This is an optimization exercise on Yosys and OpenROAD, whose aim is small area and a short achievable clock period, not a production implementation.
RTL that was checked went through simulation tests only; none was proved equivalent to the original.
Some runs may be left out. An edit can pass the tests and still lose a function that they never use.
No functional check of the RTL was part of runs 3 to 7.

## flow/design.v in outline (module list and top-level ports)
// module FA: 10 lines
// module conv2d: 3336 lines
module conv2d #(  parameter DATA_WIDTH = 8,  parameter KERNEL_WIDTH = 8,  parameter IMG_WIDTH = 32,  parameter OUT_WIDTH = 21) (
    input  wire                    CLK,
    input  wire                    RST,
    input  wire                    data_valid_in,
    input  wire [DATA_WIDTH-1:0]   data_in,
    input  wire                    load_kernel,
    input  wire [KERNEL_WIDTH-1:0] kernel,
    output wire [OUT_WIDTH-1:0]    data_out,
    output wire                    valid_out,
    output reg                     load_kernel_done);
  // ...
==> flow/flow/run.sh <==
#!/bin/bash
set -euo pipefail
W=$(pwd)
sed '1s/.*/proc synth {args} { yosys synth -nofsm -noshare -noabc {*}$args }/' \
    synth_recipe.tcl > own_synth.tcl
MARGIN=$(cat flow/margin.txt 2>/dev/null || echo 0)
bash standard.sh SYNTH_SCRIPT="$W/own_synth.tcl" SETUP_SLACK_MARGIN="$MARGIN" SKIP_GATE_CLONING=1 finish \
    > own_flow.log 2>&1
==> flow/flow/margin.txt <==
20.7
==> flow/standard.sh <==
#!/bin/bash
# synth_recipe.tcl (not shown) runs the flow's synth.tcl, then flattens the netlist and writes it again
# the make line also repeats each setting of config.mk as NAME=value (left out here)
make -C /OpenROAD-flow-scripts/flow DESIGN_CONFIG=/design/flow/config.mk WORK_HOME=/design/flow/orfs CLKGATE_MAP_FILE= SYNTH_SCRIPT=/design/flow/synth_recipe.tcl "${@:-finish}"
==> flow/config.mk <==
export PLATFORM = sky130hd
export DESIGN_NAME = conv2d
export DESIGN_NICKNAME = conv2d
export VERILOG_FILES = /design/flow/design.v
export SDC_FILE = /design/flow/constraint.sdc
export NUM_CORES = 4
export LEC_CHECK = 0
export CAP_MARGIN = 20
export CORE_MARGIN = 2
export CORE_UTILIZATION = 40
export CTS_BUF_LIST = sky130_fd_sc_hd__clkbuf_8
export CTS_CLUSTER_DIAMETER = 60
export CTS_CLUSTER_SIZE = 20
export SLEW_MARGIN = 20
==> flow/constraint.sdc <==
create_clock -name core_clock -period 35.0 [get_ports {CLK}]
set_input_delay 7.0000 -clock core_clock [delete_from_list [all_inputs] [get_ports {CLK}]]
set_output_delay 7.0000 -clock core_clock [all_outputs]
set_load 0.01 [all_outputs]
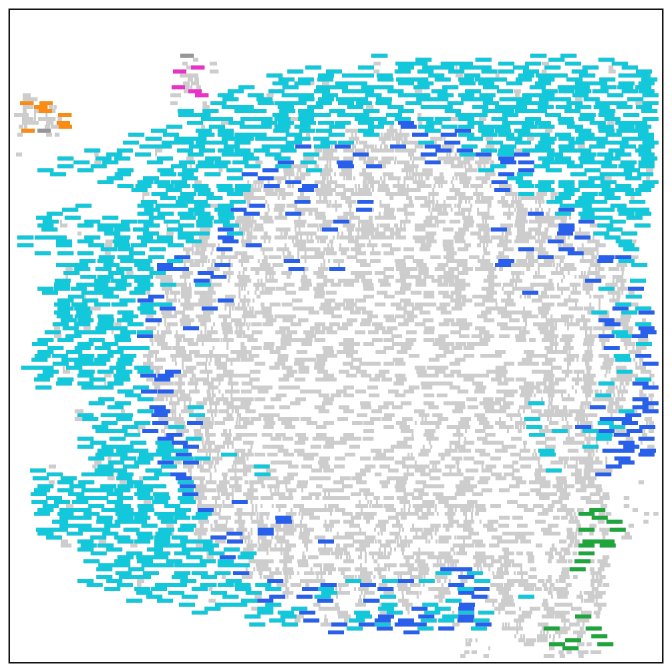
Fig. 1. Where the registers sit (run 1).
Other sequential cells in the stronger gray, the rest of the logic in the fainter gray.
Key: magenta = counter_load [sequential cells 5]; green = out_r [sequential cells 21, where south-east]; cyan = pv [sequential cells 1,056, where spread over the die]; blue = kr [sequential cells 200, where spread over the die]; orange = cnt [sequential cells 8, where north-west]
Another 2 sequential cells are not colored.

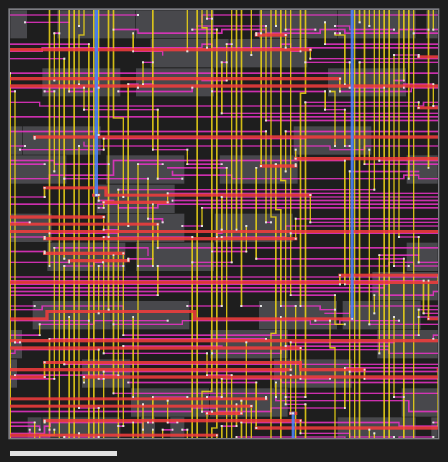
Fig. 2. Layout detail (run 1).
Bar = 10 µm. Window x 204 to 244, y 115 to 155 µm. Cells in gray, sequential cells in the stronger gray; small squares are vias.
Key: red = M3; yellow = M2; magenta = M1; blue = M4
Sequential cells in the window: 0. 36 logic cells have their middle in the window. Most frequent: fa_1 (32), nor2_1 (3), ha_1 (1).

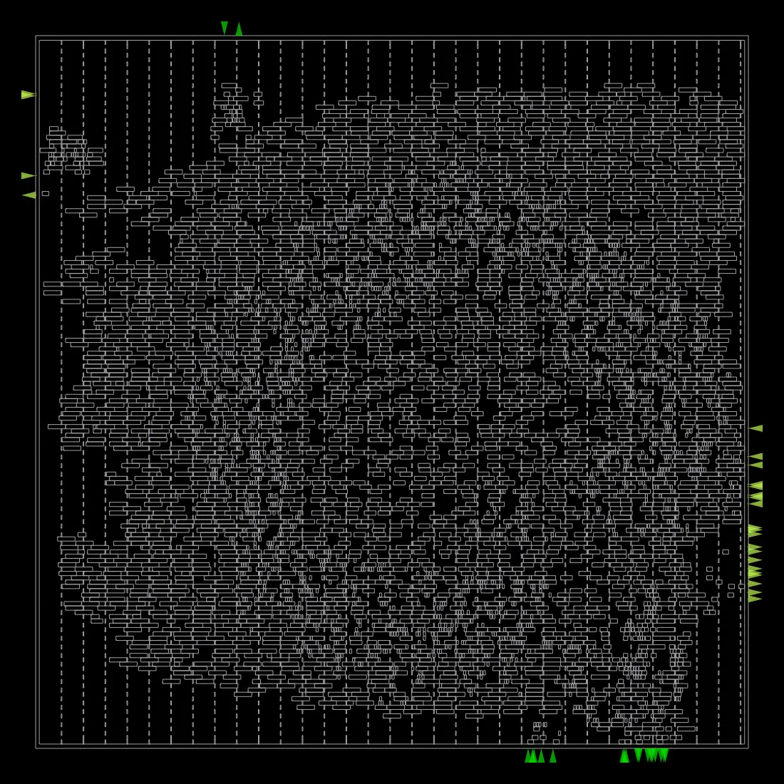
Fig. 3. Cell placement (run 1).
core outline area: 197,000 µm²
sequential cells: 1,292
post-layout util: 42.6%
n_taps: 2,640
Layout Cells excl Fill: 7,548

==> metrics.cfg, run 1 <==
[status]
status=finished clean

[timing]
tns_ns=0
timing.fmax_mhz=69.6
rsz0062_at_grt=true
final-max-slew-violation-count=0
fin_skew_ns=0.0594
layout_setup_ws_ns=20.64
fin_crit_sh_pct=41.0
relSlewSlack_pct=31.1
setup_viol=0
finalCriticalPeriod_ns=14.36
tightestPinTransition_ns=1.03

[synthesis]
synthCells=5063
synth_ff_type=edfxtp_1
synth-async-reset-ratio_pct=1.16
ys_types=42
synth_warnings=1
synth_area_um2=79200

[floorplan]
row_count=163
dieArea_um2=202000
num_io_pins=43
start_util_pct=40.2

[hold_path]
hp-class=flop to flop
holdPathStages=0

[place]
place.gp.congestion=1.06
pre_cts_slack_ns=19.49
io_buffers=42
dp.cells=7366
placed_area_um2=81600
hpwl_mm=193

[route]
vias_per_cell=5.57
post-route-drc-count=0
wl_met2_mm=108
num_vias=42059
drt_iter0_markers=5990
wl_met1_mm=99.9
dr.pass1.iters=6
wl_met3_mm=24.7
wl_mm=246
top_layer_used=met5

[global_route]
grt_pass1_vias=44481
antenna_found_initial=12
grt_pass1_wl_mm=345
grt_overflow_total=0

[cts]
clockBufferDepth=3
cts-root-buf=clkbuf_8
tritoncts=done
clk_latency_ns=0.97
clkTransAtPathRegs_ns=0.11
clkSinkCount=1292

[setup_path]
path_cells=buf_16, and2_4, buf_6
path_max_fanout=2
cp-end-kind=primary output
r2r_cells=24
max_stage_delay_ns=0.15
slowest_stage=and2_4

[layout]
largest_register_ffs=1056
stdcell_area_um2=83900

## run 1: per-layer routing
layer,track usage (%),vias up
met5,0,-
met4,10.6,10
met3,5.83,463
met2,36.1,2567
met1,35.1,23146
li1,-,15873
## run 1: per-stage QoR
step | utilization (%) | hold WS, ns
detailed placement | 41.4 | 0.405
floorplan | - | 0.400
global route | 42.6 | 0.405
global placement | 41.4 | 0.400
finish | 42.6 | 0.400
CTS | 42.6 | 0.393
## run 1: cell usage in the layout (no fill, tap or decap), types with 3 or more instances in the layout
cell type           n
dfrtp_1            15
o21bai_1            3
inv_8              11
clkinv_2            3
edfxtp_1         1277
diode_2             5
clkinv_8            9
nand4_1             5
o21ai_0             5
nor2_1           1611
xnor2_1            20
inv_12             11
nor2b_1             3
fa_1             1561
xor2_1              9
a21oi_1            14
nand3_1             8
clkinv_4            5
inv_16              4
inv_1              20
ha_1               64
buf_4              15
clkinvlp_4          7
inv_6               6
clkdlybuf4s50_1    40
a21o_1              6
clkbuf_8          103
clkinv_1           17
nand2_1            12
## run 1: area by class of cell
| type | count | area (µm²) | area share (%) |
|---|---|---|---|
| well taps | 2640 | 3300 | 3.94 |
| inverters | 23 | 86.3 | 0.103 |
| repair buffers | 61 | 634 | 0.757 |
| diodes | 5 | 12.5 | 0.0149 |
| clock inverters | 70 | 746 | 0.889 |
| clock buffers | 103 | 1420 | 1.69 |
| flip-flops and latches | 1292 | 38700 | 46.2 |
| multi-input cells | 3354 | 38900 | 46.4 |
## run 1: worst max-delay path: cells and delay by family
| kind | cells | cell delay, ns |
|---|---|---|
| buffers and inverters | 2 | 0.21 |
| AND/OR/NAND/NOR | 1 | 0.15 |
## run 1: cell usage after synthesis (2+ instances only)
master / count / area share (%)
and3_1: 2 / 0.016
o21bai_1: 3 / 0.028
xor2_1: 9 / 0.10
edfxtp_1: 1277 / 48
clkbuf_1: 394 / 1.9
a41o_1: 2 / 0.025
a21oi_1: 14 / 0.088
a21o_1: 6 / 0.057
nor2b_1: 3 / 0.024
fa_1: 1561 / 39
and2_1: 4 / 0.032
ha_1: 64 / 1.0
a31oi_1: 2 / 0.016
o211ai_1: 2 / 0.019
o21ai_0: 5 / 0.032
nand4_1: 5 / 0.039
nand2_1: 12 / 0.057
inv_1: 15 / 0.071
nand3_1: 8 / 0.051
xnor2_1: 20 / 0.22
a311oi_1: 2 / 0.022
dfrtp_1: 15 / 0.47
clkinv_1: 8 / 0.038
a211oi_1: 2 / 0.019
nor2_1: 1611 / 7.6
## run 1: timing repair
action / CTS / global route
endpoints found under the setup margin: 1 / 1
hold endpoints to repair: 0 / 0
hold buffers: 0 / 0
pin swaps: 0 / 0
buffers inserted: 4 / 0
gates resized for setup: 8 / 0
## run 1: cell families after synthesis
family	share of synthesized area, %
buffers and inverters	1.98
flip-flops	48.9
XOR/XNOR	0.321
AND/OR/NAND/NOR	7.90
adder cells (fa/ha/maj)	40.5
AO/OA/AOI/OAI	0.460
==> run 2, diff against run 1 <==
--- a/flow/config.mk
+++ b/flow/config.mk
@@ -7,7 +7,7 @@
 export LEC_CHECK = 0
 export CAP_MARGIN = 20
 export CORE_MARGIN = 2
-export CORE_UTILIZATION = 40
+export CORE_UTILIZATION = 65
 export CTS_BUF_LIST = sky130_fd_sc_hd__clkbuf_8
 export CTS_CLUSTER_DIAMETER = 60
 export CTS_CLUSTER_SIZE = 20
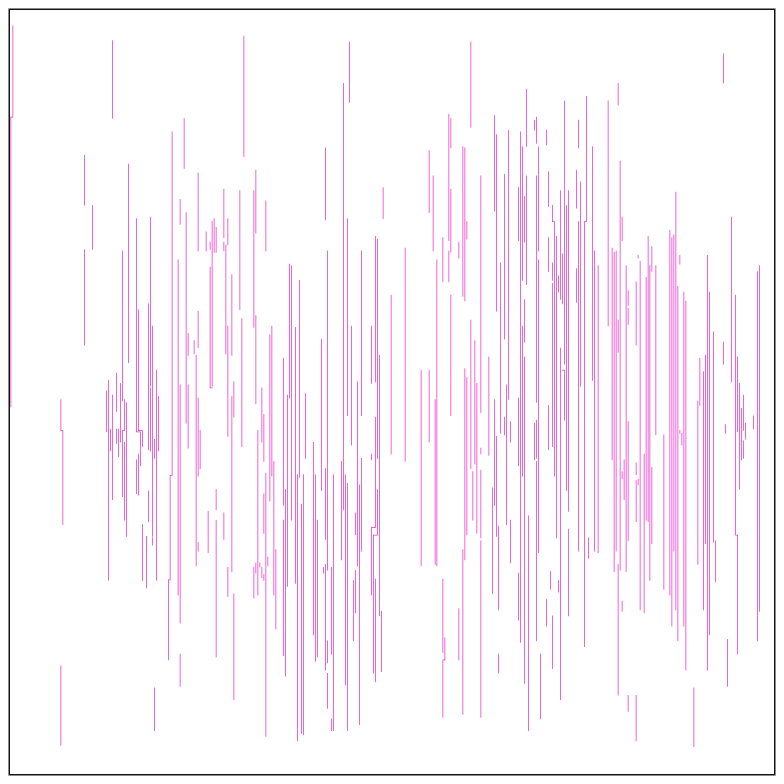
Fig. 4. Met4 routing (run 2).
The wires run mostly vertical. 258 nets have wire on it. The layer carries 18,000 µm of wire. The longest straight run is 236 µm.

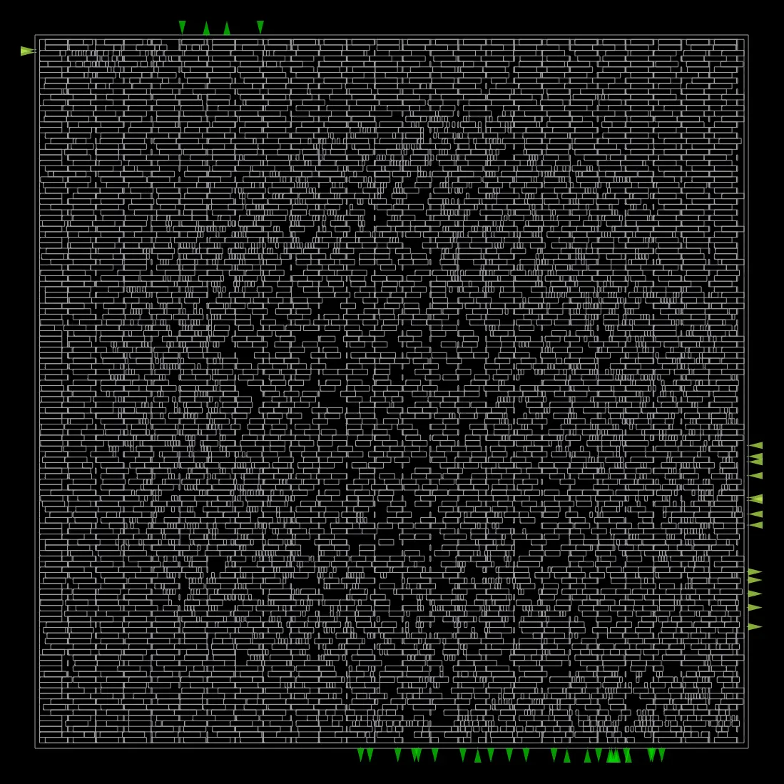
Fig. 5. Cell placement (run 2).
fill cell instance count of the final layout: 8,197
core outline area: 121,000 µm²
Layout Cells excl Fill: 6,515

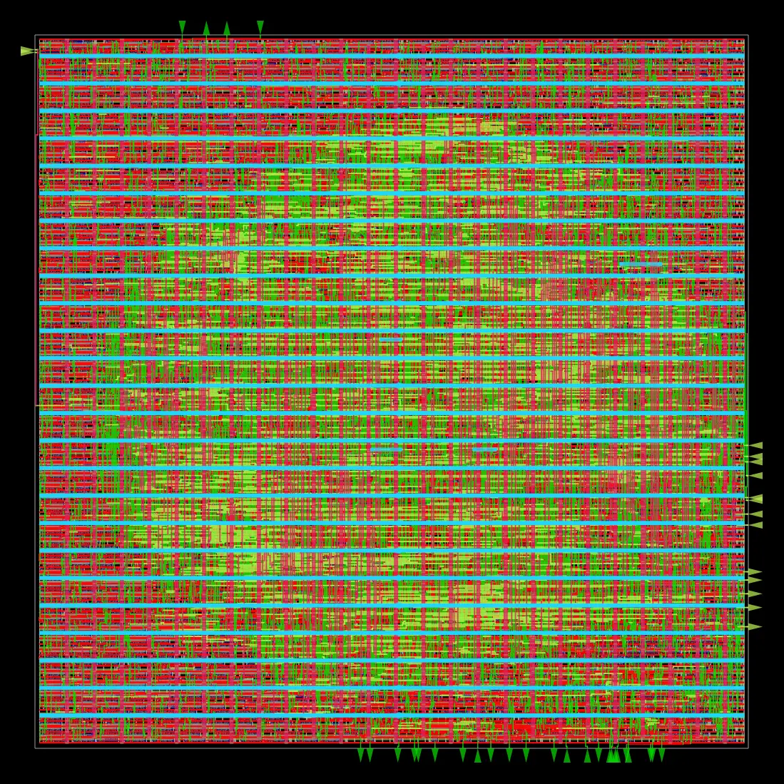
Fig. 6. Top view of the die (run 2).
Ports: 43
die width: 353 µm
Post-Route WL: 232 mm
post-route cell area: 82,500 µm²

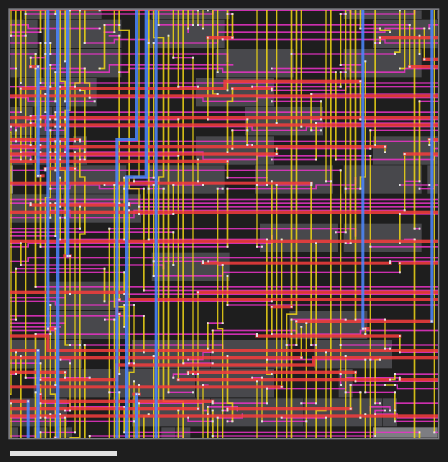
Fig. 7. Layout detail (run 2).
Bar = 10 µm. Window x 157 to 197, y 86 to 126 µm. Cells in gray, sequential cells in the stronger gray; small squares are vias.
Key: magenta = M1; red = M3; yellow = M2; blue = M4
43 logic cells have their middle in the window. Most frequent: fa_1 (34), nor2_1 (8), clkbuf_8 (1). Sequential cells in the window: 0.

==> metrics.cfg, run 2 <==
[place]
pre_cts_slack_ns=19.75
place.gp.congestion=1.06
hpwl_mm=183
io_buffers=42

[timing]
hold_viol=0
tightestPinTransition_ns=1.16
rsz0062_at_grt=true
relSlewSlack_pct=22.9
fin_crit_sh_pct=41.0
tns_ns=0
final-max-slew-violation-count=0
finalCriticalPeriod_ns=14.35
fin_skew_ns=0.0522
timing.fmax_mhz=69.7
layout_setup_ws_ns=20.65
setup_viol=0

[cts]
cts_hold_buffers=0
clkTransAtPathRegs_ns=0.11
clockBufferDepth=3
clkSinkCount=1292
htreeDepth=3
clk_latency_ns=0.89
tritoncts=done
cts-root-buf=clkbuf_8
cts_buffers=98

[layout]
drive_gt1_share_pct=3.52
layout_common_cells=1,611 x nor2_1, 1,561 x fa_1, 1,277 x edfxtp_1
final_nets=6472
layout_commonest_cell=nor2_1
area_delta_synth_final_pct=4.12
largest_register_ffs=1056

[setup_path]
path_max_fanout=2
path_class=primary input to primary output
r2r_slack_ns=23.72
cp.required_ns=28.00
start_kind=primary input
cp-end-kind=primary output
r2r_cells=24
cp_data_arrival_time_ns=7.35

[synthesis]
synth_top_cell_by_area=edfxtp_1
syn_avg_cell_area_um2=15.6
ys_types=42
synth_area_um2=79200
synth_compound_gate_area_share_pct=0.460
synthCells=5063
synth_adder_area_share_pct=40.5
synth_seq_cells=1292
synth_warnings=1
synth_area_leaders=edfxtp_1 48%, fa_1 39%, nor2_1 7.6%
synth_xor_area_share_pct=0.321
synth_top_family_by_area=adder cells
ys_top_cells_by_count=1,611 x nor2_1, 1,561 x fa_1, 1,277 x edfxtp_1, 394 x clkbuf_1, 64 x ha_1
synth-simple-area-share_pct=7.90
synth.top_cell.area_share_pct=48.4
synth_edf_count=1277
synth_most_common_cell=nor2_1
synth-async-reset-ratio_pct=1.16
synthesis.nets=6708
synthMuxAreaShare_pct=0
ys_seq_area_share_pct=48.9
synth_ff_type=edfxtp_1

[route]
dr.pass1.iters=8
drtAntennaViolNets=0
wl_per_cell_um=35.7
vias_per_cell=6.49
post-route-drc-count=0
num_vias=42285
drt_iter0_markers=6125

[global_route]
grt_util_met2_pct=52.5
busiest_layer=met1
track_usage_pct=38.8
grt_pass1_vias=44401
grtUsageMet1_pct=54.9
grt_pass1_wl_mm=329
grt_overflow_total=0
antenna_found_initial=11
grt_util_met3_pct=13.9
grt_max_degree=207

[floorplan]
dieArea_um2=125000
start_util_pct=65.2
row_count=128

[status]
status=finished clean

[run]
drv_cap=0

[hold_path]
hp-class=flop to flop
holdPathStages=0

[run 2: critical path: stages]
cell and delay [ns]:
buf_16 0.11, and2_4 0.13, buf_6 0.11
[run 2: layout make-up]
cell class	instances	area, µm²
antenna	4	10.0
clock buffer	100	1380
clock inverter	59	682
fill	8197	38900
inverter	23	86.3
multi-input combinational	3354	38900
sequential	1292	38700
tap	1625	2030
timing repair buffer	58	633
[run 2: what timing repair did]
item | CTS | global route
endpoints found under the setup margin | 1 | 1
setup buffers | 4 | 0
hold endpoints to repair | 0 | 0
gates resized for setup | 6 | 3
pin swaps | 1 | 0
[run 2: metal layers]
metal  part of all wire (%)  up-vias  routed length, µm
li1                       -    15851                  -
met1                     36    22662              84200
met2                     42     3109              97300
met3                     14      655              32900
met4                    7.7        8              18000
met5                  0.022        -                 52
[run 2: cell families (layout without fill, tap and decap cells)]
| logic type | count (synthesis) | in the layout |
|---|---|---|
| AO/OA/AOI/OAI | 50 | 50 |
| XOR/XNOR | 29 | 29 |
| adder cells (fa/ha/maj) | 1625 | 1625 |
| buffers and inverters | 417 | 240 |
| flip-flops | 1292 | 1292 |
| other | 0 | 4 |
| AND/OR/NAND/NOR | 1650 | 1650 |
[run 2: through the flow]
stage / instances / util (%) / hold slack [ns] / cell area (µm²)
final: 6515 / 67.9 / 0.401 / 82500
after global routing: 6512 / 67.9 / 0.419 / 82500
after CTS: 6511 / 67.9 / 0.393 / 82500
after detailed placement: 6348 / 66.2 / 0.405 / 80300
after global placement: 6348 / 66.2 / 0.400 / 80300
after floorplan: 5063 / - / 0.400 / 79200
--- run 3: outline of the changes from run 2 ---
flow/design.v: 3346 -> 3322 lines; modules unchanged: 1
  conv2d: edited, 3336 -> 3312 lines
==> flow/flow/run.sh (replaced) <==
#!/bin/bash
set -euo pipefail
W=$(pwd)
sed '1s/.*/proc synth {args} { yosys synth -nofsm -noshare -noabc {*}$args }/' \
    synth_recipe.tcl > own_synth.tcl
MARGIN=$(cat flow/margin.txt 2>/dev/null || echo 0)
bash standard.sh SYNTH_SCRIPT="$W/own_synth.tcl" SETUP_SLACK_MARGIN="$MARGIN" finish \
    > own_flow.log 2>&1
--- a/flow/config.mk
+++ b/flow/config.mk
@@ -8,7 +8,4 @@
 export CAP_MARGIN = 20
 export CORE_MARGIN = 2
-export CORE_UTILIZATION = 65
-export CTS_BUF_LIST = sky130_fd_sc_hd__clkbuf_8
-export CTS_CLUSTER_DIAMETER = 60
-export CTS_CLUSTER_SIZE = 20
+export CORE_UTILIZATION = 40
 export SLEW_MARGIN = 20
removed: flow/flow/margin.txt
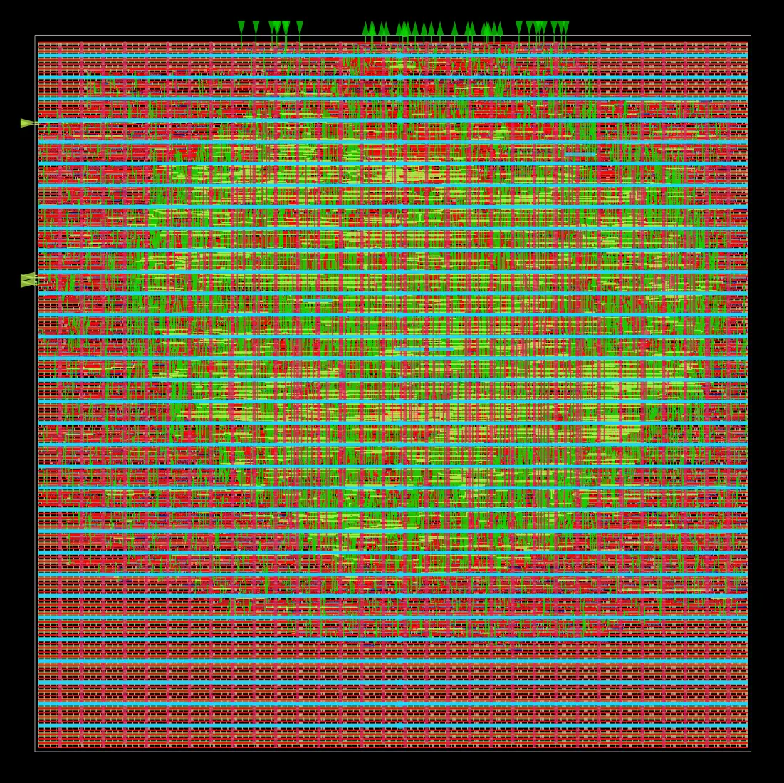
Fig. 8. Top view of the die (run 3).
Post-Route WL: 245 mm
Die Ht: 451 µm
die area: 203,000 µm²
Layout Cells excl Fill: 7,702

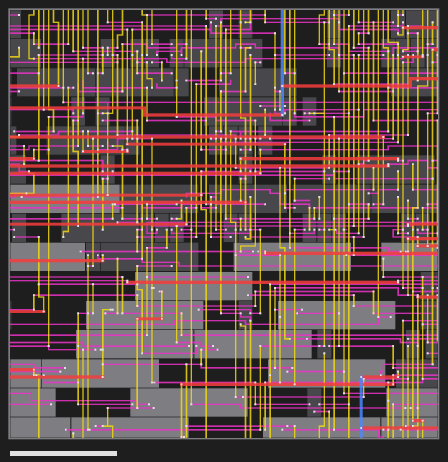
Fig. 9. Layout detail (run 3).
Bar = 10 µm. Window x 205 to 245, y 115 to 155 µm. Cells in gray, sequential cells in the stronger gray; small squares are vias.
Key: yellow = M2; magenta = M1; red = M3; blue = M4
Sequential cells in the window: 14. Most frequent: nor2_1 (42), edfxtp_1 (14), fa_1 (13). 71 logic cells have their middle in the window.

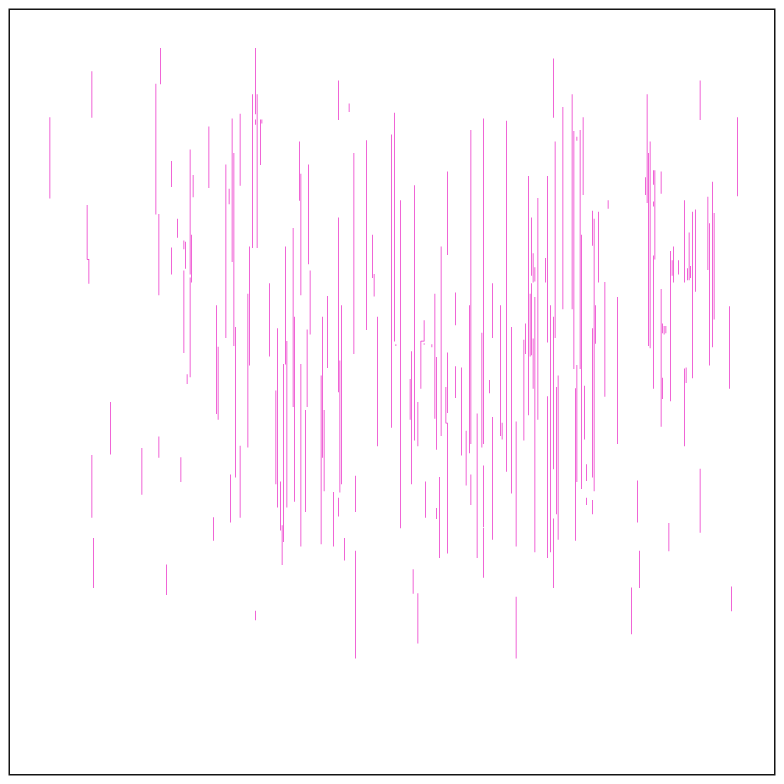
Fig. 10. Met4 routing (run 3).
164 nets have wire on it. The longest straight run is 207 µm. The wires run mostly vertical. The layer carries 11,300 µm of wire.

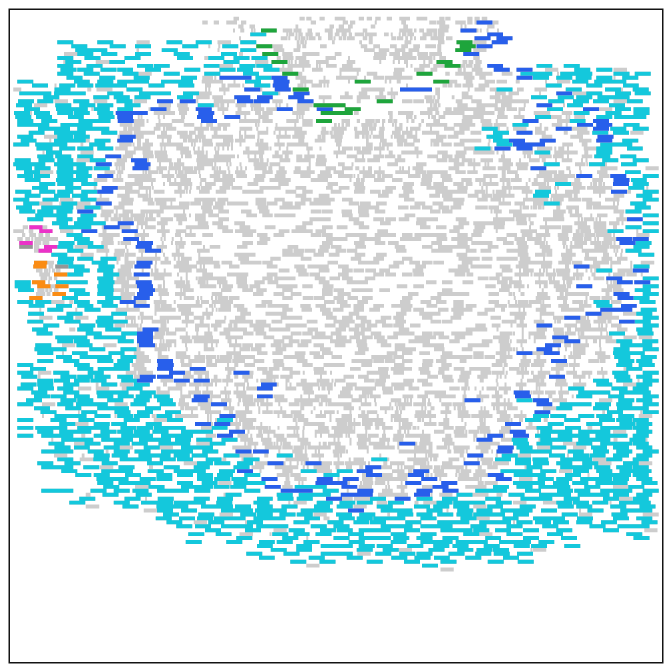
Fig. 11. Where the registers sit (run 3).
Other sequential cells in the stronger gray, the rest of the logic in the fainter gray.
Key: blue = kr [sequential cells 200]; orange = cnt [sequential cells 8, where west]; cyan = pv [sequential cells 1,056, where spread over the die]; magenta = counter_load [sequential cells 5]; green = acc [sequential cells 21, where north]
Another 2 sequential cells are not colored.

==> metrics.cfg, run 3 <==
[synthesis]
synth_adder_area_share_pct=40.0
synth_seq_cells=1292
synth_warnings=1
synth_top_cell_by_area=edfxtp_1
synth-simple-area-share_pct=8.06
synth_edf_count=1277
synthMuxAreaShare_pct=0.0188
synth_compound_gate_area_share_pct=0.928
synthCells=5165
ys_top_cells_by_count=1,610 x nor2_1, 1,547 x fa_1, 1,277 x edfxtp_1, 391 x clkbuf_1, 75 x ha_1
syn_avg_cell_area_um2=15.5
synth_most_common_cell=nor2_1
synth_area_um2=79800
synth-async-reset-ratio_pct=1.16
synth_top_family_by_area=adder cells
ys_seq_area_share_pct=48.5
synth_xor_area_share_pct=0.483
synthesis.nets=6807
synth_area_leaders=edfxtp_1 48%, fa_1 39%, nor2_1 7.6%
synth.top_cell.area_share_pct=48.0
ys_types=60
synth_ff_type=edfxtp_1

[global_route]
grt_max_degree=119
grt_util_met3_pct=7.89
grtUsageMet1_pct=35.7
grt_pass1_wl_mm=348
antenna_found_initial=8
busiest_layer=met1
grt_util_met2_pct=34.4
grt_pass1_vias=45401
track_usage_pct=24.5
grt_overflow_total=0

[timing]
layout_setup_ws_ns=19.59
rsz0062_at_grt=false
relSlewSlack_pct=29.0
fin_crit_sh_pct=44.0
finalCriticalPeriod_ns=15.41
hold_viol=0
setup_viol=0
final-max-slew-violation-count=0
fin_skew_ns=0.0374
tns_ns=0
tightestPinTransition_ns=1.07
timing.fmax_mhz=64.9

[setup_path]
max_stage_delay_ns=0.54
start_kind=primary input
cp.depth=3
r2r_cells=19
path_max_fanout=118
slowest_stage=clkdlybuf4s50_1
path_class=primary input to primary output
cp-end-kind=primary output
critPathBufInv=2
cp.required_ns=28.00
cp_data_arrival_time_ns=8.41
path_cells=buf_8, and2_1, clkdlybuf4s50_1
r2r_slack_ns=25.56
crit_family=buffers and inverters

[route]
wl_per_cell_um=31.9
drt_iter0_markers=6004
vias_per_cell=5.58
num_vias=43013
dr.pass1.iters=7
post-route-drc-count=0
drtAntennaViolNets=0

[cts]
cts_setup_buffers=0
clkTransAtPathRegs_ns=0.06
tritoncts=done
clkSinkCount=1292
cts_hold_buffers=0
clockBufferDepth=3
cts-root-buf=clkbuf_16
cts_buffers=133
cts_resized=0
htreeDepth=4
clk_latency_ns=0.81

[place]
io_buffers=42
place.gp.congestion=1.03
pre_cts_slack_ns=19.56
hpwl_mm=193
dp.cells=7464

[layout]
area_delta_synth_final_pct=8.36
layout_common_cells=1,610 x nor2_1, 1,547 x fa_1, 1,277 x edfxtp_1
drive_gt1_share_pct=4.47
final_nets=6601
layout_commonest_cell=nor2_1
largest_register_ffs=1056

[hold_path]
holdPathStages=0
hp-class=flop to flop

[run]
drv_cap=0

[floorplan]
fp.coreArea_um2=198000
start_util_pct=40.3
num_io_pins=43
die_w_um=451
row_count=163

[status]
status=finished clean

==> run 3: cell types whose count changed in the layout (fill, tap and decap cells not counted), sizes merged, moves of 11 or more <==
cell | before | now
fa | 1561 | 1547
o21ai | 5 | 20
inv | 54 | 32
ha | 64 | 75
nand2 | 12 | 27
clkinv | 24 | 48
clkbuf | 100 | 166
==> run 3: stage by stage <==
| stage | area [µm²] | utilization (%) | hold slack, ns |
|---|---|---|---|
| 2_1_floorplan | 79800 | - | 0.400 |
| 3_3_place_gp | 82200 | 41.5 | 0.401 |
| 3_5_place_dp | 82200 | 41.5 | 0.405 |
| 4_1_cts | 86500 | 43.7 | 0.390 |
| 5_1_grt | 86500 | 43.7 | 0.395 |
| 6_report | 86500 | 43.7 | 0.398 |
==> run 3: layout make-up <==
class / instances / area, µm²
Fill cell: 17470 / 111000
Multi-Input combinational cell: 3446 / 39500
Sequential cell: 1292 / 38700
Clock buffer: 166 / 3500
Tap cell: 2640 / 3300
Clock inverter: 67 / 792
Timing Repair Buffer: 60 / 572
Inverter: 26 / 97.6
Antenna cell: 5 / 12.5
==> run 3: worst reg2reg max path: cells and delay by family (launching register included) <==
| kind | cells | cell delay, ns |
|---|---|---|
| adders and majority gates | 13 | 6.79 |
| DFF | 1 | 0.93 |
| and+or+nand+nor | 3 | 0.72 |
| xor gates and xnor gates | 1 | 0.40 |
| AOI/OAI and AO/OA | 2 | 0.38 |
==> run 3: logic make-up (layout without fill, tap and decap cells) <==
family	after synthesis	after routing
and+or+nand+nor	1677	1677
xor gates and xnor gates	44	44
other	0	5
DFF	1292	1292
AOI/OAI and AO/OA	102	102
muxes	1	1
buffers and inverters	427	319
adders and majority gates	1622	1622
==> run 3: per-layer routing <==
metal | wire (µm) | up-vias
met3 | 27400 | 448
met5 | 64 | -
met2 | 105000 | 2576
met4 | 11300 | 8
met1 | 102000 | 23607
li1 | - | 16374
==> run 4, diff against run 3 <==
==> flow/flow/margin.txt (new file) <==
20.6
--- a/flow/config.mk
+++ b/flow/config.mk
@@ -8,4 +8,5 @@
 export CAP_MARGIN = 20
 export CORE_MARGIN = 2
 export CORE_UTILIZATION = 40
+export CTS_BUF_LIST = sky130_fd_sc_hd__clkbuf_8
 export SLEW_MARGIN = 20
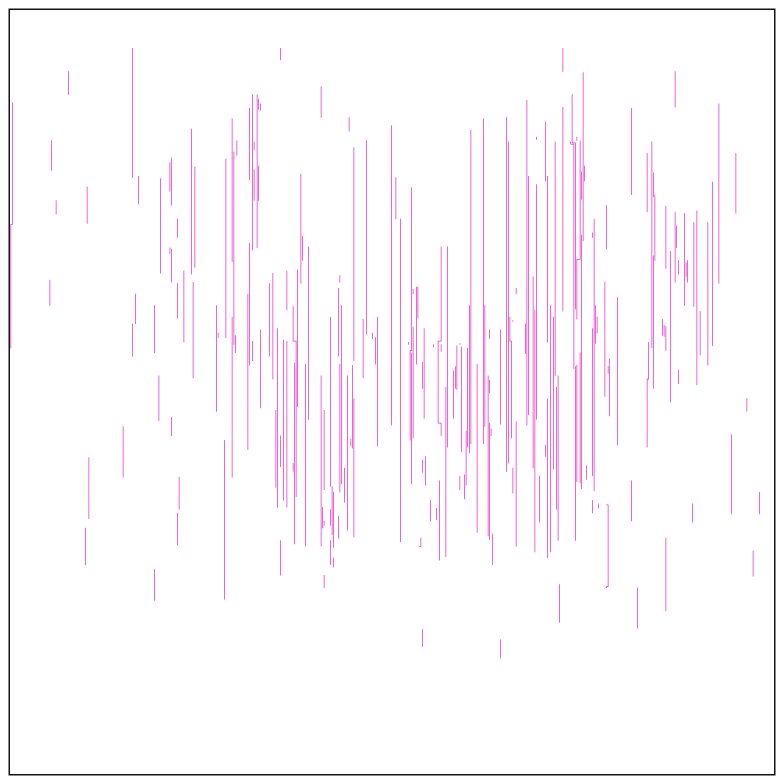
Fig. 12. Met4 routing (run 4).
The layer carries 11,900 µm of wire. The layer holds 4.8% of the routed length. The longest straight run is 209 µm.

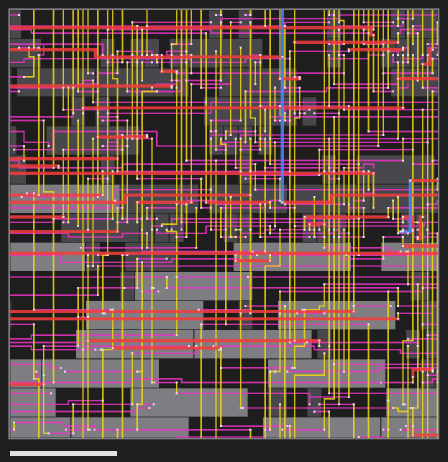
Fig. 13. Layout detail (run 4).
Bar = 10 µm. Window x 205 to 245, y 115 to 155 µm. Cells in gray, sequential cells in the stronger gray; small squares are vias.
Key: red = M3; magenta = M1; blue = M4; yellow = M2
Sequential cells in the window: 14. 73 logic cells have their middle in the window. Most frequent: nor2_1 (42), edfxtp_1 (14), fa_1 (13).

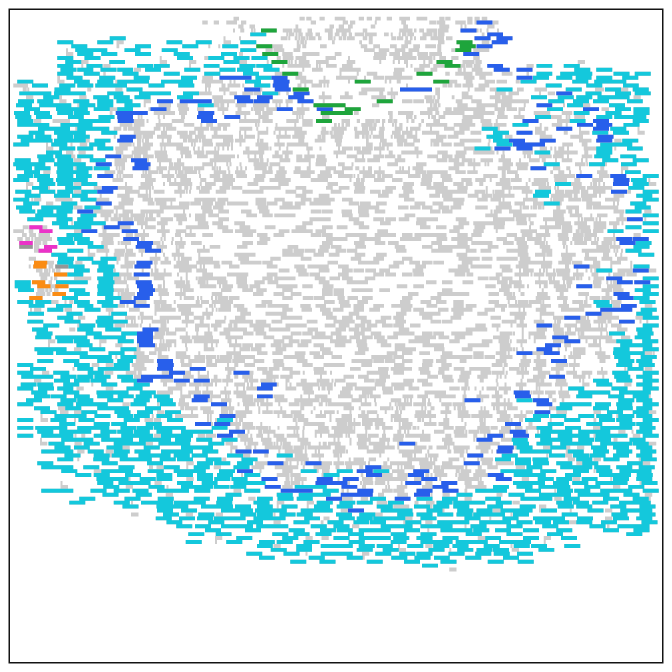
Fig. 14. Where the registers sit (run 4).
Other sequential cells in the stronger gray, the rest of the logic in the fainter gray.
Key: magenta = counter_load [sequential cells 5]; green = acc [sequential cells 21, where north]; cyan = pv [sequential cells 1,056, where spread over the die]; blue = kr [sequential cells 200]; orange = cnt [sequential cells 8, where west]
Another 2 sequential cells are not colored.

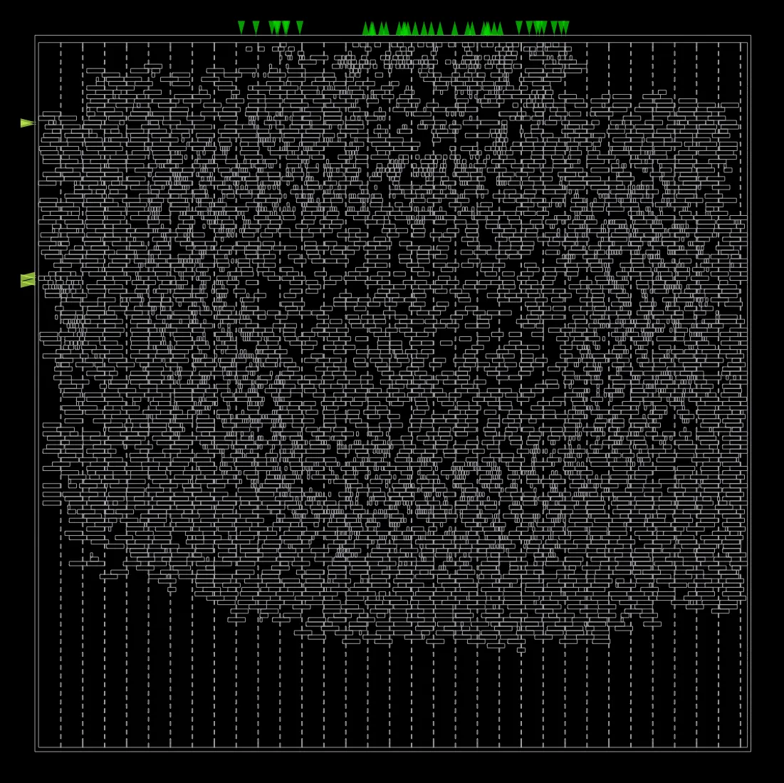
Fig. 15. Cell placement (run 4).
core outline area: 198,000 µm²
row cnt: 163
fill cell instance count of the final layout: 17,536
post-layout util: 43.6%
Layout Cells excl Fill: 7,830

==> metrics.cfg, run 4 <==
[setup_path]
r2r_cells=19
r2r_slack_ns=25.56
crit_family=buffers and inverters
cp-end-kind=primary output
path_max_fanout=4
cp.depth=3
slowest_stage=and2_4
start_kind=primary input
cp.required_ns=28.00
max_stage_delay_ns=0.15
path_class=primary input to primary output
path_cells=buf_16, and2_4, buf_6
critPathBufInv=2
cp_data_arrival_time_ns=7.37

[layout]
final_nets=6673
layout_commonest_cell=nor2_1
largest_register_ffs=1056
area_delta_synth_final_pct=8.02
drive_gt1_share_pct=5.86
layout_common_cells=1,610 x nor2_1, 1,547 x fa_1, 1,277 x edfxtp_1

[global_route]
grt_overflow_total=0
track_usage_pct=24.7
grt_pass1_vias=46077
grt_pass1_wl_mm=351
antenna_found_initial=16
grt_max_degree=93

[run]
drv_cap=0

[cts]
clk_latency_ns=0.99
clkSinkCount=1292
cts_hold_buffers=0
tritoncts=done
clkTransAtPathRegs_ns=0.06
cts-root-buf=clkbuf_8
cts_buffers=201
htreeDepth=4
clockBufferDepth=3

[floorplan]
die_h_um=451
dieArea_um2=203000
start_util_pct=40.3
die_w_um=451
num_io_pins=43

[synthesis]
synth.top_cell.area_share_pct=48.0
synth_ff_type=edfxtp_1
synth_warnings=1
ys_top_cells_by_count=1,610 x nor2_1, 1,547 x fa_1, 1,277 x edfxtp_1, 391 x clkbuf_1, 75 x ha_1
synth_seq_cells=1292
synth_edf_count=1277
ys_types=60
synth_area_um2=79800
synth_area_leaders=edfxtp_1 48%, fa_1 39%, nor2_1 7.6%
synth-async-reset-ratio_pct=1.16
syn_avg_cell_area_um2=15.5
synth_most_common_cell=nor2_1
synth_top_cell_by_area=edfxtp_1
synthesis.nets=6807
ys_seq_area_share_pct=48.5
synthCells=5165

[timing]
tightestPinTransition_ns=1.05
setup_viol=0
timing.fmax_mhz=69.6
final-max-slew-violation-count=0
fin_skew_ns=0.0727
hold_viol=0
rsz0062_at_grt=false
tns_ns=0
relSlewSlack_pct=30.3
fin_crit_sh_pct=41.0
finalCriticalPeriod_ns=14.37

[route]
post-route-drc-count=0
num_vias=43371
dr.pass1.iters=6
vias_per_cell=5.54
drt_iter0_markers=6326
wl_per_cell_um=31.6
drtAntennaViolNets=0
wl_mm=248

[place]
io_buffers=42
hpwl_mm=193
place.gp.congestion=1.03
dp.cells=7464

[status]
status=finished clean

[hold_path]
holdPathStages=0
hp-class=flop to flop

[run 4: routing by layer]
| layer | routed length (µm) | track usage [%] |
|---|---|---|
| met3 | 29200 | 8.34 |
| met4 | 11900 | 10.1 |
| met5 | 283 | 0 |
| met2 | 105000 | 34.4 |
| met1 | 101000 | 35.5 |
[run 4: worst reg2reg max path, stage by stage (launching register included)]
cell	delay, ns
edfxtp_1	0.94
nor2_1	0.16
fa_1	0.54
fa_1	0.46
fa_1	0.57
fa_1	0.82
fa_1	0.51
fa_1	0.42
fa_1	0.51
fa_1	0.58
fa_1	0.44
fa_1	0.46
fa_1	0.55
fa_1	0.44
ha_1	0.44
and2_1	0.28
a21boi_1	0.18
and3b_2	0.29
o31ai_4	0.21
xor2_1	0.40
[run 4: per-stage QoR]
stage / util, % / hold WS [ns] / setup WS (ns) / instance area [µm²]
after global placement: 41.5 / 0.401 / 19.59 / 82200
after detailed placement: 41.5 / 0.405 / 19.56 / 82200
final: 43.6 / 0.347 / 20.63 / 86200
after floorplan: - / 0.400 / 20.84 / 79800
after global routing: 43.6 / 0.352 / 20.63 / 86200
after CTS: 43.6 / 0.347 / 20.63 / 86200
[run 4: cells by family after synthesis]
group           count (synthesis)  synth area share (%)
simple gates                 1677                  8.06
fa+ha+maj                    1622                  40.0
flops                        1292                  48.5
buf+inv                       427                  2.02
compound gates                102                 0.928
xor+xnor                       44                 0.483
mux                             1                0.0188
[run 4: timing repair]
action / CTS / global route
setup buffers: 1 / 0
setup endpoints to repair: 1 / 0
resized for setup: 8 / 0
hold endpoints to repair: 0 / 0
[run 4: final cells by class]
type,count,area (µm²)
Clock inverter,153,1100
Antenna cell,6,15.0
Clock buffer,203,2790
Multi-Input combinational cell,3446,39500
Sequential cell,1292,38700
Fill cell,17536,112000
Timing Repair Buffer,64,691
Tap cell,2640,3300
Inverter,26,97.6
--- run 5 (changed files replaced; the others as in run 4) ---
removed: flow/flow/run.sh
removed: flow/flow/margin.txt
removed: flow/standard.sh
==> flow/design.v <==
module FA(a,b,cin,s,cout);
	output s,cout;
	input cin,a,b;
	wire x,y,z;
	xor(x,a,b); 
	xor(s,x,cin);
	and(y,a,b);
	and(z,cin,x);
	or (cout,y,z);
endmodule
module adder #(parameter DATA_WIDTH = 32) (s,co,cin,a,b);  
	output [DATA_WIDTH-1:0] s;
	output co;
	input cin;
	input [DATA_WIDTH-1:0] a,b;
	wire [DATA_WIDTH-1:0] cout;
	assign co = cout[DATA_WIDTH-1];
	genvar i;
	generate
		for(i = 0; i < DATA_WIDTH; i = i+1)
			begin :gen_loop
				if(i == 0) FA ins(a[i],b[i],cin,s[i],cout[i]); 
				else FA ins(a[i],b[i],cout[i-1],s[i],cout[i]);
			end
	endgenerate
endmodule
module D_FF #(parameter WIDTH = 16 )(CLK,RST,IN,Q,E);
input CLK,RST,E;
input [WIDTH-1:0] IN;
output reg [WIDTH-1:0] Q;
always @(posedge CLK or negedge RST) begin
	if	(!RST)	
		Q<=0;
	else if(E==1'b1)
		Q <= IN;
	else Q<=Q;
end
endmodule
module delay_clock #(parameter DATA_WIDTH = 8,	parameter N_CLOCKs = 12)(CLK,RST,E,IN,out);  
	input CLK,RST,E;
	input [DATA_WIDTH-1:0] IN;
	output [DATA_WIDTH-1:0] out;
	wire [DATA_WIDTH-1:0] tmp [0 : N_CLOCKs-1];
	assign out = tmp[N_CLOCKs-1];
genvar i;
generate
	for (i = 0; i < N_CLOCKs; i=i+1) begin: DFF
		if(i==0) D_FF#(DATA_WIDTH) D_FF_INS(.CLK(CLK),
														.RST(RST),
														.IN(IN),
														.Q(tmp[i]), 
														.E(E) );
		else 		 D_FF#(DATA_WIDTH) D_FF_INS(.CLK(CLK),
														.RST(RST),
														.IN(tmp[i-1]),
														.Q(tmp[i]),
														.E(E) );
	end
	endgenerate
endmodule
module delay_valid #(parameter N_CLOCKs = 12) (clk,resetn,valid_in,valid_out);
	input clk;
	input resetn;
	input valid_in;
	output valid_out;
    wire out_valid;
    delay_clock #(.DATA_WIDTH(1),.N_CLOCKs(N_CLOCKs)) valid_inst(clk,resetn,valid_in,valid_in,out_valid);
    assign valid_out = out_valid& valid_in;
endmodule
module LINE_BUFFER #(parameter DATA_WIDTH = 16,  parameter IMG_WIDTH = 28) (CLK,RST,IN,OUT,E);
input CLK,RST,E;
input [DATA_WIDTH-1:0] IN;
output [DATA_WIDTH-1:0] OUT;
wire [DATA_WIDTH-1:0] tmp [0:IMG_WIDTH-1];
assign OUT = tmp[IMG_WIDTH-1];
genvar i;
generate
	for (i = 0; i < IMG_WIDTH; i=i+1) begin: DFF
		if(i==0) D_FF#(DATA_WIDTH) D_FF_INS(.CLK(CLK),
														.RST(RST),
														.IN(IN),
														.Q(tmp[i]), 
														.E(E) );
		else 		 D_FF#(DATA_WIDTH) D_FF_INS(.CLK(CLK),
														.RST(RST),
														.IN(tmp[i-1]),
														.Q(tmp[i]),
														.E(E) );
	end
	endgenerate
endmodule
module four_line_buffer 	#(	parameter DATA_WIDTH = 16,parameter IMG_WIDTH = 28 )(CLK,RST,data_in,w1,w2,w3,w4,w5,w6,w7,w8,w9,w10,w11,w12,w13,w14,w15,w16,w17,w18,w19,w20,w21,w22,w23,w24,w25,data_valid_in,valid_out);
input CLK,RST,data_valid_in;
input [DATA_WIDTH-1:0] data_in;
output [DATA_WIDTH-1:0] w1,w2,w3,w4,w5,w6,w7,w8,w9,w10,w11,w12,w13,w14,w15,w16,w17,w18,w19,w20,w21,w22,w23,w24,w25;
output valid_out;
LINE_BUFFER #(DATA_WIDTH,IMG_WIDTH ) LB1(.CLK(CLK),
																.RST(RST),
																.IN(w25),
																.OUT(w20),
																.E(data_valid_in));
 LINE_BUFFER #(DATA_WIDTH,IMG_WIDTH ) LB2(.CLK(CLK),
																.RST(RST),
																.IN(w20),
																.OUT(w15),
																.E(data_valid_in));
 LINE_BUFFER #(DATA_WIDTH,IMG_WIDTH ) LB3(.CLK(CLK),
																.RST(RST),
																.IN(w15),
																.OUT(w10),
																.E(data_valid_in));																
LINE_BUFFER #(DATA_WIDTH,IMG_WIDTH ) LB4(.CLK(CLK),
																.RST(RST),
																.IN(w10),
																.OUT(w5),
																.E(data_valid_in));
D_FF #(DATA_WIDTH )DFF1 (	.CLK(CLK),
									.RST(RST),
									.IN(data_in),
									.Q(w25),
									.E(data_valid_in));
D_FF #(DATA_WIDTH )DFF2 (	.CLK(CLK),
									.RST(RST),
									.IN(w25),
									.Q(w24),
									.E(data_valid_in));
D_FF #(DATA_WIDTH )DFF3 (	.CLK(CLK),
									.RST(RST),
									.IN(w24),
									.Q(w23),
									.E(data_valid_in));
D_FF #(DATA_WIDTH )DFF4 (	.CLK(CLK),
									.RST(RST),
									.IN(w23),
									.Q(w22),
									.E(data_valid_in));
D_FF #(DATA_WIDTH )DFF5 (	.CLK(CLK),
									.RST(RST),
									.IN(w22),
									.Q(w21),
									.E(data_valid_in));	
D_FF #(DATA_WIDTH )DFF6 (	.CLK(CLK),
									.RST(RST),
									.IN(w20),
									.Q(w19),
									.E(data_valid_in));	
D_FF #(DATA_WIDTH )DFF7 (	.CLK(CLK),
									.RST(RST),
									.IN(w19),
									.Q(w18),
									.E(data_valid_in));	
D_FF #(DATA_WIDTH )DFF8 (	.CLK(CLK),
									.RST(RST),
									.IN(w18),
									.Q(w17),
									.E(data_valid_in));
D_FF #(DATA_WIDTH )DFF9 (	.CLK(CLK),
									.RST(RST),
									.IN(w17),
									.Q(w16),
									.E(data_valid_in));
D_FF #(DATA_WIDTH )DFF10 (	.CLK(CLK),
									.RST(RST),
									.IN(w15),
									.Q(w14),
									.E(data_valid_in));
D_FF #(DATA_WIDTH )DFF11 (	.CLK(CLK),
									.RST(RST),
									.IN(w14),
									.Q(w13),
									.E(data_valid_in));
D_FF #(DATA_WIDTH )DFF12 (	.CLK(CLK),
									.RST(RST),
									.IN(w13),
									.Q(w12),
									.E(data_valid_in));	
D_FF #(DATA_WIDTH )DFF13 (	.CLK(CLK),
									.RST(RST),
									.IN(w12),
									.Q(w11),
									.E(data_valid_in));	
D_FF #(DATA_WIDTH )DFF14 (	.CLK(CLK),
									.RST(RST),
									.IN(w10),
									.Q(w9),
									.E(data_valid_in));
D_FF #(DATA_WIDTH )DFF21 (	.CLK(CLK),
									.RST(RST),
									.IN(w9),
									.Q(w8),
									.E(data_valid_in));
D_FF #(DATA_WIDTH )DFF15 (	.CLK(CLK),
									.RST(RST),
									.IN(w8),
									.Q(w7),
									.E(data_valid_in));
D_FF #(DATA_WIDTH )DFF16 (	.CLK(CLK),
									.RST(RST),
									.IN(w7),
									.Q(w6),
									.E(data_valid_in));
D_FF #(DATA_WIDTH )DFF17 (	.CLK(CLK),
									.RST(RST),
									.IN(w5),
									.Q(w4),
									.E(data_valid_in));
D_FF #(DATA_WIDTH )DFF18 (	.CLK(CLK),
									.RST(RST),
									.IN(w4),
									.Q(w3),
									.E(data_valid_in));
D_FF #(DATA_WIDTH )DFF19 (	.CLK(CLK),
									.RST(RST),
									.IN(w3),
									.Q(w2),
									.E(data_valid_in));	
D_FF #(DATA_WIDTH )DFF20 (	.CLK(CLK),
									.RST(RST),
									.IN(w2),
									.Q(w1),
									.E(data_valid_in));	
delay_valid #(.N_CLOCKs(IMG_WIDTH*4+5)) valid_ins(CLK,RST,data_valid_in,valid_out);
endmodule 						
module mult_24bit #(parameter A_WIDTH = 8, parameter B_WIDTH = 8, parameter P_WIDTH = 16) (a,b,p);  
input [A_WIDTH-1:0] a;
input [B_WIDTH-1:0] b;
output [P_WIDTH-1:0] p;
wire [A_WIDTH-1:0] l [0:B_WIDTH-1];
wire [P_WIDTH-1:0] s [0:B_WIDTH-1];
genvar i;
generate
	for (i = 0; i < B_WIDTH; i = i+1) begin: ROW
		assign l[i] = {A_WIDTH{b[i]}}&a[A_WIDTH-1:0];
		if (i == 0) assign s[i] = {{(P_WIDTH-A_WIDTH){1'b0}},l[i]};
		else        assign s[i] = s[i-1] + ({{(P_WIDTH-A_WIDTH){1'b0}},l[i]}<<i);
	end
endgenerate
assign p= s[B_WIDTH-1];
endmodule
module conv2d #(  parameter DATA_WIDTH = 8,  parameter KERNEL_WIDTH = 8,  parameter IMG_WIDTH = 32,  parameter OUT_WIDTH = 21) (
	 input     wire            CLK,
    input     wire            RST,
    input     wire            data_valid_in,
    input     wire   [DATA_WIDTH-1:0]    data_in,
    input     wire            load_kernel,
    input     wire   [KERNEL_WIDTH-1:0]   kernel,    
    output    wire   [OUT_WIDTH-1:0]    data_out,
    output     valid_out, 
	 output reg load_kernel_done);
wire [DATA_WIDTH-1:0] w1,w2,w3,w4,w5,w6,w7,w8,w9,w10,w11,w12,w13,w14,w15,w16,w17,w18,w19,w20,w21,w22,w23,w24,w25;
    reg [KERNEL_WIDTH-1:0] kernelR [0:24];
	 reg [4:0] counter_load;
always @(posedge CLK)
      if (load_kernel)
        kernelR[counter_load] <= kernel;
    always @ (posedge CLK or negedge RST) begin
      if(RST == 1'b0) begin
        counter_load <= 4'b0;
      end
      else if (load_kernel == 1'b1) begin
        counter_load <= counter_load + 5'b1;
      end
      else if (load_kernel == 1'b0) begin
        counter_load <= counter_load;
      end
	  end
	always @ (posedge CLK or negedge RST) begin
		if(RST == 1'b0) begin
			load_kernel_done <= 1'b0;
		end
		else if (counter_load == 5'd25) begin
			load_kernel_done <= 1'b1;
		end
		else begin
			load_kernel_done <= load_kernel_done;
		end
	end
	 four_line_buffer #(.DATA_WIDTH(DATA_WIDTH),.IMG_WIDTH(IMG_WIDTH)) 
					four_lbs	  (CLK,
									RST,
									data_in,
									w1,
									w2,
									w3,
									w4,
									w5,
									w6,
									w7,
									w8,
									w9,
									w10,
									w11,
									w12,
									w13,
									w14,
									w15,
									w16,
									w17,
									w18,
									w19,
									w20,
									w21,
									w22,
									w23,
									w24,
									w25,
									data_valid_in,
									valid_out);
wire [OUT_WIDTH-1:0] m0,m1,m2,m3,m4,m5,m6,m7,m8,m9,m10,m11,m12,m13,m14,m15,m16,m17,m18,m19,m20,m21,m22,m23,m24;								
mult_24bit #(.A_WIDTH(KERNEL_WIDTH),.B_WIDTH(DATA_WIDTH),.P_WIDTH(OUT_WIDTH)) mult1(.a(kernelR[0]),.b(w25),.p(m0));
mult_24bit #(.A_WIDTH(KERNEL_WIDTH),.B_WIDTH(DATA_WIDTH),.P_WIDTH(OUT_WIDTH)) mult2(.a(kernelR[1]),.b(w24),.p(m1));
mult_24bit #(.A_WIDTH(KERNEL_WIDTH),.B_WIDTH(DATA_WIDTH),.P_WIDTH(OUT_WIDTH)) mult3(.a(kernelR[2]),.b(w23),.p(m2));
mult_24bit #(.A_WIDTH(KERNEL_WIDTH),.B_WIDTH(DATA_WIDTH),.P_WIDTH(OUT_WIDTH)) mult4(.a(kernelR[3]),.b(w22),.p(m3));
mult_24bit #(.A_WIDTH(KERNEL_WIDTH),.B_WIDTH(DATA_WIDTH),.P_WIDTH(OUT_WIDTH)) mult5(.a(kernelR[4]),.b(w21),.p(m4));
mult_24bit #(.A_WIDTH(KERNEL_WIDTH),.B_WIDTH(DATA_WIDTH),.P_WIDTH(OUT_WIDTH)) mult6(.a(kernelR[5]),.b(w20),.p(m5));
mult_24bit #(.A_WIDTH(KERNEL_WIDTH),.B_WIDTH(DATA_WIDTH),.P_WIDTH(OUT_WIDTH)) mult7(.a(kernelR[6]),.b(w19),.p(m6));
mult_24bit #(.A_WIDTH(KERNEL_WIDTH),.B_WIDTH(DATA_WIDTH),.P_WIDTH(OUT_WIDTH)) mult8(.a(kernelR[7]),.b(w18),.p(m7));
mult_24bit #(.A_WIDTH(KERNEL_WIDTH),.B_WIDTH(DATA_WIDTH),.P_WIDTH(OUT_WIDTH)) mult9(.a(kernelR[8]),.b(w17),.p(m8));
mult_24bit #(.A_WIDTH(KERNEL_WIDTH),.B_WIDTH(DATA_WIDTH),.P_WIDTH(OUT_WIDTH)) mult10(.a(kernelR[9]),.b(w16),.p(m9));
mult_24bit #(.A_WIDTH(KERNEL_WIDTH),.B_WIDTH(DATA_WIDTH),.P_WIDTH(OUT_WIDTH)) mult11(.a(kernelR[10]),.b(w15),.p(m10));
mult_24bit #(.A_WIDTH(KERNEL_WIDTH),.B_WIDTH(DATA_WIDTH),.P_WIDTH(OUT_WIDTH)) mult12(.a(kernelR[11]),.b(w14),.p(m11));
mult_24bit #(.A_WIDTH(KERNEL_WIDTH),.B_WIDTH(DATA_WIDTH),.P_WIDTH(OUT_WIDTH)) mult13(.a(kernelR[12]),.b(w13),.p(m12));
mult_24bit #(.A_WIDTH(KERNEL_WIDTH),.B_WIDTH(DATA_WIDTH),.P_WIDTH(OUT_WIDTH)) mult14(.a(kernelR[13]),.b(w12),.p(m13));
mult_24bit #(.A_WIDTH(KERNEL_WIDTH),.B_WIDTH(DATA_WIDTH),.P_WIDTH(OUT_WIDTH)) mult15(.a(kernelR[14]),.b(w11),.p(m14));
mult_24bit #(.A_WIDTH(KERNEL_WIDTH),.B_WIDTH(DATA_WIDTH),.P_WIDTH(OUT_WIDTH)) mult16(.a(kernelR[15]),.b(w10),.p(m15));
mult_24bit #(.A_WIDTH(KERNEL_WIDTH),.B_WIDTH(DATA_WIDTH),.P_WIDTH(OUT_WIDTH)) mult17(.a(kernelR[16]),.b(w9),.p(m16));
mult_24bit #(.A_WIDTH(KERNEL_WIDTH),.B_WIDTH(DATA_WIDTH),.P_WIDTH(OUT_WIDTH)) mult18(.a(kernelR[17]),.b(w8),.p(m17));
mult_24bit #(.A_WIDTH(KERNEL_WIDTH),.B_WIDTH(DATA_WIDTH),.P_WIDTH(OUT_WIDTH)) mult19(.a(kernelR[18]),.b(w7),.p(m18));
mult_24bit #(.A_WIDTH(KERNEL_WIDTH),.B_WIDTH(DATA_WIDTH),.P_WIDTH(OUT_WIDTH)) mult20(.a(kernelR[19]),.b(w6),.p(m19));
mult_24bit #(.A_WIDTH(KERNEL_WIDTH),.B_WIDTH(DATA_WIDTH),.P_WIDTH(OUT_WIDTH)) mult21(.a(kernelR[20]),.b(w5),.p(m20));
mult_24bit #(.A_WIDTH(KERNEL_WIDTH),.B_WIDTH(DATA_WIDTH),.P_WIDTH(OUT_WIDTH)) mult22(.a(kernelR[21]),.b(w4),.p(m21));
mult_24bit #(.A_WIDTH(KERNEL_WIDTH),.B_WIDTH(DATA_WIDTH),.P_WIDTH(OUT_WIDTH)) mult23(.a(kernelR[22]),.b(w3),.p(m22));
mult_24bit #(.A_WIDTH(KERNEL_WIDTH),.B_WIDTH(DATA_WIDTH),.P_WIDTH(OUT_WIDTH)) mult24(.a(kernelR[23]),.b(w2),.p(m23));
mult_24bit #(.A_WIDTH(KERNEL_WIDTH),.B_WIDTH(DATA_WIDTH),.P_WIDTH(OUT_WIDTH)) mult25(.a(kernelR[24]),.b(w1),.p(m24));
wire [OUT_WIDTH-1:0] s0,s1,s2,s3,s4,s5,s6,s7,s8,s9,s10,s11,s12,s13,s14,s15,s16,s17,s18,s19,s20,s21,s22,s23,s24;
adder #( .DATA_WIDTH(OUT_WIDTH) ) add1(.s(s0),.co(),.cin(1'b0),.a(m0),.b(m1));
adder #( .DATA_WIDTH(OUT_WIDTH) ) add2(.s(s1),.co(),.cin(1'b0),.a(s0),.b(m2));
adder #( .DATA_WIDTH(OUT_WIDTH) ) add3(.s(s2),.co(),.cin(1'b0),.a(s1),.b(m3));
adder #( .DATA_WIDTH(OUT_WIDTH) ) add4(.s(s3),.co(),.cin(1'b0),.a(s2),.b(m4));
adder #( .DATA_WIDTH(OUT_WIDTH) ) add5(.s(s4),.co(),.cin(1'b0),.a(s3),.b(m5));
adder #( .DATA_WIDTH(OUT_WIDTH) ) add6(.s(s5),.co(),.cin(1'b0),.a(s4),.b(m6));
adder #( .DATA_WIDTH(OUT_WIDTH) ) add7(.s(s6),.co(),.cin(1'b0),.a(s5),.b(m7));
adder #( .DATA_WIDTH(OUT_WIDTH) ) add8(.s(s7),.co(),.cin(1'b0),.a(s6),.b(m8));
adder #( .DATA_WIDTH(OUT_WIDTH) ) add9(.s(s8),.co(),.cin(1'b0),.a(s7),.b(m9));
adder #( .DATA_WIDTH(OUT_WIDTH) ) add10(.s(s9),.co(),.cin(1'b0),.a(s8),.b(m10));
adder #( .DATA_WIDTH(OUT_WIDTH) ) add11(.s(s10),.co(),.cin(1'b0),.a(s9),.b(m11));
adder #( .DATA_WIDTH(OUT_WIDTH) ) add12(.s(s11),.co(),.cin(1'b0),.a(s10),.b(m12));
adder #( .DATA_WIDTH(OUT_WIDTH) ) add13(.s(s12),.co(),.cin(1'b0),.a(s11),.b(m13));
adder #( .DATA_WIDTH(OUT_WIDTH) ) add14(.s(s13),.co(),.cin(1'b0),.a(s12),.b(m14));
adder #( .DATA_WIDTH(OUT_WIDTH) ) add15(.s(s14),.co(),.cin(1'b0),.a(s13),.b(m15));
adder #( .DATA_WIDTH(OUT_WIDTH) ) add16(.s(s15),.co(),.cin(1'b0),.a(s14),.b(m16));
adder #( .DATA_WIDTH(OUT_WIDTH) ) add17(.s(s16),.co(),.cin(1'b0),.a(s15),.b(m17));
adder #( .DATA_WIDTH(OUT_WIDTH) ) add18(.s(s17),.co(),.cin(1'b0),.a(s16),.b(m18));
adder #( .DATA_WIDTH(OUT_WIDTH) ) add19(.s(s18),.co(),.cin(1'b0),.a(s17),.b(m19));
adder #( .DATA_WIDTH(OUT_WIDTH) ) add20(.s(s19),.co(),.cin(1'b0),.a(s18),.b(m20));
adder #( .DATA_WIDTH(OUT_WIDTH) ) add21(.s(s20),.co(),.cin(1'b0),.a(s19),.b(m21));
adder #( .DATA_WIDTH(OUT_WIDTH) ) add22(.s(s21),.co(),.cin(1'b0),.a(s20),.b(m22));
adder #( .DATA_WIDTH(OUT_WIDTH) ) add23(.s(s22),.co(),.cin(1'b0),.a(s21),.b(m23));
adder #( .DATA_WIDTH(OUT_WIDTH) ) add24(.s(s23),.co(),.cin(1'b0),.a(s22),.b(m24));
assign data_out=s23;
endmodule
==> flow/run.sh <==
#!/bin/bash
# synth_recipe.tcl (not shown) runs the flow's synth.tcl, then flattens the netlist and writes it again
# the make line also repeats each setting of config.mk as NAME=value (left out here)
make -C /OpenROAD-flow-scripts/flow DESIGN_CONFIG=/design/flow/config.mk WORK_HOME=/design/flow/orfs CLKGATE_MAP_FILE= SYNTH_SCRIPT=/design/flow/synth_recipe.tcl finish
==> flow/config.mk <==
export PLATFORM = sky130hd
export DESIGN_NAME = conv2d
export DESIGN_NICKNAME = conv2d
export VERILOG_FILES = /design/flow/design.v
export SDC_FILE = /design/flow/constraint.sdc
export NUM_CORES = 4
export LEC_CHECK = 0
export CAP_MARGIN = 20
export CORE_MARGIN = 2
export CORE_UTILIZATION = 40
export SLEW_MARGIN = 20
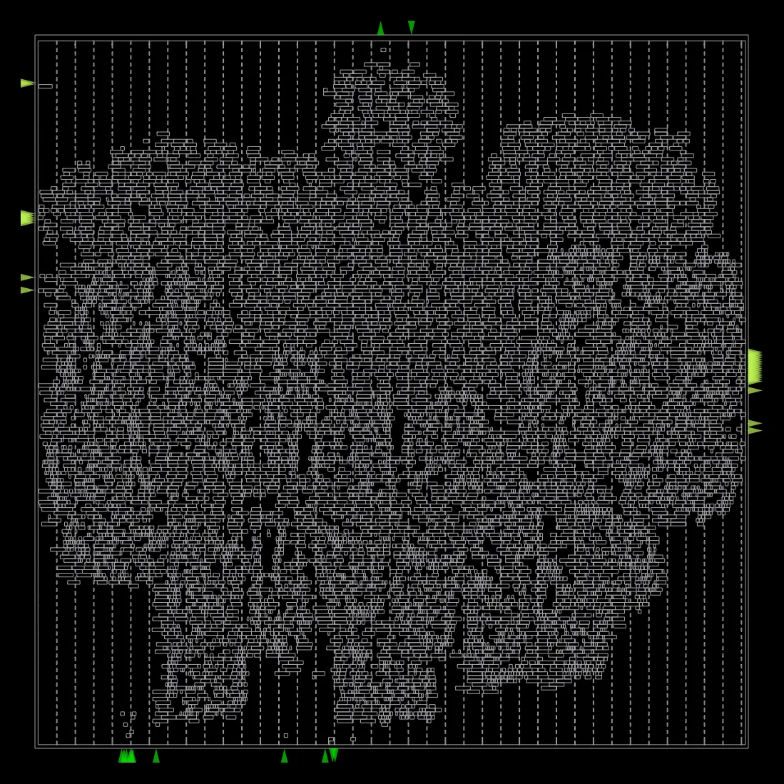
Fig. 16. Cell placement (run 5).
fill cell instance count of the final layout: 25,570
Layout Cells excl Fill: 13,212
fraction of area in registers: 29.8%
post-layout util: 43.7%
n_taps: 3,705

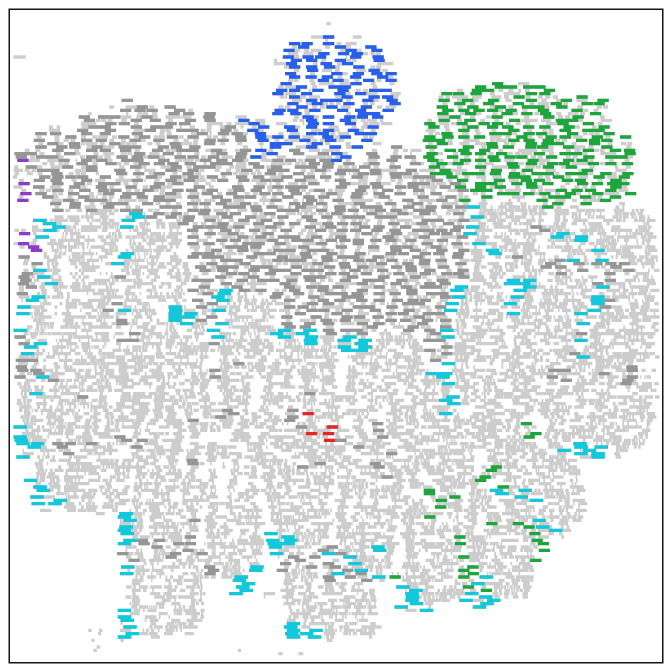
Fig. 17. Where the registers sit (run 5).
Other sequential cells in the stronger gray, the rest of the logic in the fainter gray.
Key: cyan = kernelR [sequential cells 200]; purple = four_lbs.DFF1.Q [sequential cells 8]; green = four_lbs.LB4.DFF.genblk1.D_FF_INS.Q [sequential cells 256]; blue = four_lbs.valid_ins.valid_inst.DFF.genblk1.D_FF_INS.Q [sequential cells 133, where north]; red = counter_load [sequential cells 5]
Another 801 sequential cells are not colored.

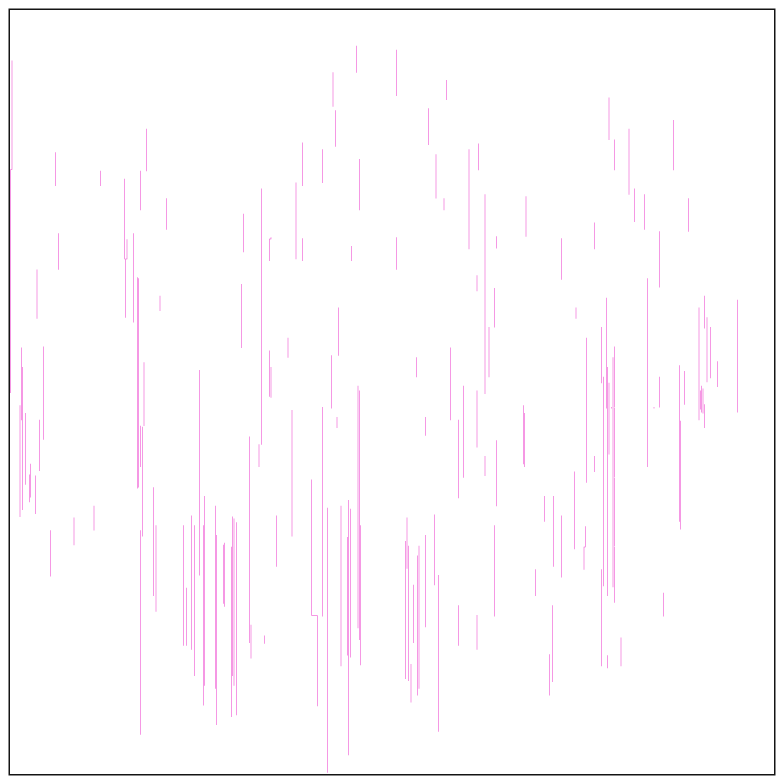
Fig. 18. Met4 routing (run 5).
107 nets have wire on it. The longest straight run is 184 µm.

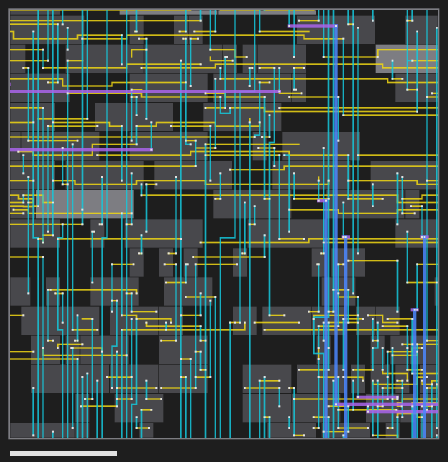
Fig. 19. Layout detail (run 5).
Bar = 10 µm. Window x 246 to 286, y 140 to 180 µm. Cells in gray, sequential cells in the stronger gray; small squares are vias.
Key: purple = M3; yellow = M1; cyan = M2; blue = M4
88 logic cells have their middle in the window. Most frequent: fa_1 (27), inv_1 (19), ha_1 (16). Sequential cells in the window: 2.

==> metrics.cfg, run 5 <==
[status]
status=finished clean

[synthesis]
syn_avg_cell_area_um2=11.9
synth_warnings=6
synth_most_common_cell=fa_1
synth_ff_type=dfrtp_1
synth_top_cell_by_area=dfrtp_1
ys_seq_area_share_pct=32.4
synth.top_cell.area_share_pct=27.0
ys_top_cells_by_count=1,260 x fa_1, 1,203 x dfrtp_1, 1,042 x and2_1, 1,021 x ha_1, 1,011 x inv_1
synthesis.nets=11709
synth_area_um2=112000
synth_area_leaders=dfrtp_1 27%, fa_1 23%, ha_1 11%
synth_edf_count=200
synth-async-reset-ratio_pct=85.7
synth_seq_cells=1403
ys_types=47
synthCells=9408

[layout]
drive_gt1_share_pct=13.1
area_delta_synth_final_pct=8.63
final_nets=11677
layout_commonest_cell=fa_1
layout_common_cells=1,260 x fa_1, 1,203 x dfrtp_1, 1,042 x and2_1

[setup_path]
path_class=flop to primary output
max_stage_delay_ns=0.75
crit_family=adder cells
cp.depth=63
cp.required_ns=28.00
slowest_stage=xnor2_1
crit_path_frequent_cell=fa_1
r2r_cells=4
path_max_fanout=10
critPathBufInv=8
r2r_slack_ns=32.28
cp_data_arrival_time_ns=25.23
start_kind=flop
cp-end-kind=primary output

[floorplan]
start_util_pct=40.3
num_io_pins=43
dieArea_um2=283000
row_count=193
die_h_um=532
fp.coreArea_um2=277000
die_w_um=532

[place]
io_buffers=42
hpwl_mm=182
place.gp.congestion=0.876

[cts]
htreeDepth=4
cts_resized=0
cts_setup_buffers=0
cts_hold_buffers=0
cts-root-buf=clkbuf_16
cts_buffers=169
clkTransAtPathRegs_ns=0.06
tritoncts=done
clkSinkCount=1403
clk_latency_ns=0.83
clockBufferDepth=4

[global_route]
grt_pass1_wl_mm=396
grt_pass1_vias=73289
antenna_found_initial=11
grt_max_degree=195
track_usage_pct=17.5
grt_overflow_total=0

[route]
post-route-drc-count=0
num_vias=66485
wl_mm=242
drt_iter0_markers=3211
vias_per_cell=5.03
dr.pass1.iters=5
wl_per_cell_um=18.3
drtAntennaViolNets=0

[timing]
setup_viol=0
final-max-slew-violation-count=0
tightestPinTransition_ns=1.04
relSlewSlack_pct=30.3
hold_ws_ns=0.470
rsz0062_at_grt=false
timing.fmax_mhz=31.0
tns_ns=0
fin_crit_sh_pct=92.1
finalCriticalPeriod_ns=32.23
hold_viol=0
fin_skew_ns=0.0500

[hold_path]
holdPathStages=1
hp-class=flop to flop

[run]
drv_cap=0

==> run 5: cell count changes after synthesis, sizes merged, moves of 946 or more <==
cell,delta
dfrtp,+1188
ha,+946
inv,+985
mux2,+1195
edfxtp,-1077
nor2,-1348
and2,+1038
==> run 5: area by class of cell <==
cell class                      instances  area, µm²
Inverter                             1011       3790
Tap cell                             3705       4640
Multi-Input combinational cell       6720      70300
Clock inverter                         48        536
Fill cell                           25570     156000
Sequential cell                      1403      36100
Antenna cell                            6       15.0
Timing Repair Buffer                   71        741
Clock buffer                          248       5000
==> run 5: kinds of logic (layout without fill, tap and decap cells) <==
logic type                 Yosys count  in the layout  share of synthesized area (%)
xor gates and xnor gates           392            392                           3.08
DFF                               1403           1403                           32.4
AOI/OAI and AO/OA                  553            553                           3.27
adders and majority gates         2281           2281                           34.1
buffers and inverters             1285           1378                           4.57
other                                0              6                              0
muxes                             1196           1196                           12.1
and+or+nand+nor                   2298           2298                           10.6
==> run 5: metal layers <==
metal  part of all wire, %  track usage (%)  up-vias
li1                      -                -    30564
met4                   4.0             6.56        0
met2                    52             32.1     1064
met1                    40             21.0    34473
met5                     0                0        -
met3                   3.4             1.79      384
==> run 5: stage by stage <==
step,std cells,setup slack [ns],instance area (µm²),util [%]
2_1_floorplan,9408,6.21,112000,-
3_3_place_gp,12909,3.75,116000,41.7
3_5_place_dp,12909,3.55,116000,41.7
4_1_cts,13205,2.61,121000,43.7
5_1_grt,13209,1.98,121000,43.7
6_report,13212,2.77,121000,43.7
==> run 5: worst reg2reg max path: stages, from the launching register on <==
cell and delay, ns:
dfrtp_1 0.42, inv_1 0.11, ha_1 0.15, nand2_1 0.59, nor2_1 1.05
==> run 6, diff against run 5 <==
==> flow/design.v (replaced) <==
module conv2d #(  parameter DATA_WIDTH = 8,  parameter KERNEL_WIDTH = 8,  parameter IMG_WIDTH = 32,  parameter OUT_WIDTH = 21) (
    input  wire                    CLK,
    input  wire                    RST,
    input  wire                    data_valid_in,
    input  wire [DATA_WIDTH-1:0]   data_in,
    input  wire                    load_kernel,
    input  wire [KERNEL_WIDTH-1:0] kernel,
    output wire [OUT_WIDTH-1:0]    data_out,
    output wire                    valid_out,
    output reg                     load_kernel_done);
localparam NTAP = 4*IMG_WIDTH + 5;        
localparam PW   = DATA_WIDTH*NTAP;
localparam KW   = KERNEL_WIDTH*25;
reg [KW-1:0] kr;
reg [4:0]    counter_load;
wire         k_we = load_kernel & (counter_load < 5'd25);
always @(posedge CLK)
    if (k_we) kr <= {kr[KW-KERNEL_WIDTH-1:0], kernel};
always @(posedge CLK or negedge RST)
    if (!RST) counter_load <= 5'd0;
    else if (load_kernel) counter_load <= counter_load + 5'd1;
always @(posedge CLK or negedge RST)
    if (!RST) load_kernel_done <= 1'b0;
    else if (counter_load == 5'd25) load_kernel_done <= 1'b1;
reg [PW-1:0] pv;
always @(posedge CLK)
    if (data_valid_in) pv <= {pv[PW-DATA_WIDTH-1:0], data_in};
reg [7:0] cnt;
reg       full;
always @(posedge CLK or negedge RST)
    if (!RST) begin
        cnt  <= 8'd0;
        full <= 1'b0;
    end else if (data_valid_in & ~full) begin
        cnt  <= cnt + 8'd1;
        full <= (cnt == NTAP-1);
    end
assign valid_out = data_valid_in & full;
function [KERNEL_WIDTH-1:0] K;
    input integer k;
    K = kr[KERNEL_WIDTH*(24-k) +: KERNEL_WIDTH];
endfunction
function [DATA_WIDTH-1:0] P;
    input integer j;
    P = pv[DATA_WIDTH*j +: DATA_WIDTH];
endfunction
reg [OUT_WIDTH-1:0] acc_d;
integer k;
always @* begin
    acc_d = 0;
    for (k = 1; k < 25; k = k + 1)
        acc_d = acc_d + K(k) * P((k % 5) + IMG_WIDTH*(k / 5) - 1);
end
reg [OUT_WIDTH-1:0] acc;
always @(posedge CLK)
    if (data_valid_in) acc <= acc_d;
assign data_out = acc + K(0) * P(0);
endmodule
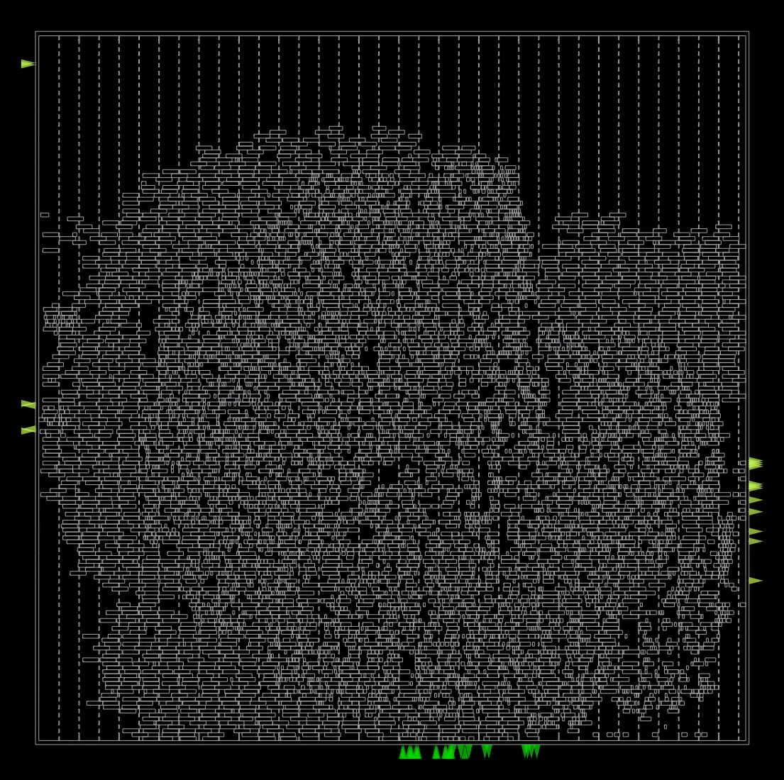
Fig. 20. Cell placement (run 6).
row cnt: 179
post-layout util: 44.1%
core outline area: 238,000 µm²

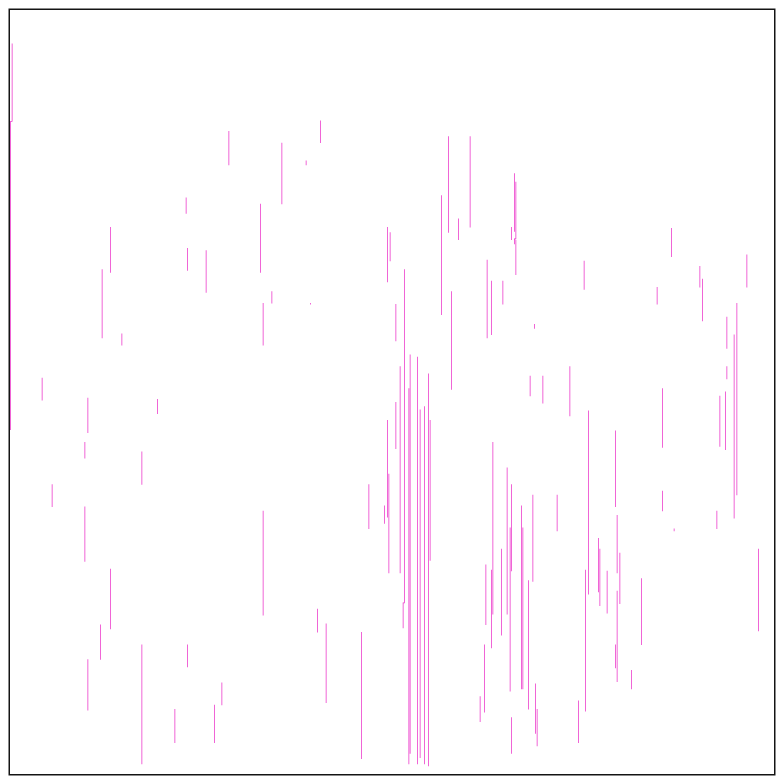
Fig. 21. Met4 routing (run 6).
The longest straight run is 263 µm. The wires run mostly vertical. The layer holds 2.7% of the routed length.

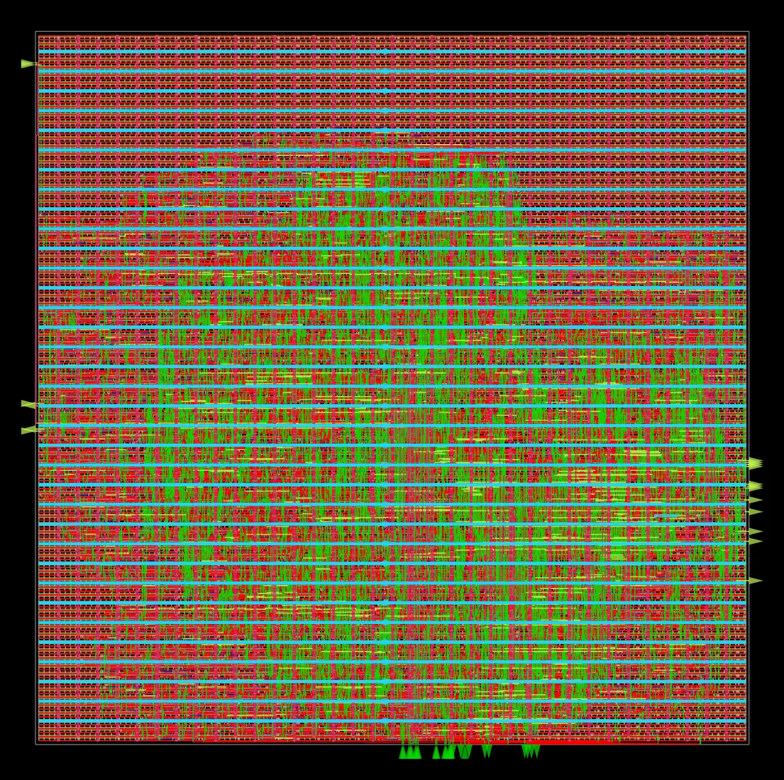
Fig. 22. Top view of the die (run 6).
Post-Route WL: 226 mm
post-route cell area: 105,000 µm²

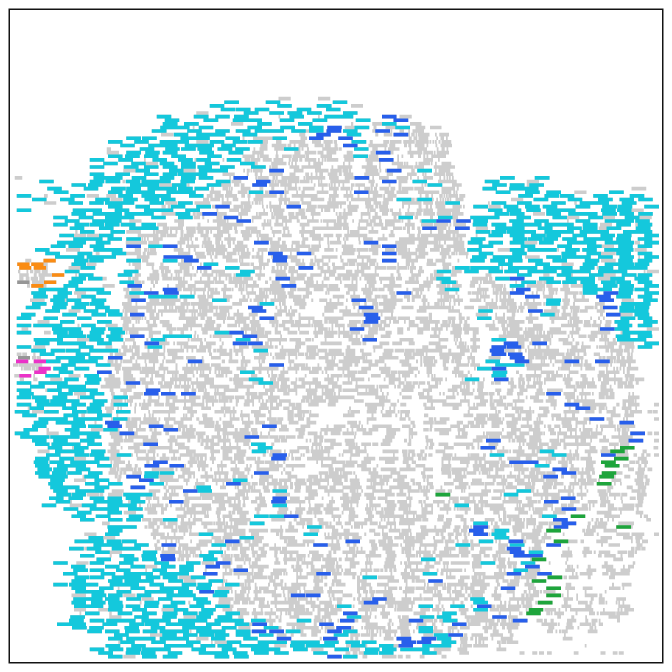
Fig. 23. Where the registers sit (run 6).
Other sequential cells in the stronger gray, the rest of the logic in the fainter gray.
Key: blue = kr [sequential cells 200, where spread over the die]; green = acc [sequential cells 21, where south-east]; magenta = counter_load [sequential cells 5, where west]; cyan = pv [sequential cells 1,056, where spread over the die]; orange = cnt [sequential cells 8, where west]
Another 2 sequential cells are not colored.

==> metrics.cfg, run 6 <==
[cts]
tritoncts=done
htreeDepth=4
clk_latency_ns=0.82
cts_buffers=140
clockBufferDepth=3
cts_setup_buffers=0
clkSinkCount=1292
cts_resized=0

[timing]
fin_crit_sh_pct=43.7
tns_ns=0
fin_skew_ns=0.0468
hold_ws_ns=0.406
final-max-slew-violation-count=0
setup_viol=0
timing.fmax_mhz=65.5
rsz0062_at_grt=false
layout_setup_ws_ns=19.72
hold_viol=0

[hold_path]
hp-class=flop to flop

[synthesis]
synth_warnings=1
syn_avg_cell_area_um2=13.3
ys_types=46
ys_seq_area_share_pct=40.5
synth.top_cell.area_share_pct=40.1
synth_ff_type=edfxtp_1
ys_top_cells_by_count=1,790 x inv_1, 1,554 x fa_1, 1,277 x edfxtp_1, 1,046 x and2_1, 710 x ha_1
synth-async-reset-ratio_pct=1.16
synth_area_um2=95500
synth_top_cell_by_area=edfxtp_1
synth_most_common_cell=inv_1
synth_seq_cells=1292
synthesis.nets=9465

[layout]
largest_register_ffs=1056
layout_commonest_cell=inv_1
drive_gt1_share_pct=3.11
area_delta_synth_final_pct=9.72
layout_common_cells=1,790 x inv_1, 1,554 x fa_1, 1,277 x edfxtp_1

[place]
hpwl_mm=177
place.gp.congestion=0.916
io_buffers=42

[setup_path]
slowest_stage=clkdlybuf4s50_1
path_max_fanout=81
path_cells=buf_8, and2_1, clkdlybuf4s50_1
start_kind=primary input
r2r_slack_ns=24.94
path_class=primary input to primary output
r2r_cells=25
cp_data_arrival_time_ns=8.28
max_stage_delay_ns=0.54

[global_route]
grt_overflow_total=0
antenna_found_initial=9
track_usage_pct=19.4
grt_pass1_wl_mm=353
grt_pass1_vias=55943
grt_max_degree=186

[route]
num_vias=51265
drt_iter0_markers=3716
dr.pass1.iters=7
post-route-drc-count=0

[floorplan]
num_io_pins=43
die_w_um=493
dieArea_um2=243000
die_h_um=493

[run]
drv_cap=0

[status]
status=finished clean

==> run 6: cell types whose count changed after synthesis, sizes merged, moves of 123 or more <==
cell / delta
fa: +294
nand2: -154
o21ai: -124
inv: +779
edfxtp: +1077
mux2: -1196
ha: -311
xor2: -149
a21oi: -123
xnor2: -200
dfrtp: -1188
buf: -145
nor2: -248
==> run 6: critical path, delay by kind of cell <==
family / cells / cell delay, ns
buf+inv: 2 / 0.95
simple gates: 1 / 0.24
==> run 6: area by class of cell <==
type / instances / area [µm²]
inverter: 1790 / 6720
multi-input combinational: 4086 / 50000
timing repair buffer: 59 / 594
antenna: 3 / 7.51
tap: 3167 / 3960
sequential: 1292 / 38700
fill: 21437 / 133000
clock inverter: 88 / 1110
clock buffer: 169 / 3650
==> run 6: metal layers <==
layer  vias up  routed length [µm]  GRT usage [%]
li1      22471                   -              -
met1     27451              103000           28.1
met2      1083              106000           30.6
met3       258               10400           2.70
met4         2                6060           5.39
met5         -                  13              0
==> run 6: per-stage QoR <==
step / instance area [µm²] / cells
floorplan: 95500 / 7181
global placement: 100000 / 10394
detailed placement: 100000 / 10394
CTS: 105000 / 10651
global route: 105000 / 10653
finish: 105000 / 10654
==> run 6: kinds of logic (layout without fill, tap and decap cells) <==
kind of cell             Yosys count  in the layout  share of synthesized area (%)
AO/OA/AOI/OAI                     96             96                          0.663
XOR/XNOR                          43             43                          0.394
adder cells (fa/ha/maj)         2264           2264                           41.9
buffers and inverters           1803           2106                           7.09
flip-flops                      1292           1292                           40.5
other                              0              3                              0
AND/OR/NAND/NOR                 1683           1683                           9.45
--- run 7: outline of the changes from run 6 ---
flow/design.v: 58 -> 3322 lines; modules unchanged: 0
  FA: new, 10 lines
  conv2d: edited, 58 -> 3312 lines
==> module FA as of run 7 <==
module FA(a,b,cin,s,cout);
	output s,cout;
	input cin,a,b;
	wire x,y,z;
	xor(x,a,b); 
	xor(s,x,cin);
	and(y,a,b);
	and(z,cin,x);
	or (cout,y,z);
endmodule
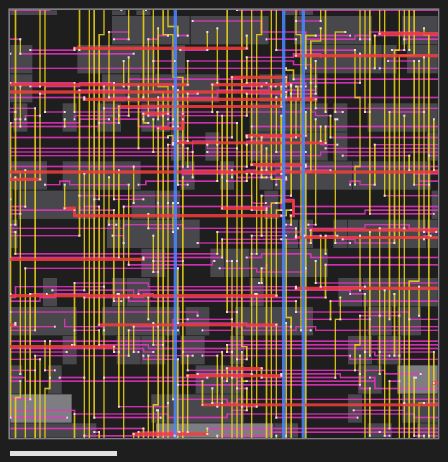
Fig. 24. Layout detail (run 7).
Bar = 10 µm. Window x 215 to 255, y 121 to 161 µm. Cells in gray, sequential cells in the stronger gray; small squares are vias.
Key: red = M3; magenta = M1; yellow = M2; blue = M4
Most frequent: or2_2 (23), fa_1 (21), nor2_1 (19). Sequential cells in the window: 2. 81 logic cells have their middle in the window.

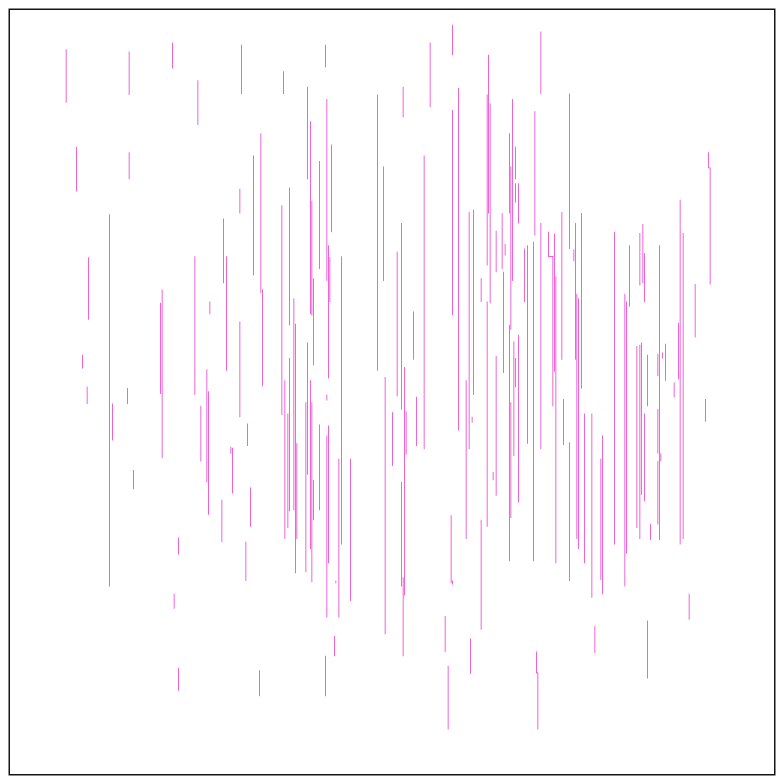
Fig. 25. Met4 routing (run 7).
133 nets have wire on it. The layer carries 11,800 µm of wire. The layer holds 4.4% of the routed length. The wires run mostly vertical. The longest straight run is 229 µm.

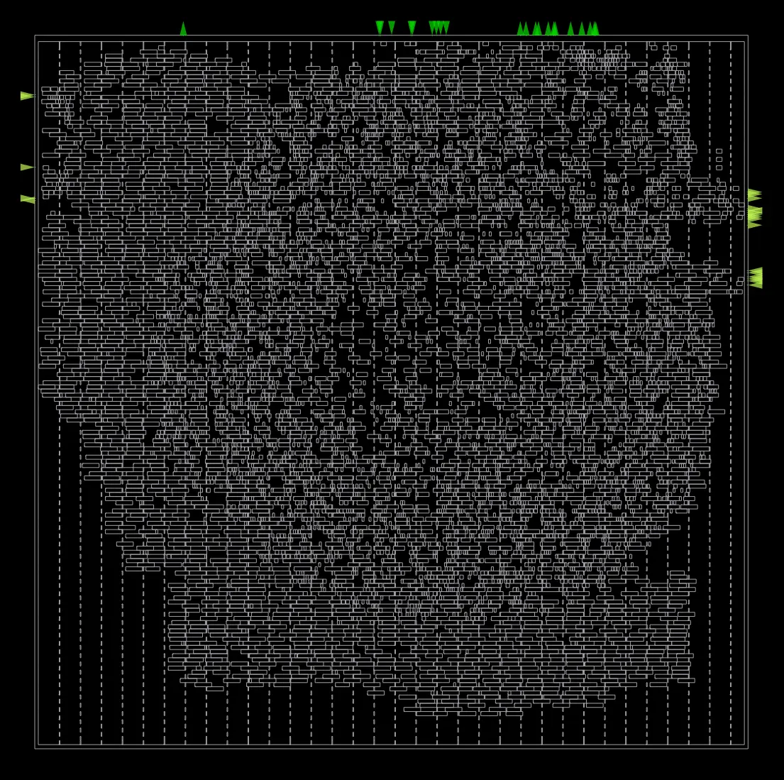
Fig. 26. Cell placement (run 7).
fraction of area in registers: 40.6%
row cnt: 170

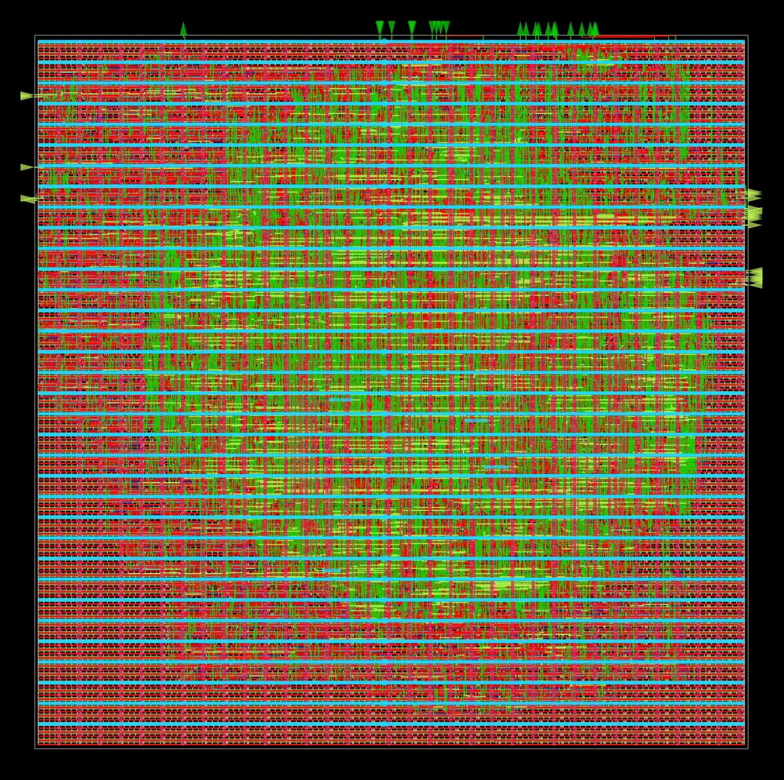
Fig. 27. Top view of the die (run 7).
post-route cell area: 95,300 µm²
Layout Cells excl Fill: 9,481
die width: 469 µm
die area: 220,000 µm²
post-layout util: 44.4%

==> metrics.cfg, run 7 <==
[status]
status=finished clean

[place]
hpwl_mm=214
place.gp.congestion=1.01
io_buffers=42
pre_cts_slack_ns=19.54

[timing]
finalCriticalPeriod_ns=15.38
tns_ns=0
relSlewSlack_pct=30.3
rsz0062_at_grt=false
timing.fmax_mhz=65.0
final-max-slew-violation-count=0
setup_viol=0
fin_crit_sh_pct=44.0
hold_viol=0
tightestPinTransition_ns=1.05
fin_skew_ns=0.0632
layout_setup_ws_ns=19.62

[layout]
layout_commonest_cell=inv_1
area_delta_synth_final_pct=10.1
n_fill_cell=19451
diodes=0
final_nets=8178
layout_common_cells=1,580 x inv_1, 1,547 x fa_1, 1,277 x edfxtp_1
drive_gt1_share_pct=17.9
largest_register_ffs=1056

[setup_path]
path_class=primary input to primary output
cp-end-kind=primary output
cp_data_arrival_time_ns=8.38
path_cells=buf_8, and2_1, clkdlybuf4s50_1
max_stage_delay_ns=0.55
r2r_cells=25
path_max_fanout=107
start_kind=primary input
slowest_stage=clkdlybuf4s50_1
cp.required_ns=28.00
r2r_slack_ns=24.84

[cts]
cts_setup_buffers=0
cts-root-buf=clkbuf_16
clk_latency_ns=0.84
cts_resized=0
htreeDepth=4
clockBufferDepth=3
tritoncts=done
clkTransAtPathRegs_ns=0.06
cts_buffers=140
clkSinkCount=1292
cts_hold_buffers=0

[floorplan]
fp.coreArea_um2=215000
num_io_pins=43
start_util_pct=40.3

[synthesis]
synth_seq_cells=1292
synthCells=6343
synth_warnings=1
synth_area_um2=86600
ys_top_cells_by_count=1,580 x inv_1, 1,547 x fa_1, 1,277 x edfxtp_1, 966 x or2_2, 657 x nor2_1
synth_ff_type=edfxtp_1
synth_area_leaders=edfxtp_1 44%, fa_1 36%, or2_2 7.0%
synth_top_cell_by_area=edfxtp_1
synth.top_cell.area_share_pct=44.3
ys_types=47
synth_edf_count=1277
ys_seq_area_share_pct=44.7
synth_most_common_cell=inv_1
synth-async-reset-ratio_pct=1.16
syn_avg_cell_area_um2=13.7
synthesis.nets=7985

[run]
drv_cap=0

[route]
wl_met1_mm=116
top_layer_used=met5
wl_met2_mm=120
wl_met3_mm=20.5
wl_per_cell_um=28.4
wl_mm=269
post-route-drc-count=0
dr.pass1.iters=6
num_vias=47829
drtAntennaViolNets=0
drt_iter0_markers=5007
vias_per_cell=5.04

[global_route]
grt_overflow_total=0
antenna_found_initial=9
track_usage_pct=24.8
grt_pass1_vias=51946
grt_pass1_wl_mm=383
grt_max_degree=108

[hold_path]
holdPathStages=0
hp-class=flop to flop

==> run 7: changes by cell type in the layout (fill, tap and decap cells not counted), moves of 6 or more <==
cell,change
and2_1,-1044
or2_2,+966
nor2_1,+642
ha_1,-635
nand2_1,-563
inv_1,-210
buf_4,+8
clkinv_2,-8
clkbuf_1,+7
fa_1,-7
a21o_1,+6
==> run 7: routing by layer <==
layer | vias up | track usage, %
li1 | 19519 | -
met2 | 1909 | 37.3
met3 | 380 | 4.91
met1 | 26013 | 35.5
met4 | 8 | 9.74
met5 | - | 0
==> run 7: cell type report <==
cell class	count	area [µm²]	share of cell area (%)
Multi-Input combinational cell	3459	41900	44.0
Tap cell	2838	3550	3.73
Sequential cell	1292	38700	40.6
Clock inverter	75	967	1.01
Inverter	1580	5930	6.22
Timing Repair Buffer	63	583	0.612
Clock buffer	174	3650	3.83
==> run 7: cells by family after synthesis <==
logic type / after synthesis / share of synthesized area [%]
adders and majority gates: 1622 / 36.8
xor gates and xnor gates: 43 / 0.435
muxes: 2 / 0.0231
AOI/OAI and AO/OA: 110 / 0.887
DFF: 1292 / 44.7
buffers and inverters: 1592 / 6.90
and+or+nand+nor: 1682 / 10.2
==> run 7: stage by stage <==
stage / cell area, µm² / hold WS [ns] / instances
final: 95300 / 0.386 / 9481
after global routing: 95300 / 0.382 / 9481
after CTS: 95300 / 0.375 / 9481
after detailed placement: 90700 / 0.405 / 9232
after global placement: 90700 / 0.400 / 9232
after floorplan: 86600 / 0.400 / 6343
==> run 7: critical path, delay by kind of cell <==
family        cells  cell delay (ns)
buf+inv           2             1.06
simple gates      1             0.25
## Run 8: large edit since run 7, in outline
flow/design.v: 3322 -> 2726 lines; modules unchanged: 1
  conv2d: edited, 3312 -> 2716 lines
==> flow/flow/run.sh (new file) <==
#!/bin/bash
set -euo pipefail
W=$(pwd)
sed '1s/.*/proc synth {args} { yosys synth -nofsm -noshare -noabc {*}$args }/' \
    synth_recipe.tcl > own_synth.tcl
MARGIN=$(cat flow/margin.txt 2>/dev/null || echo 0)
bash standard.sh SYNTH_SCRIPT="$W/own_synth.tcl" SETUP_SLACK_MARGIN="$MARGIN" SKIP_GATE_CLONING=1 finish \
    > own_flow.log 2>&1
==> flow/flow/margin.txt (new file) <==
20.7
==> flow/standard.sh (new file) <==
#!/bin/bash
# synth_recipe.tcl (not shown) runs the flow's synth.tcl, then flattens the netlist and writes it again
# the make line also repeats each setting of config.mk as NAME=value (left out here)
make -C /OpenROAD-flow-scripts/flow DESIGN_CONFIG=/design/flow/config.mk WORK_HOME=/design/flow/orfs CLKGATE_MAP_FILE= SYNTH_SCRIPT=/design/flow/synth_recipe.tcl "${@:-finish}"
--- a/flow/config.mk
+++ b/flow/config.mk
@@ -6,6 +6,10 @@
 export NUM_CORES = 4
 export LEC_CHECK = 0
+export ABC_AREA = 1
 export CAP_MARGIN = 20
 export CORE_MARGIN = 2
 export CORE_UTILIZATION = 40
+export CTS_BUF_LIST = sky130_fd_sc_hd__clkbuf_8
+export CTS_CLUSTER_DIAMETER = 50
+export CTS_CLUSTER_SIZE = 16
 export SLEW_MARGIN = 20
removed: flow/run.sh
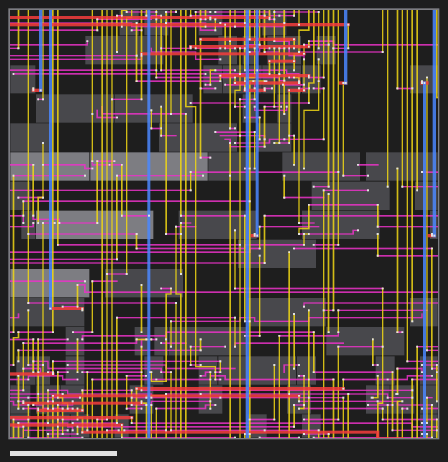
Fig. 28. Layout detail (run 8).
Bar = 10 µm. Window x 200 to 240, y 112 to 152 µm. Cells in gray, sequential cells in the stronger gray; small squares are vias.
Key: blue = M4; magenta = M1; red = M3; yellow = M2
66 logic cells have their middle in the window. Sequential cells in the window: 4. Most frequent: a21oi_1 (17), fa_1 (16), o22ai_1 (14).

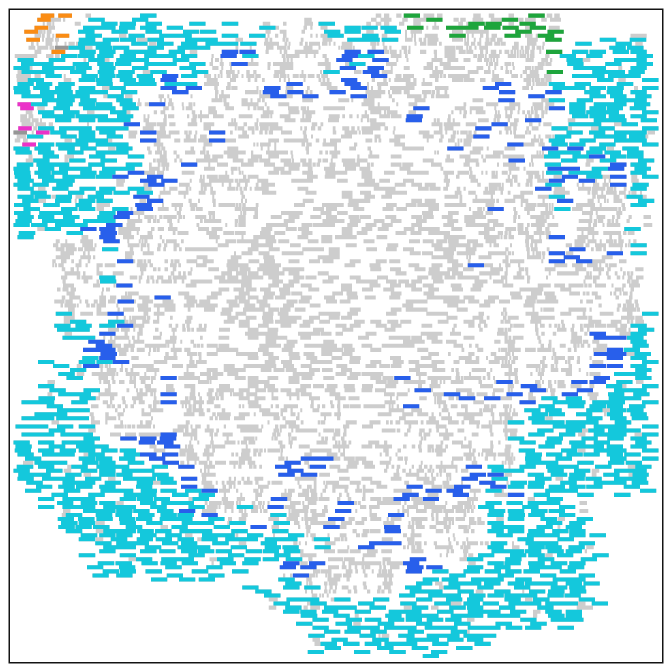
Fig. 29. Where the registers sit (run 8).
Other sequential cells in the stronger gray, the rest of the logic in the fainter gray.
Key: green = out_r [sequential cells 21, where north-east]; blue = kr [sequential cells 200, where spread over the die]; magenta = counter_load [sequential cells 5, where north-west]; cyan = pv [sequential cells 1,056, where spread over the die]; orange = cnt [sequential cells 8, where north-west]

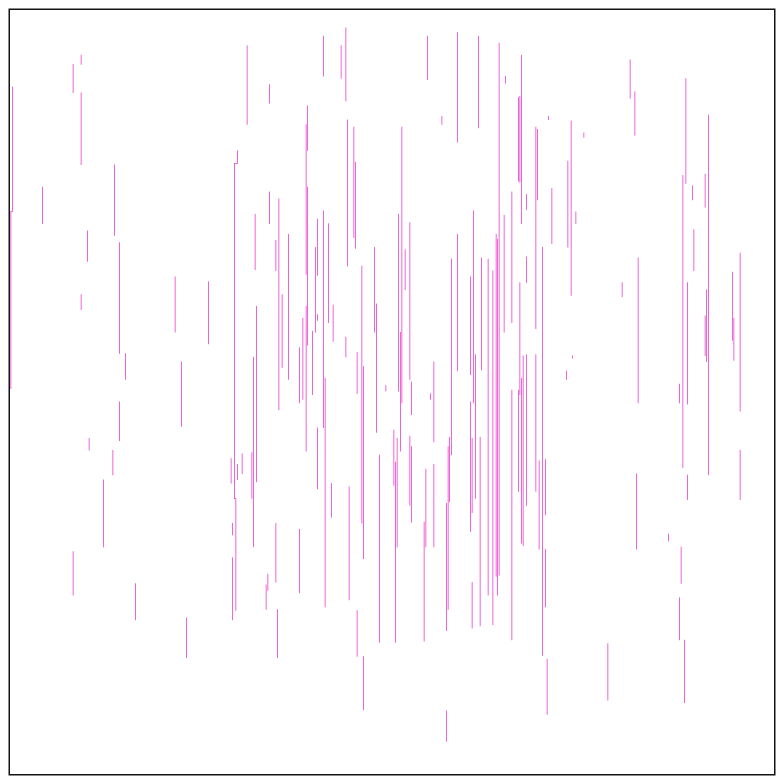
Fig. 30. Met4 routing (run 8).
The layer carries 9,620 µm of wire. The layer holds 3.9% of the routed length. The longest straight run is 307 µm. 132 nets have wire on it.

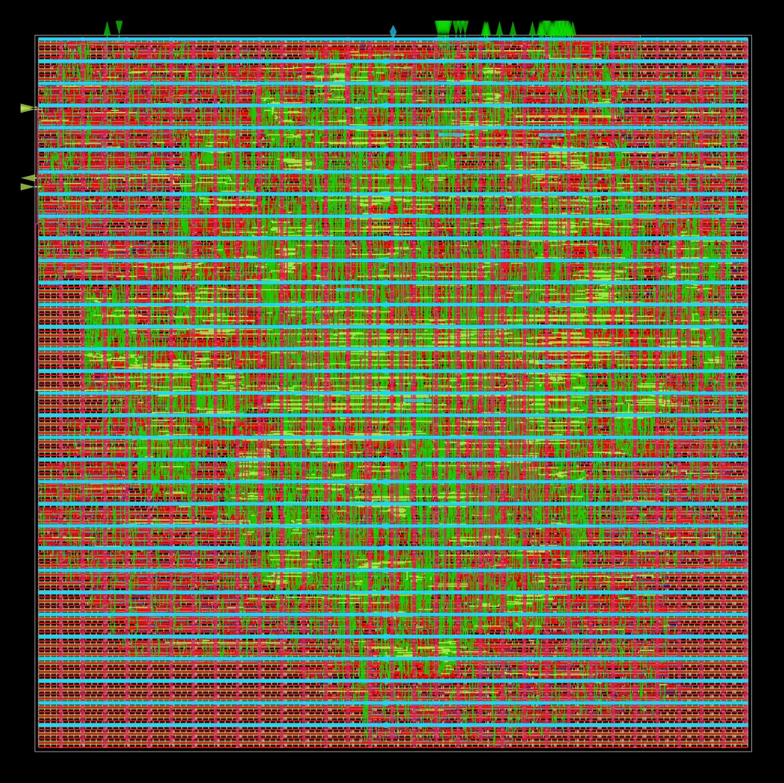
Fig. 31. Top view of the die (run 8).
row cnt: 160
Post-Route WL: 244 mm

==> metrics.cfg, run 8 <==
[status]
status=finished clean

[run]
drv_cap=0

[global_route]
grt_max_degree=182
grt_pass1_wl_mm=349
antenna_found_initial=7
grt_overflow_total=0
track_usage_pct=25.4
grtUsageMet1_pct=36.6
grt_util_met2_pct=38.4
busiest_layer=met2
grt_util_met3_pct=4.93
grt_pass1_vias=47503

[timing]
final-max-slew-violation-count=0
setup_viol=0
fin_skew_ns=0.0794
timing.fmax_mhz=70.0
tns_ns=0
tightestPinTransition_ns=1.05
rsz0062_at_grt=false
fin_crit_sh_pct=40.8
finalCriticalPeriod_ns=14.29
hold_viol=0
relSlewSlack_pct=30.0

[synthesis]
synth.top_cell.area_share_pct=50.3
ys_top_cells_by_count=1,277 x edfxtp_1, 1,120 x fa_1, 778 x o22ai_1, 690 x a21oi_1, 646 x inv_1
synth_most_common_cell=edfxtp_1
synth_ff_type=edfxtp_1
synth_area_leaders=edfxtp_1 50%, fa_1 29%, o22ai_1 6.4%
synth_top_cell_by_area=edfxtp_1
synth_seq_cells=1292
syn_avg_cell_area_um2=14.2
synthCells=5374
synth_edf_count=1277
ys_types=30
synth_area_um2=76200
ys_seq_area_share_pct=50.8
synth-async-reset-ratio_pct=1.16
synthesis.nets=6578
synth_warnings=1

[cts]
cts_hold_buffers=0
htreeDepth=4
clkSinkCount=1292
clk_latency_ns=0.98
cts-root-buf=clkbuf_8
clkTransAtPathRegs_ns=0.09
cts_buffers=138
clockBufferDepth=3
tritoncts=done

[setup_path]
r2r_slack_ns=21.89
path_class=primary input to primary output
cp-end-kind=primary output
cp_data_arrival_time_ns=7.29
cp.required_ns=28.00
start_kind=primary input
r2r_cells=35
path_max_fanout=2

[route]
num_vias=46653
post-route-drc-count=0
drtAntennaViolNets=0
drt_iter0_markers=5643
wl_per_cell_um=30.1
dr.pass1.iters=9
vias_per_cell=5.75

[layout]
n_fill_cell=17038
final_nets=6712
layout_common_cells=1,277 x edfxtp_1, 1,120 x fa_1, 778 x o22ai_1
largest_register_ffs=1056
layout_commonest_cell=edfxtp_1
drive_gt1_share_pct=5.94
multi_input_comb_area_um2=34700
regArea_um2=38700
area_delta_synth_final_pct=8.49
stdcell_area_um2=82600

[floorplan]
die_h_um=440
start_util_pct=40.2
fp.coreArea_um2=190000
num_io_pins=43
dieArea_um2=194000
die_w_um=440

[place]
hpwl_mm=196
place.gp.congestion=1.02
io_buffers=42
placed_area_um2=79600

[hold_path]
holdPathStages=0
hp-class=flop to flop

[run 8: cell types whose count changed after synthesis, sizes merged, moves of 18 or more]
cell and delta:
a221oi +21, nand2 +464, nor2 -570, xnor2 -32
or2 -898, fa -427, a21oi +663, o22ai +778
o21ai -20, inv -931, clkbuf +41, a21o -18
[run 8: metrics by stage]
step | util (%) | cells | hold WS, ns | worst slack (ns)
floorplan | - | 5374 | 0.400 | 20.89
CTS | 43.6 | 8117 | 0.381 | 20.71
detailed placement | 42.0 | 7875 | 0.405 | 19.63
global route | 43.6 | 8119 | 0.401 | 20.70
finish | 43.6 | 8119 | 0.401 | 20.71
global placement | 42.0 | 7875 | 0.400 | 19.61
[run 8: cell type report]
class                           count  share of cell area [%]
Sequential cell                  1292                    46.9
Multi-Input combinational cell   3365                    42.0
Tap cell                         2511                    3.80
Inverter                          649                    2.95
Clock buffer                      139                    2.32
Clock inverter                     99                    1.23
Timing Repair Buffer               62                   0.787
Antenna cell                        2                 0.00606
[run 8: critical path, cell delays in order]
cell     delay, ns
buf_16        0.11
nand2_4       0.04
inv_2         0.03
buf_6         0.11
[run 8: metal layers]
| layer | wire, µm | part of all wire, % |
|---|---|---|
| met5 | 69 | 0.028 |
| met4 | 9620 | 3.9 |
| met3 | 18000 | 7.3 |
| met2 | 110000 | 45 |
| met1 | 107000 | 44 |
[run 8: what timing repair did]
item                       CTS  global route
setup buffers                4             0
gates resized for setup     10             0
setup endpoints to repair    1             0
[run 8: cells by family after synthesis]
logic type	count (synthesis)	share of synthesized area, %
buffers and inverters	717	3.56
DFF	1292	50.8
AOI/OAI and AO/OA	1498	11.3
xor gates and xnor gates	20	0.230
and+or+nand+nor	663	3.62
adders and majority gates	1184	30.5
==> run 9, diff against run 8 <==
==> flow/flow/run.sh (replaced) <==
#!/bin/bash
# Own layout flow: the standard ORFS flow (standard.sh), with these changes.
#  2. Repair steps aim for extra setup slack (SETUP_SLACK_MARGIN, from
#     flow/margin.txt), so that the resizer also works on paths that
#     already meet the 35 ns clock.  Gate cloning is off, so that each input
#     port keeps driving its one input buffer only.
#  3. Port buffers are inserted as buf_1; the resizer sizes them up where
#     timing needs it.
# Every tool's output goes to own_flow.log in this folder and to orfs/logs.
set -euo pipefail
W=$(pwd)
bash flow/mksynth.sh synth_recipe.tcl "$W/flow/abc.script" > own_synth.tcl
MARGIN=$(cat flow/margin.txt)
bash standard.sh SYNTH_SCRIPT="$W/own_synth.tcl" SETUP_SLACK_MARGIN="$MARGIN" \
    SKIP_GATE_CLONING=1 BUFFER_PORTS_ARGS="-buffer_cell sky130_fd_sc_hd__buf_1" finish \
    > own_flow.log 2>&1
==> flow/flow/abc.script (new file) <==
&get -n
&st
&dch
&nf
&put
==> flow/flow/mksynth.sh (new file) <==
#!/bin/bash
# usage: mksynth.sh synth_recipe.tcl ABC_SCRIPT > own_synth.tcl
# synth_recipe.tcl with -noabc added to every "synth" call and the final ABC
# mapping run with ABC_SCRIPT instead of ORFS's abc_speed/abc_area script.
sed '1s/.*/proc synth {args} { yosys synth -nofsm -noshare -noabc {*}$args }/' "$1" | {
  IFS= read -r first; printf '%s\n' "$first"
  cat <<EOT
proc abc {args} {
  set i [lsearch -exact \$args -script]
  if {\$i >= 0} { set args [lreplace \$args [expr {\$i + 1}] [expr {\$i + 1}] {$2}] }
  yosys abc {*}\$args
}
EOT
  cat; }
--- a/flow/config.mk
+++ b/flow/config.mk
@@ -5,11 +5,10 @@
 export SDC_FILE = /design/flow/constraint.sdc
 export NUM_CORES = 4
 export LEC_CHECK = 0
-export ABC_AREA = 1
 export CAP_MARGIN = 20
 export CORE_MARGIN = 2
 export CORE_UTILIZATION = 40
 export CTS_BUF_LIST = sky130_fd_sc_hd__clkbuf_8
 export CTS_CLUSTER_DIAMETER = 50
-export CTS_CLUSTER_SIZE = 16
+export CTS_CLUSTER_SIZE = 18
 export SLEW_MARGIN = 20
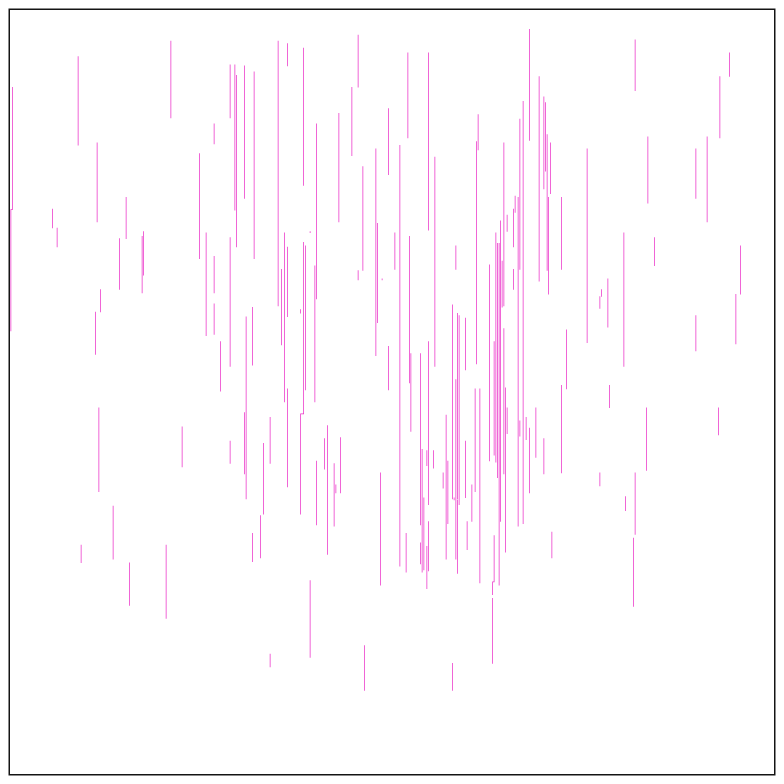
Fig. 32. Met4 routing (run 9).
121 nets have wire on it. The layer holds 3.9% of the routed length. The longest straight run is 243 µm.

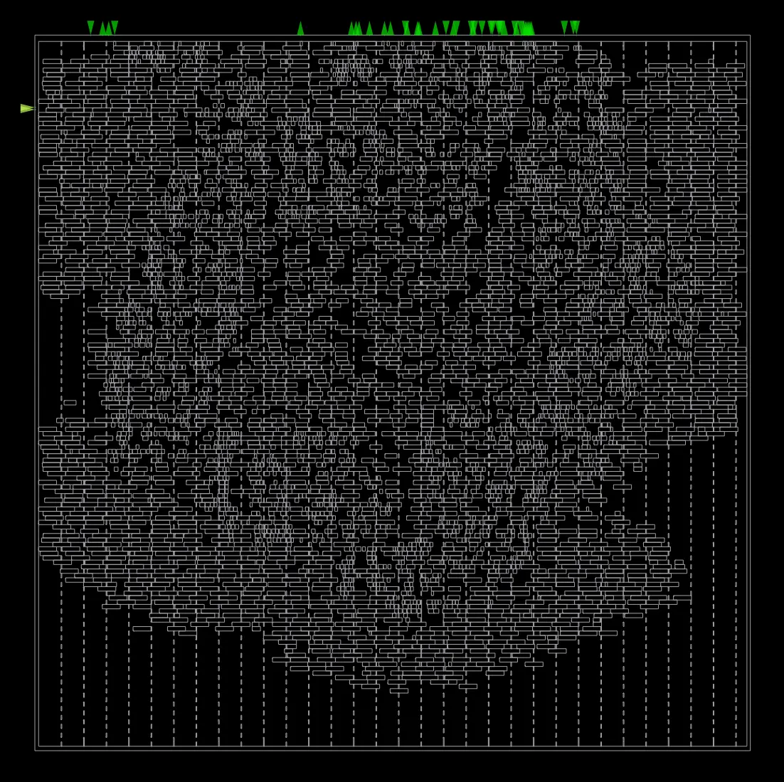
Fig. 33. Cell placement (run 9).
n_taps: 2,495
fill cell instance count of the final layout: 16,663
row cnt: 159
core outline area: 188,000 µm²
Layout Cells excl Fill: 7,390

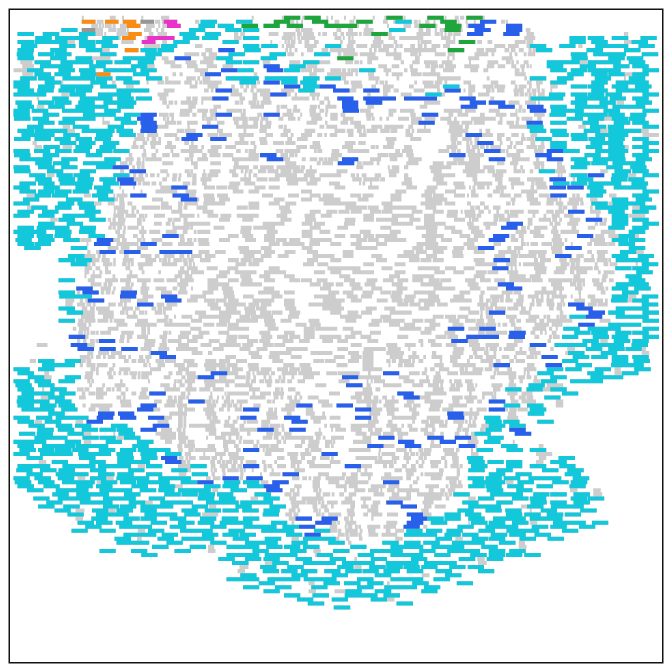
Fig. 34. Where the registers sit (run 9).
Other sequential cells in the stronger gray, the rest of the logic in the fainter gray.
Key: magenta = counter_load [sequential cells 5, where north-west]; green = out_r [sequential cells 21, where north]; orange = cnt [sequential cells 8, where north-west]; blue = kr [sequential cells 200]; cyan = pv [sequential cells 1,056, where spread over the die]
Another 2 sequential cells are not colored.

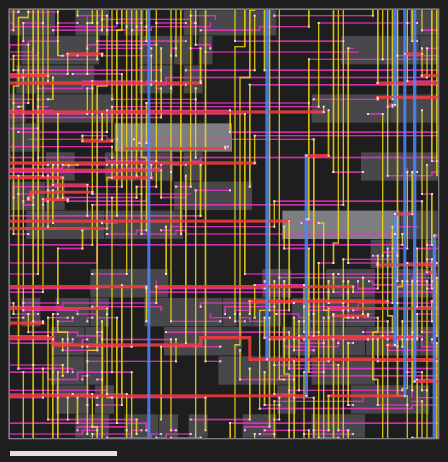
Fig. 35. Layout detail (run 9).
Bar = 10 µm. Window x 200 to 240, y 112 to 152 µm. Cells in gray, sequential cells in the stronger gray; small squares are vias.
Key: blue = M4; red = M3; magenta = M1; yellow = M2
69 logic cells have their middle in the window. Most frequent: a22o_1 (18), a21oi_1 (17), fa_1 (16). Sequential cells in the window: 2.

==> metrics.cfg, run 9 <==
[route]
wl_met1_mm=96.6
wl_per_cell_um=29.6
post-route-drc-count=0
vias_per_cell=5.89
wl_met3_mm=16.9
drtAntennaViolNets=0
drt_iter0_markers=5090
dr.pass1.iters=5

[synthesis]
synth-simple-area-share_pct=3.79
synth_xor_area_share_pct=0.312
synth_warnings=1
synth-async-reset-ratio_pct=1.16
synth_ff_type=edfxtp_1
synth_top_family_by_area=adder cells
synthMuxAreaShare_pct=0
synth.top_cell.area_share_pct=50.6
synth_compound_gate_area_share_pct=14.0
synthesis.nets=5805
synth_area_leaders=edfxtp_1 51%, fa_1 30%, a22o_1 8.1%

[timing]
tns_ns=0
hold_ws_ns=0.400
fin_crit_sh_pct=41.1
finalCriticalPeriod_ns=14.37
relSlewSlack_pct=32.1
layout_setup_ws_ns=20.63
tightestPinTransition_ns=1.02
timing.fmax_mhz=69.6
hold_viol=0

[global_route]
grt_overflow_total=0
busiest_layer=met1
grt_pass1_wl_mm=317
grt_pass1_vias=43712
grt_util_met3_pct=4.96
grt_util_met2_pct=33.4

[cts]
cts-root-buf=clkbuf_8
cts_hold_buffers=0
clkSinkCount=1292
tritoncts=done
clk_latency_ns=0.95
cts_buffers=132

[floorplan]
die_h_um=439
die_w_um=439

[setup_path]
cp_data_arrival_time_ns=7.37
start_kind=primary input
r2r_slack_ns=21.59

[status]
status=finished clean

[hold_path]
holdPathStages=0
hp-class=flop to flop

[place]
placed_area_um2=79100
dp.cells=7151
io_buffers=42

[run]
drv_cap=0

## run 9: cell types whose count changed in the layout (fill, tap and decap cells not counted), moves of 14 or more
| cell | before | now |
|---|---|---|
| buf_1 | 0 | 40 |
| a22o_1 | 0 | 700 |
| inv_1 | 654 | 9 |
| a21oi_1 | 690 | 711 |
| and2_0 | 0 | 100 |
| nand2_1 | 477 | 212 |
| nor2b_1 | 0 | 204 |
| nor2_1 | 82 | 12 |
| o22ai_1 | 778 | 0 |
| a22oi_1 | 0 | 100 |
| clkdlybuf4s50_1 | 40 | 0 |
| or2_2 | 68 | 0 |
| xnor2_1 | 2 | 16 |
| a221oi_1 | 22 | 0 |
## run 9: what timing repair did
action / in CTS / in global routing
endpoints found under the setup margin: 1 / 1
gates resized for setup: 7 / 0
pin swaps: 0 / 0
setup buffers: 3 / 0
## run 9: cell type report
type,count,area (µm²)
flip-flops and latches,1292,38700
repair buffers,58,372
well taps,2495,3120
inverters,11,41.3
multi-input cells,3298,37000
fillers,16663,106000
clock inverters,93,1100
diodes,5,12.5
clock buffers,138,1900
## run 9: worst max-delay path, stage by stage
cell       delay (ns)
clkbuf_16        0.12
and2_4           0.13
buf_6            0.11

==> layout pictures side by side <==
Top view of the die.
(a)
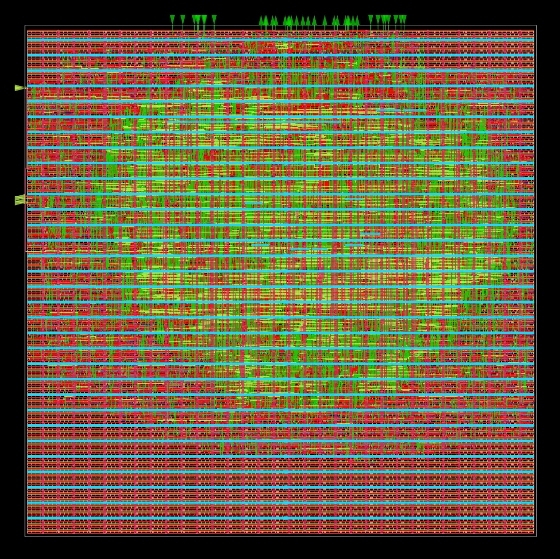
(b)
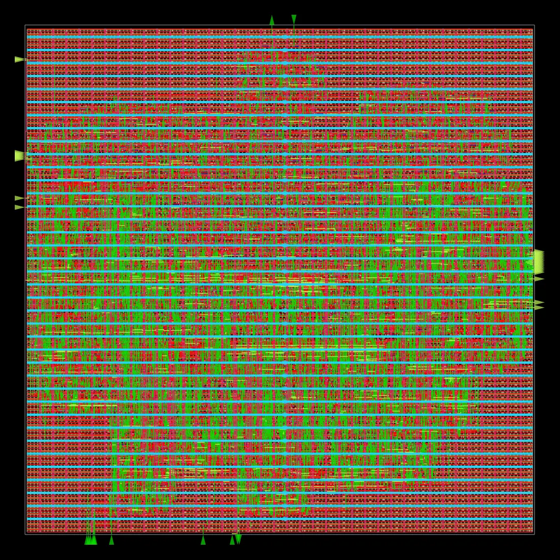
(c)
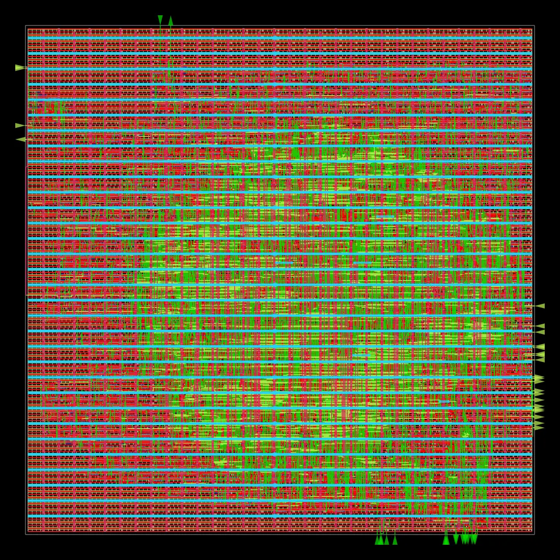
For run 5, see (b).
For run 4, see (a).
For run 1, see (c).
The one with the largest die is (b).
The one with the most cells is (b).

-- separate check: timing with driven ports --
How much do the figures lean on ideal ports? The routed layouts below were timed once more, with nothing changed but the port constraints. Step 1 sets driving cells, clkbuf_16 on the clock port and buf_2 on the other inputs (assumed; they add their load-dependent delay and slew). Step 2, shift: input delay + t, output delay - t, t = (earliest + latest rising clock arrival at the registers) / 2. This alone moves slack from input paths to output paths. Slacks: ideal ports / drivers / drivers and shift; pairs: ideal ports / drivers.
run | t, ns | setup WS [ns] | hold slack, ns | worst setup path after step 2
run 1 | 1.018 | 20.641 / 20.572 / 20.572 | 0.400 / 0.400 / 0.400 | input to output
run 2 | 0.939 | 20.647 / 20.588 / 20.588 | 0.401 / 0.401 / 0.401 | input to output
run 3 | 0.879 | 19.588 / 19.542 / 19.542 | 0.398 / 0.398 / 0.398 | input to output
run 4 | 1.034 | 20.634 / 20.471 / 20.471 | 0.347 / 0.347 / 0.347 | input to output
run 5 | 0.899 | 2.768 / 2.675 / 3.574 | 0.470 / 0.470 / 0.470 | register to output
run 6 | 0.893 | 19.722 / 19.617 / 19.617 | 0.406 / 0.406 / 0.406 | input to output
run 7 | 0.898 | 19.616 / 19.566 / 19.566 | 0.386 / 0.386 / 0.386 | input to output
run 8 | 1.021 | 20.710 / 20.651 / 20.651 | 0.401 / 0.401 / 0.401 | input to output
run 9 | 1.004 | 20.632 / 20.591 / 20.591 | 0.400 / 0.400 / 0.400 | input to output
After both steps setup and hold are still met in every run listed. The setup slack of run 4, which loses most, moves by -0.163 ns with the drivers and by -0.163 ns with both steps.
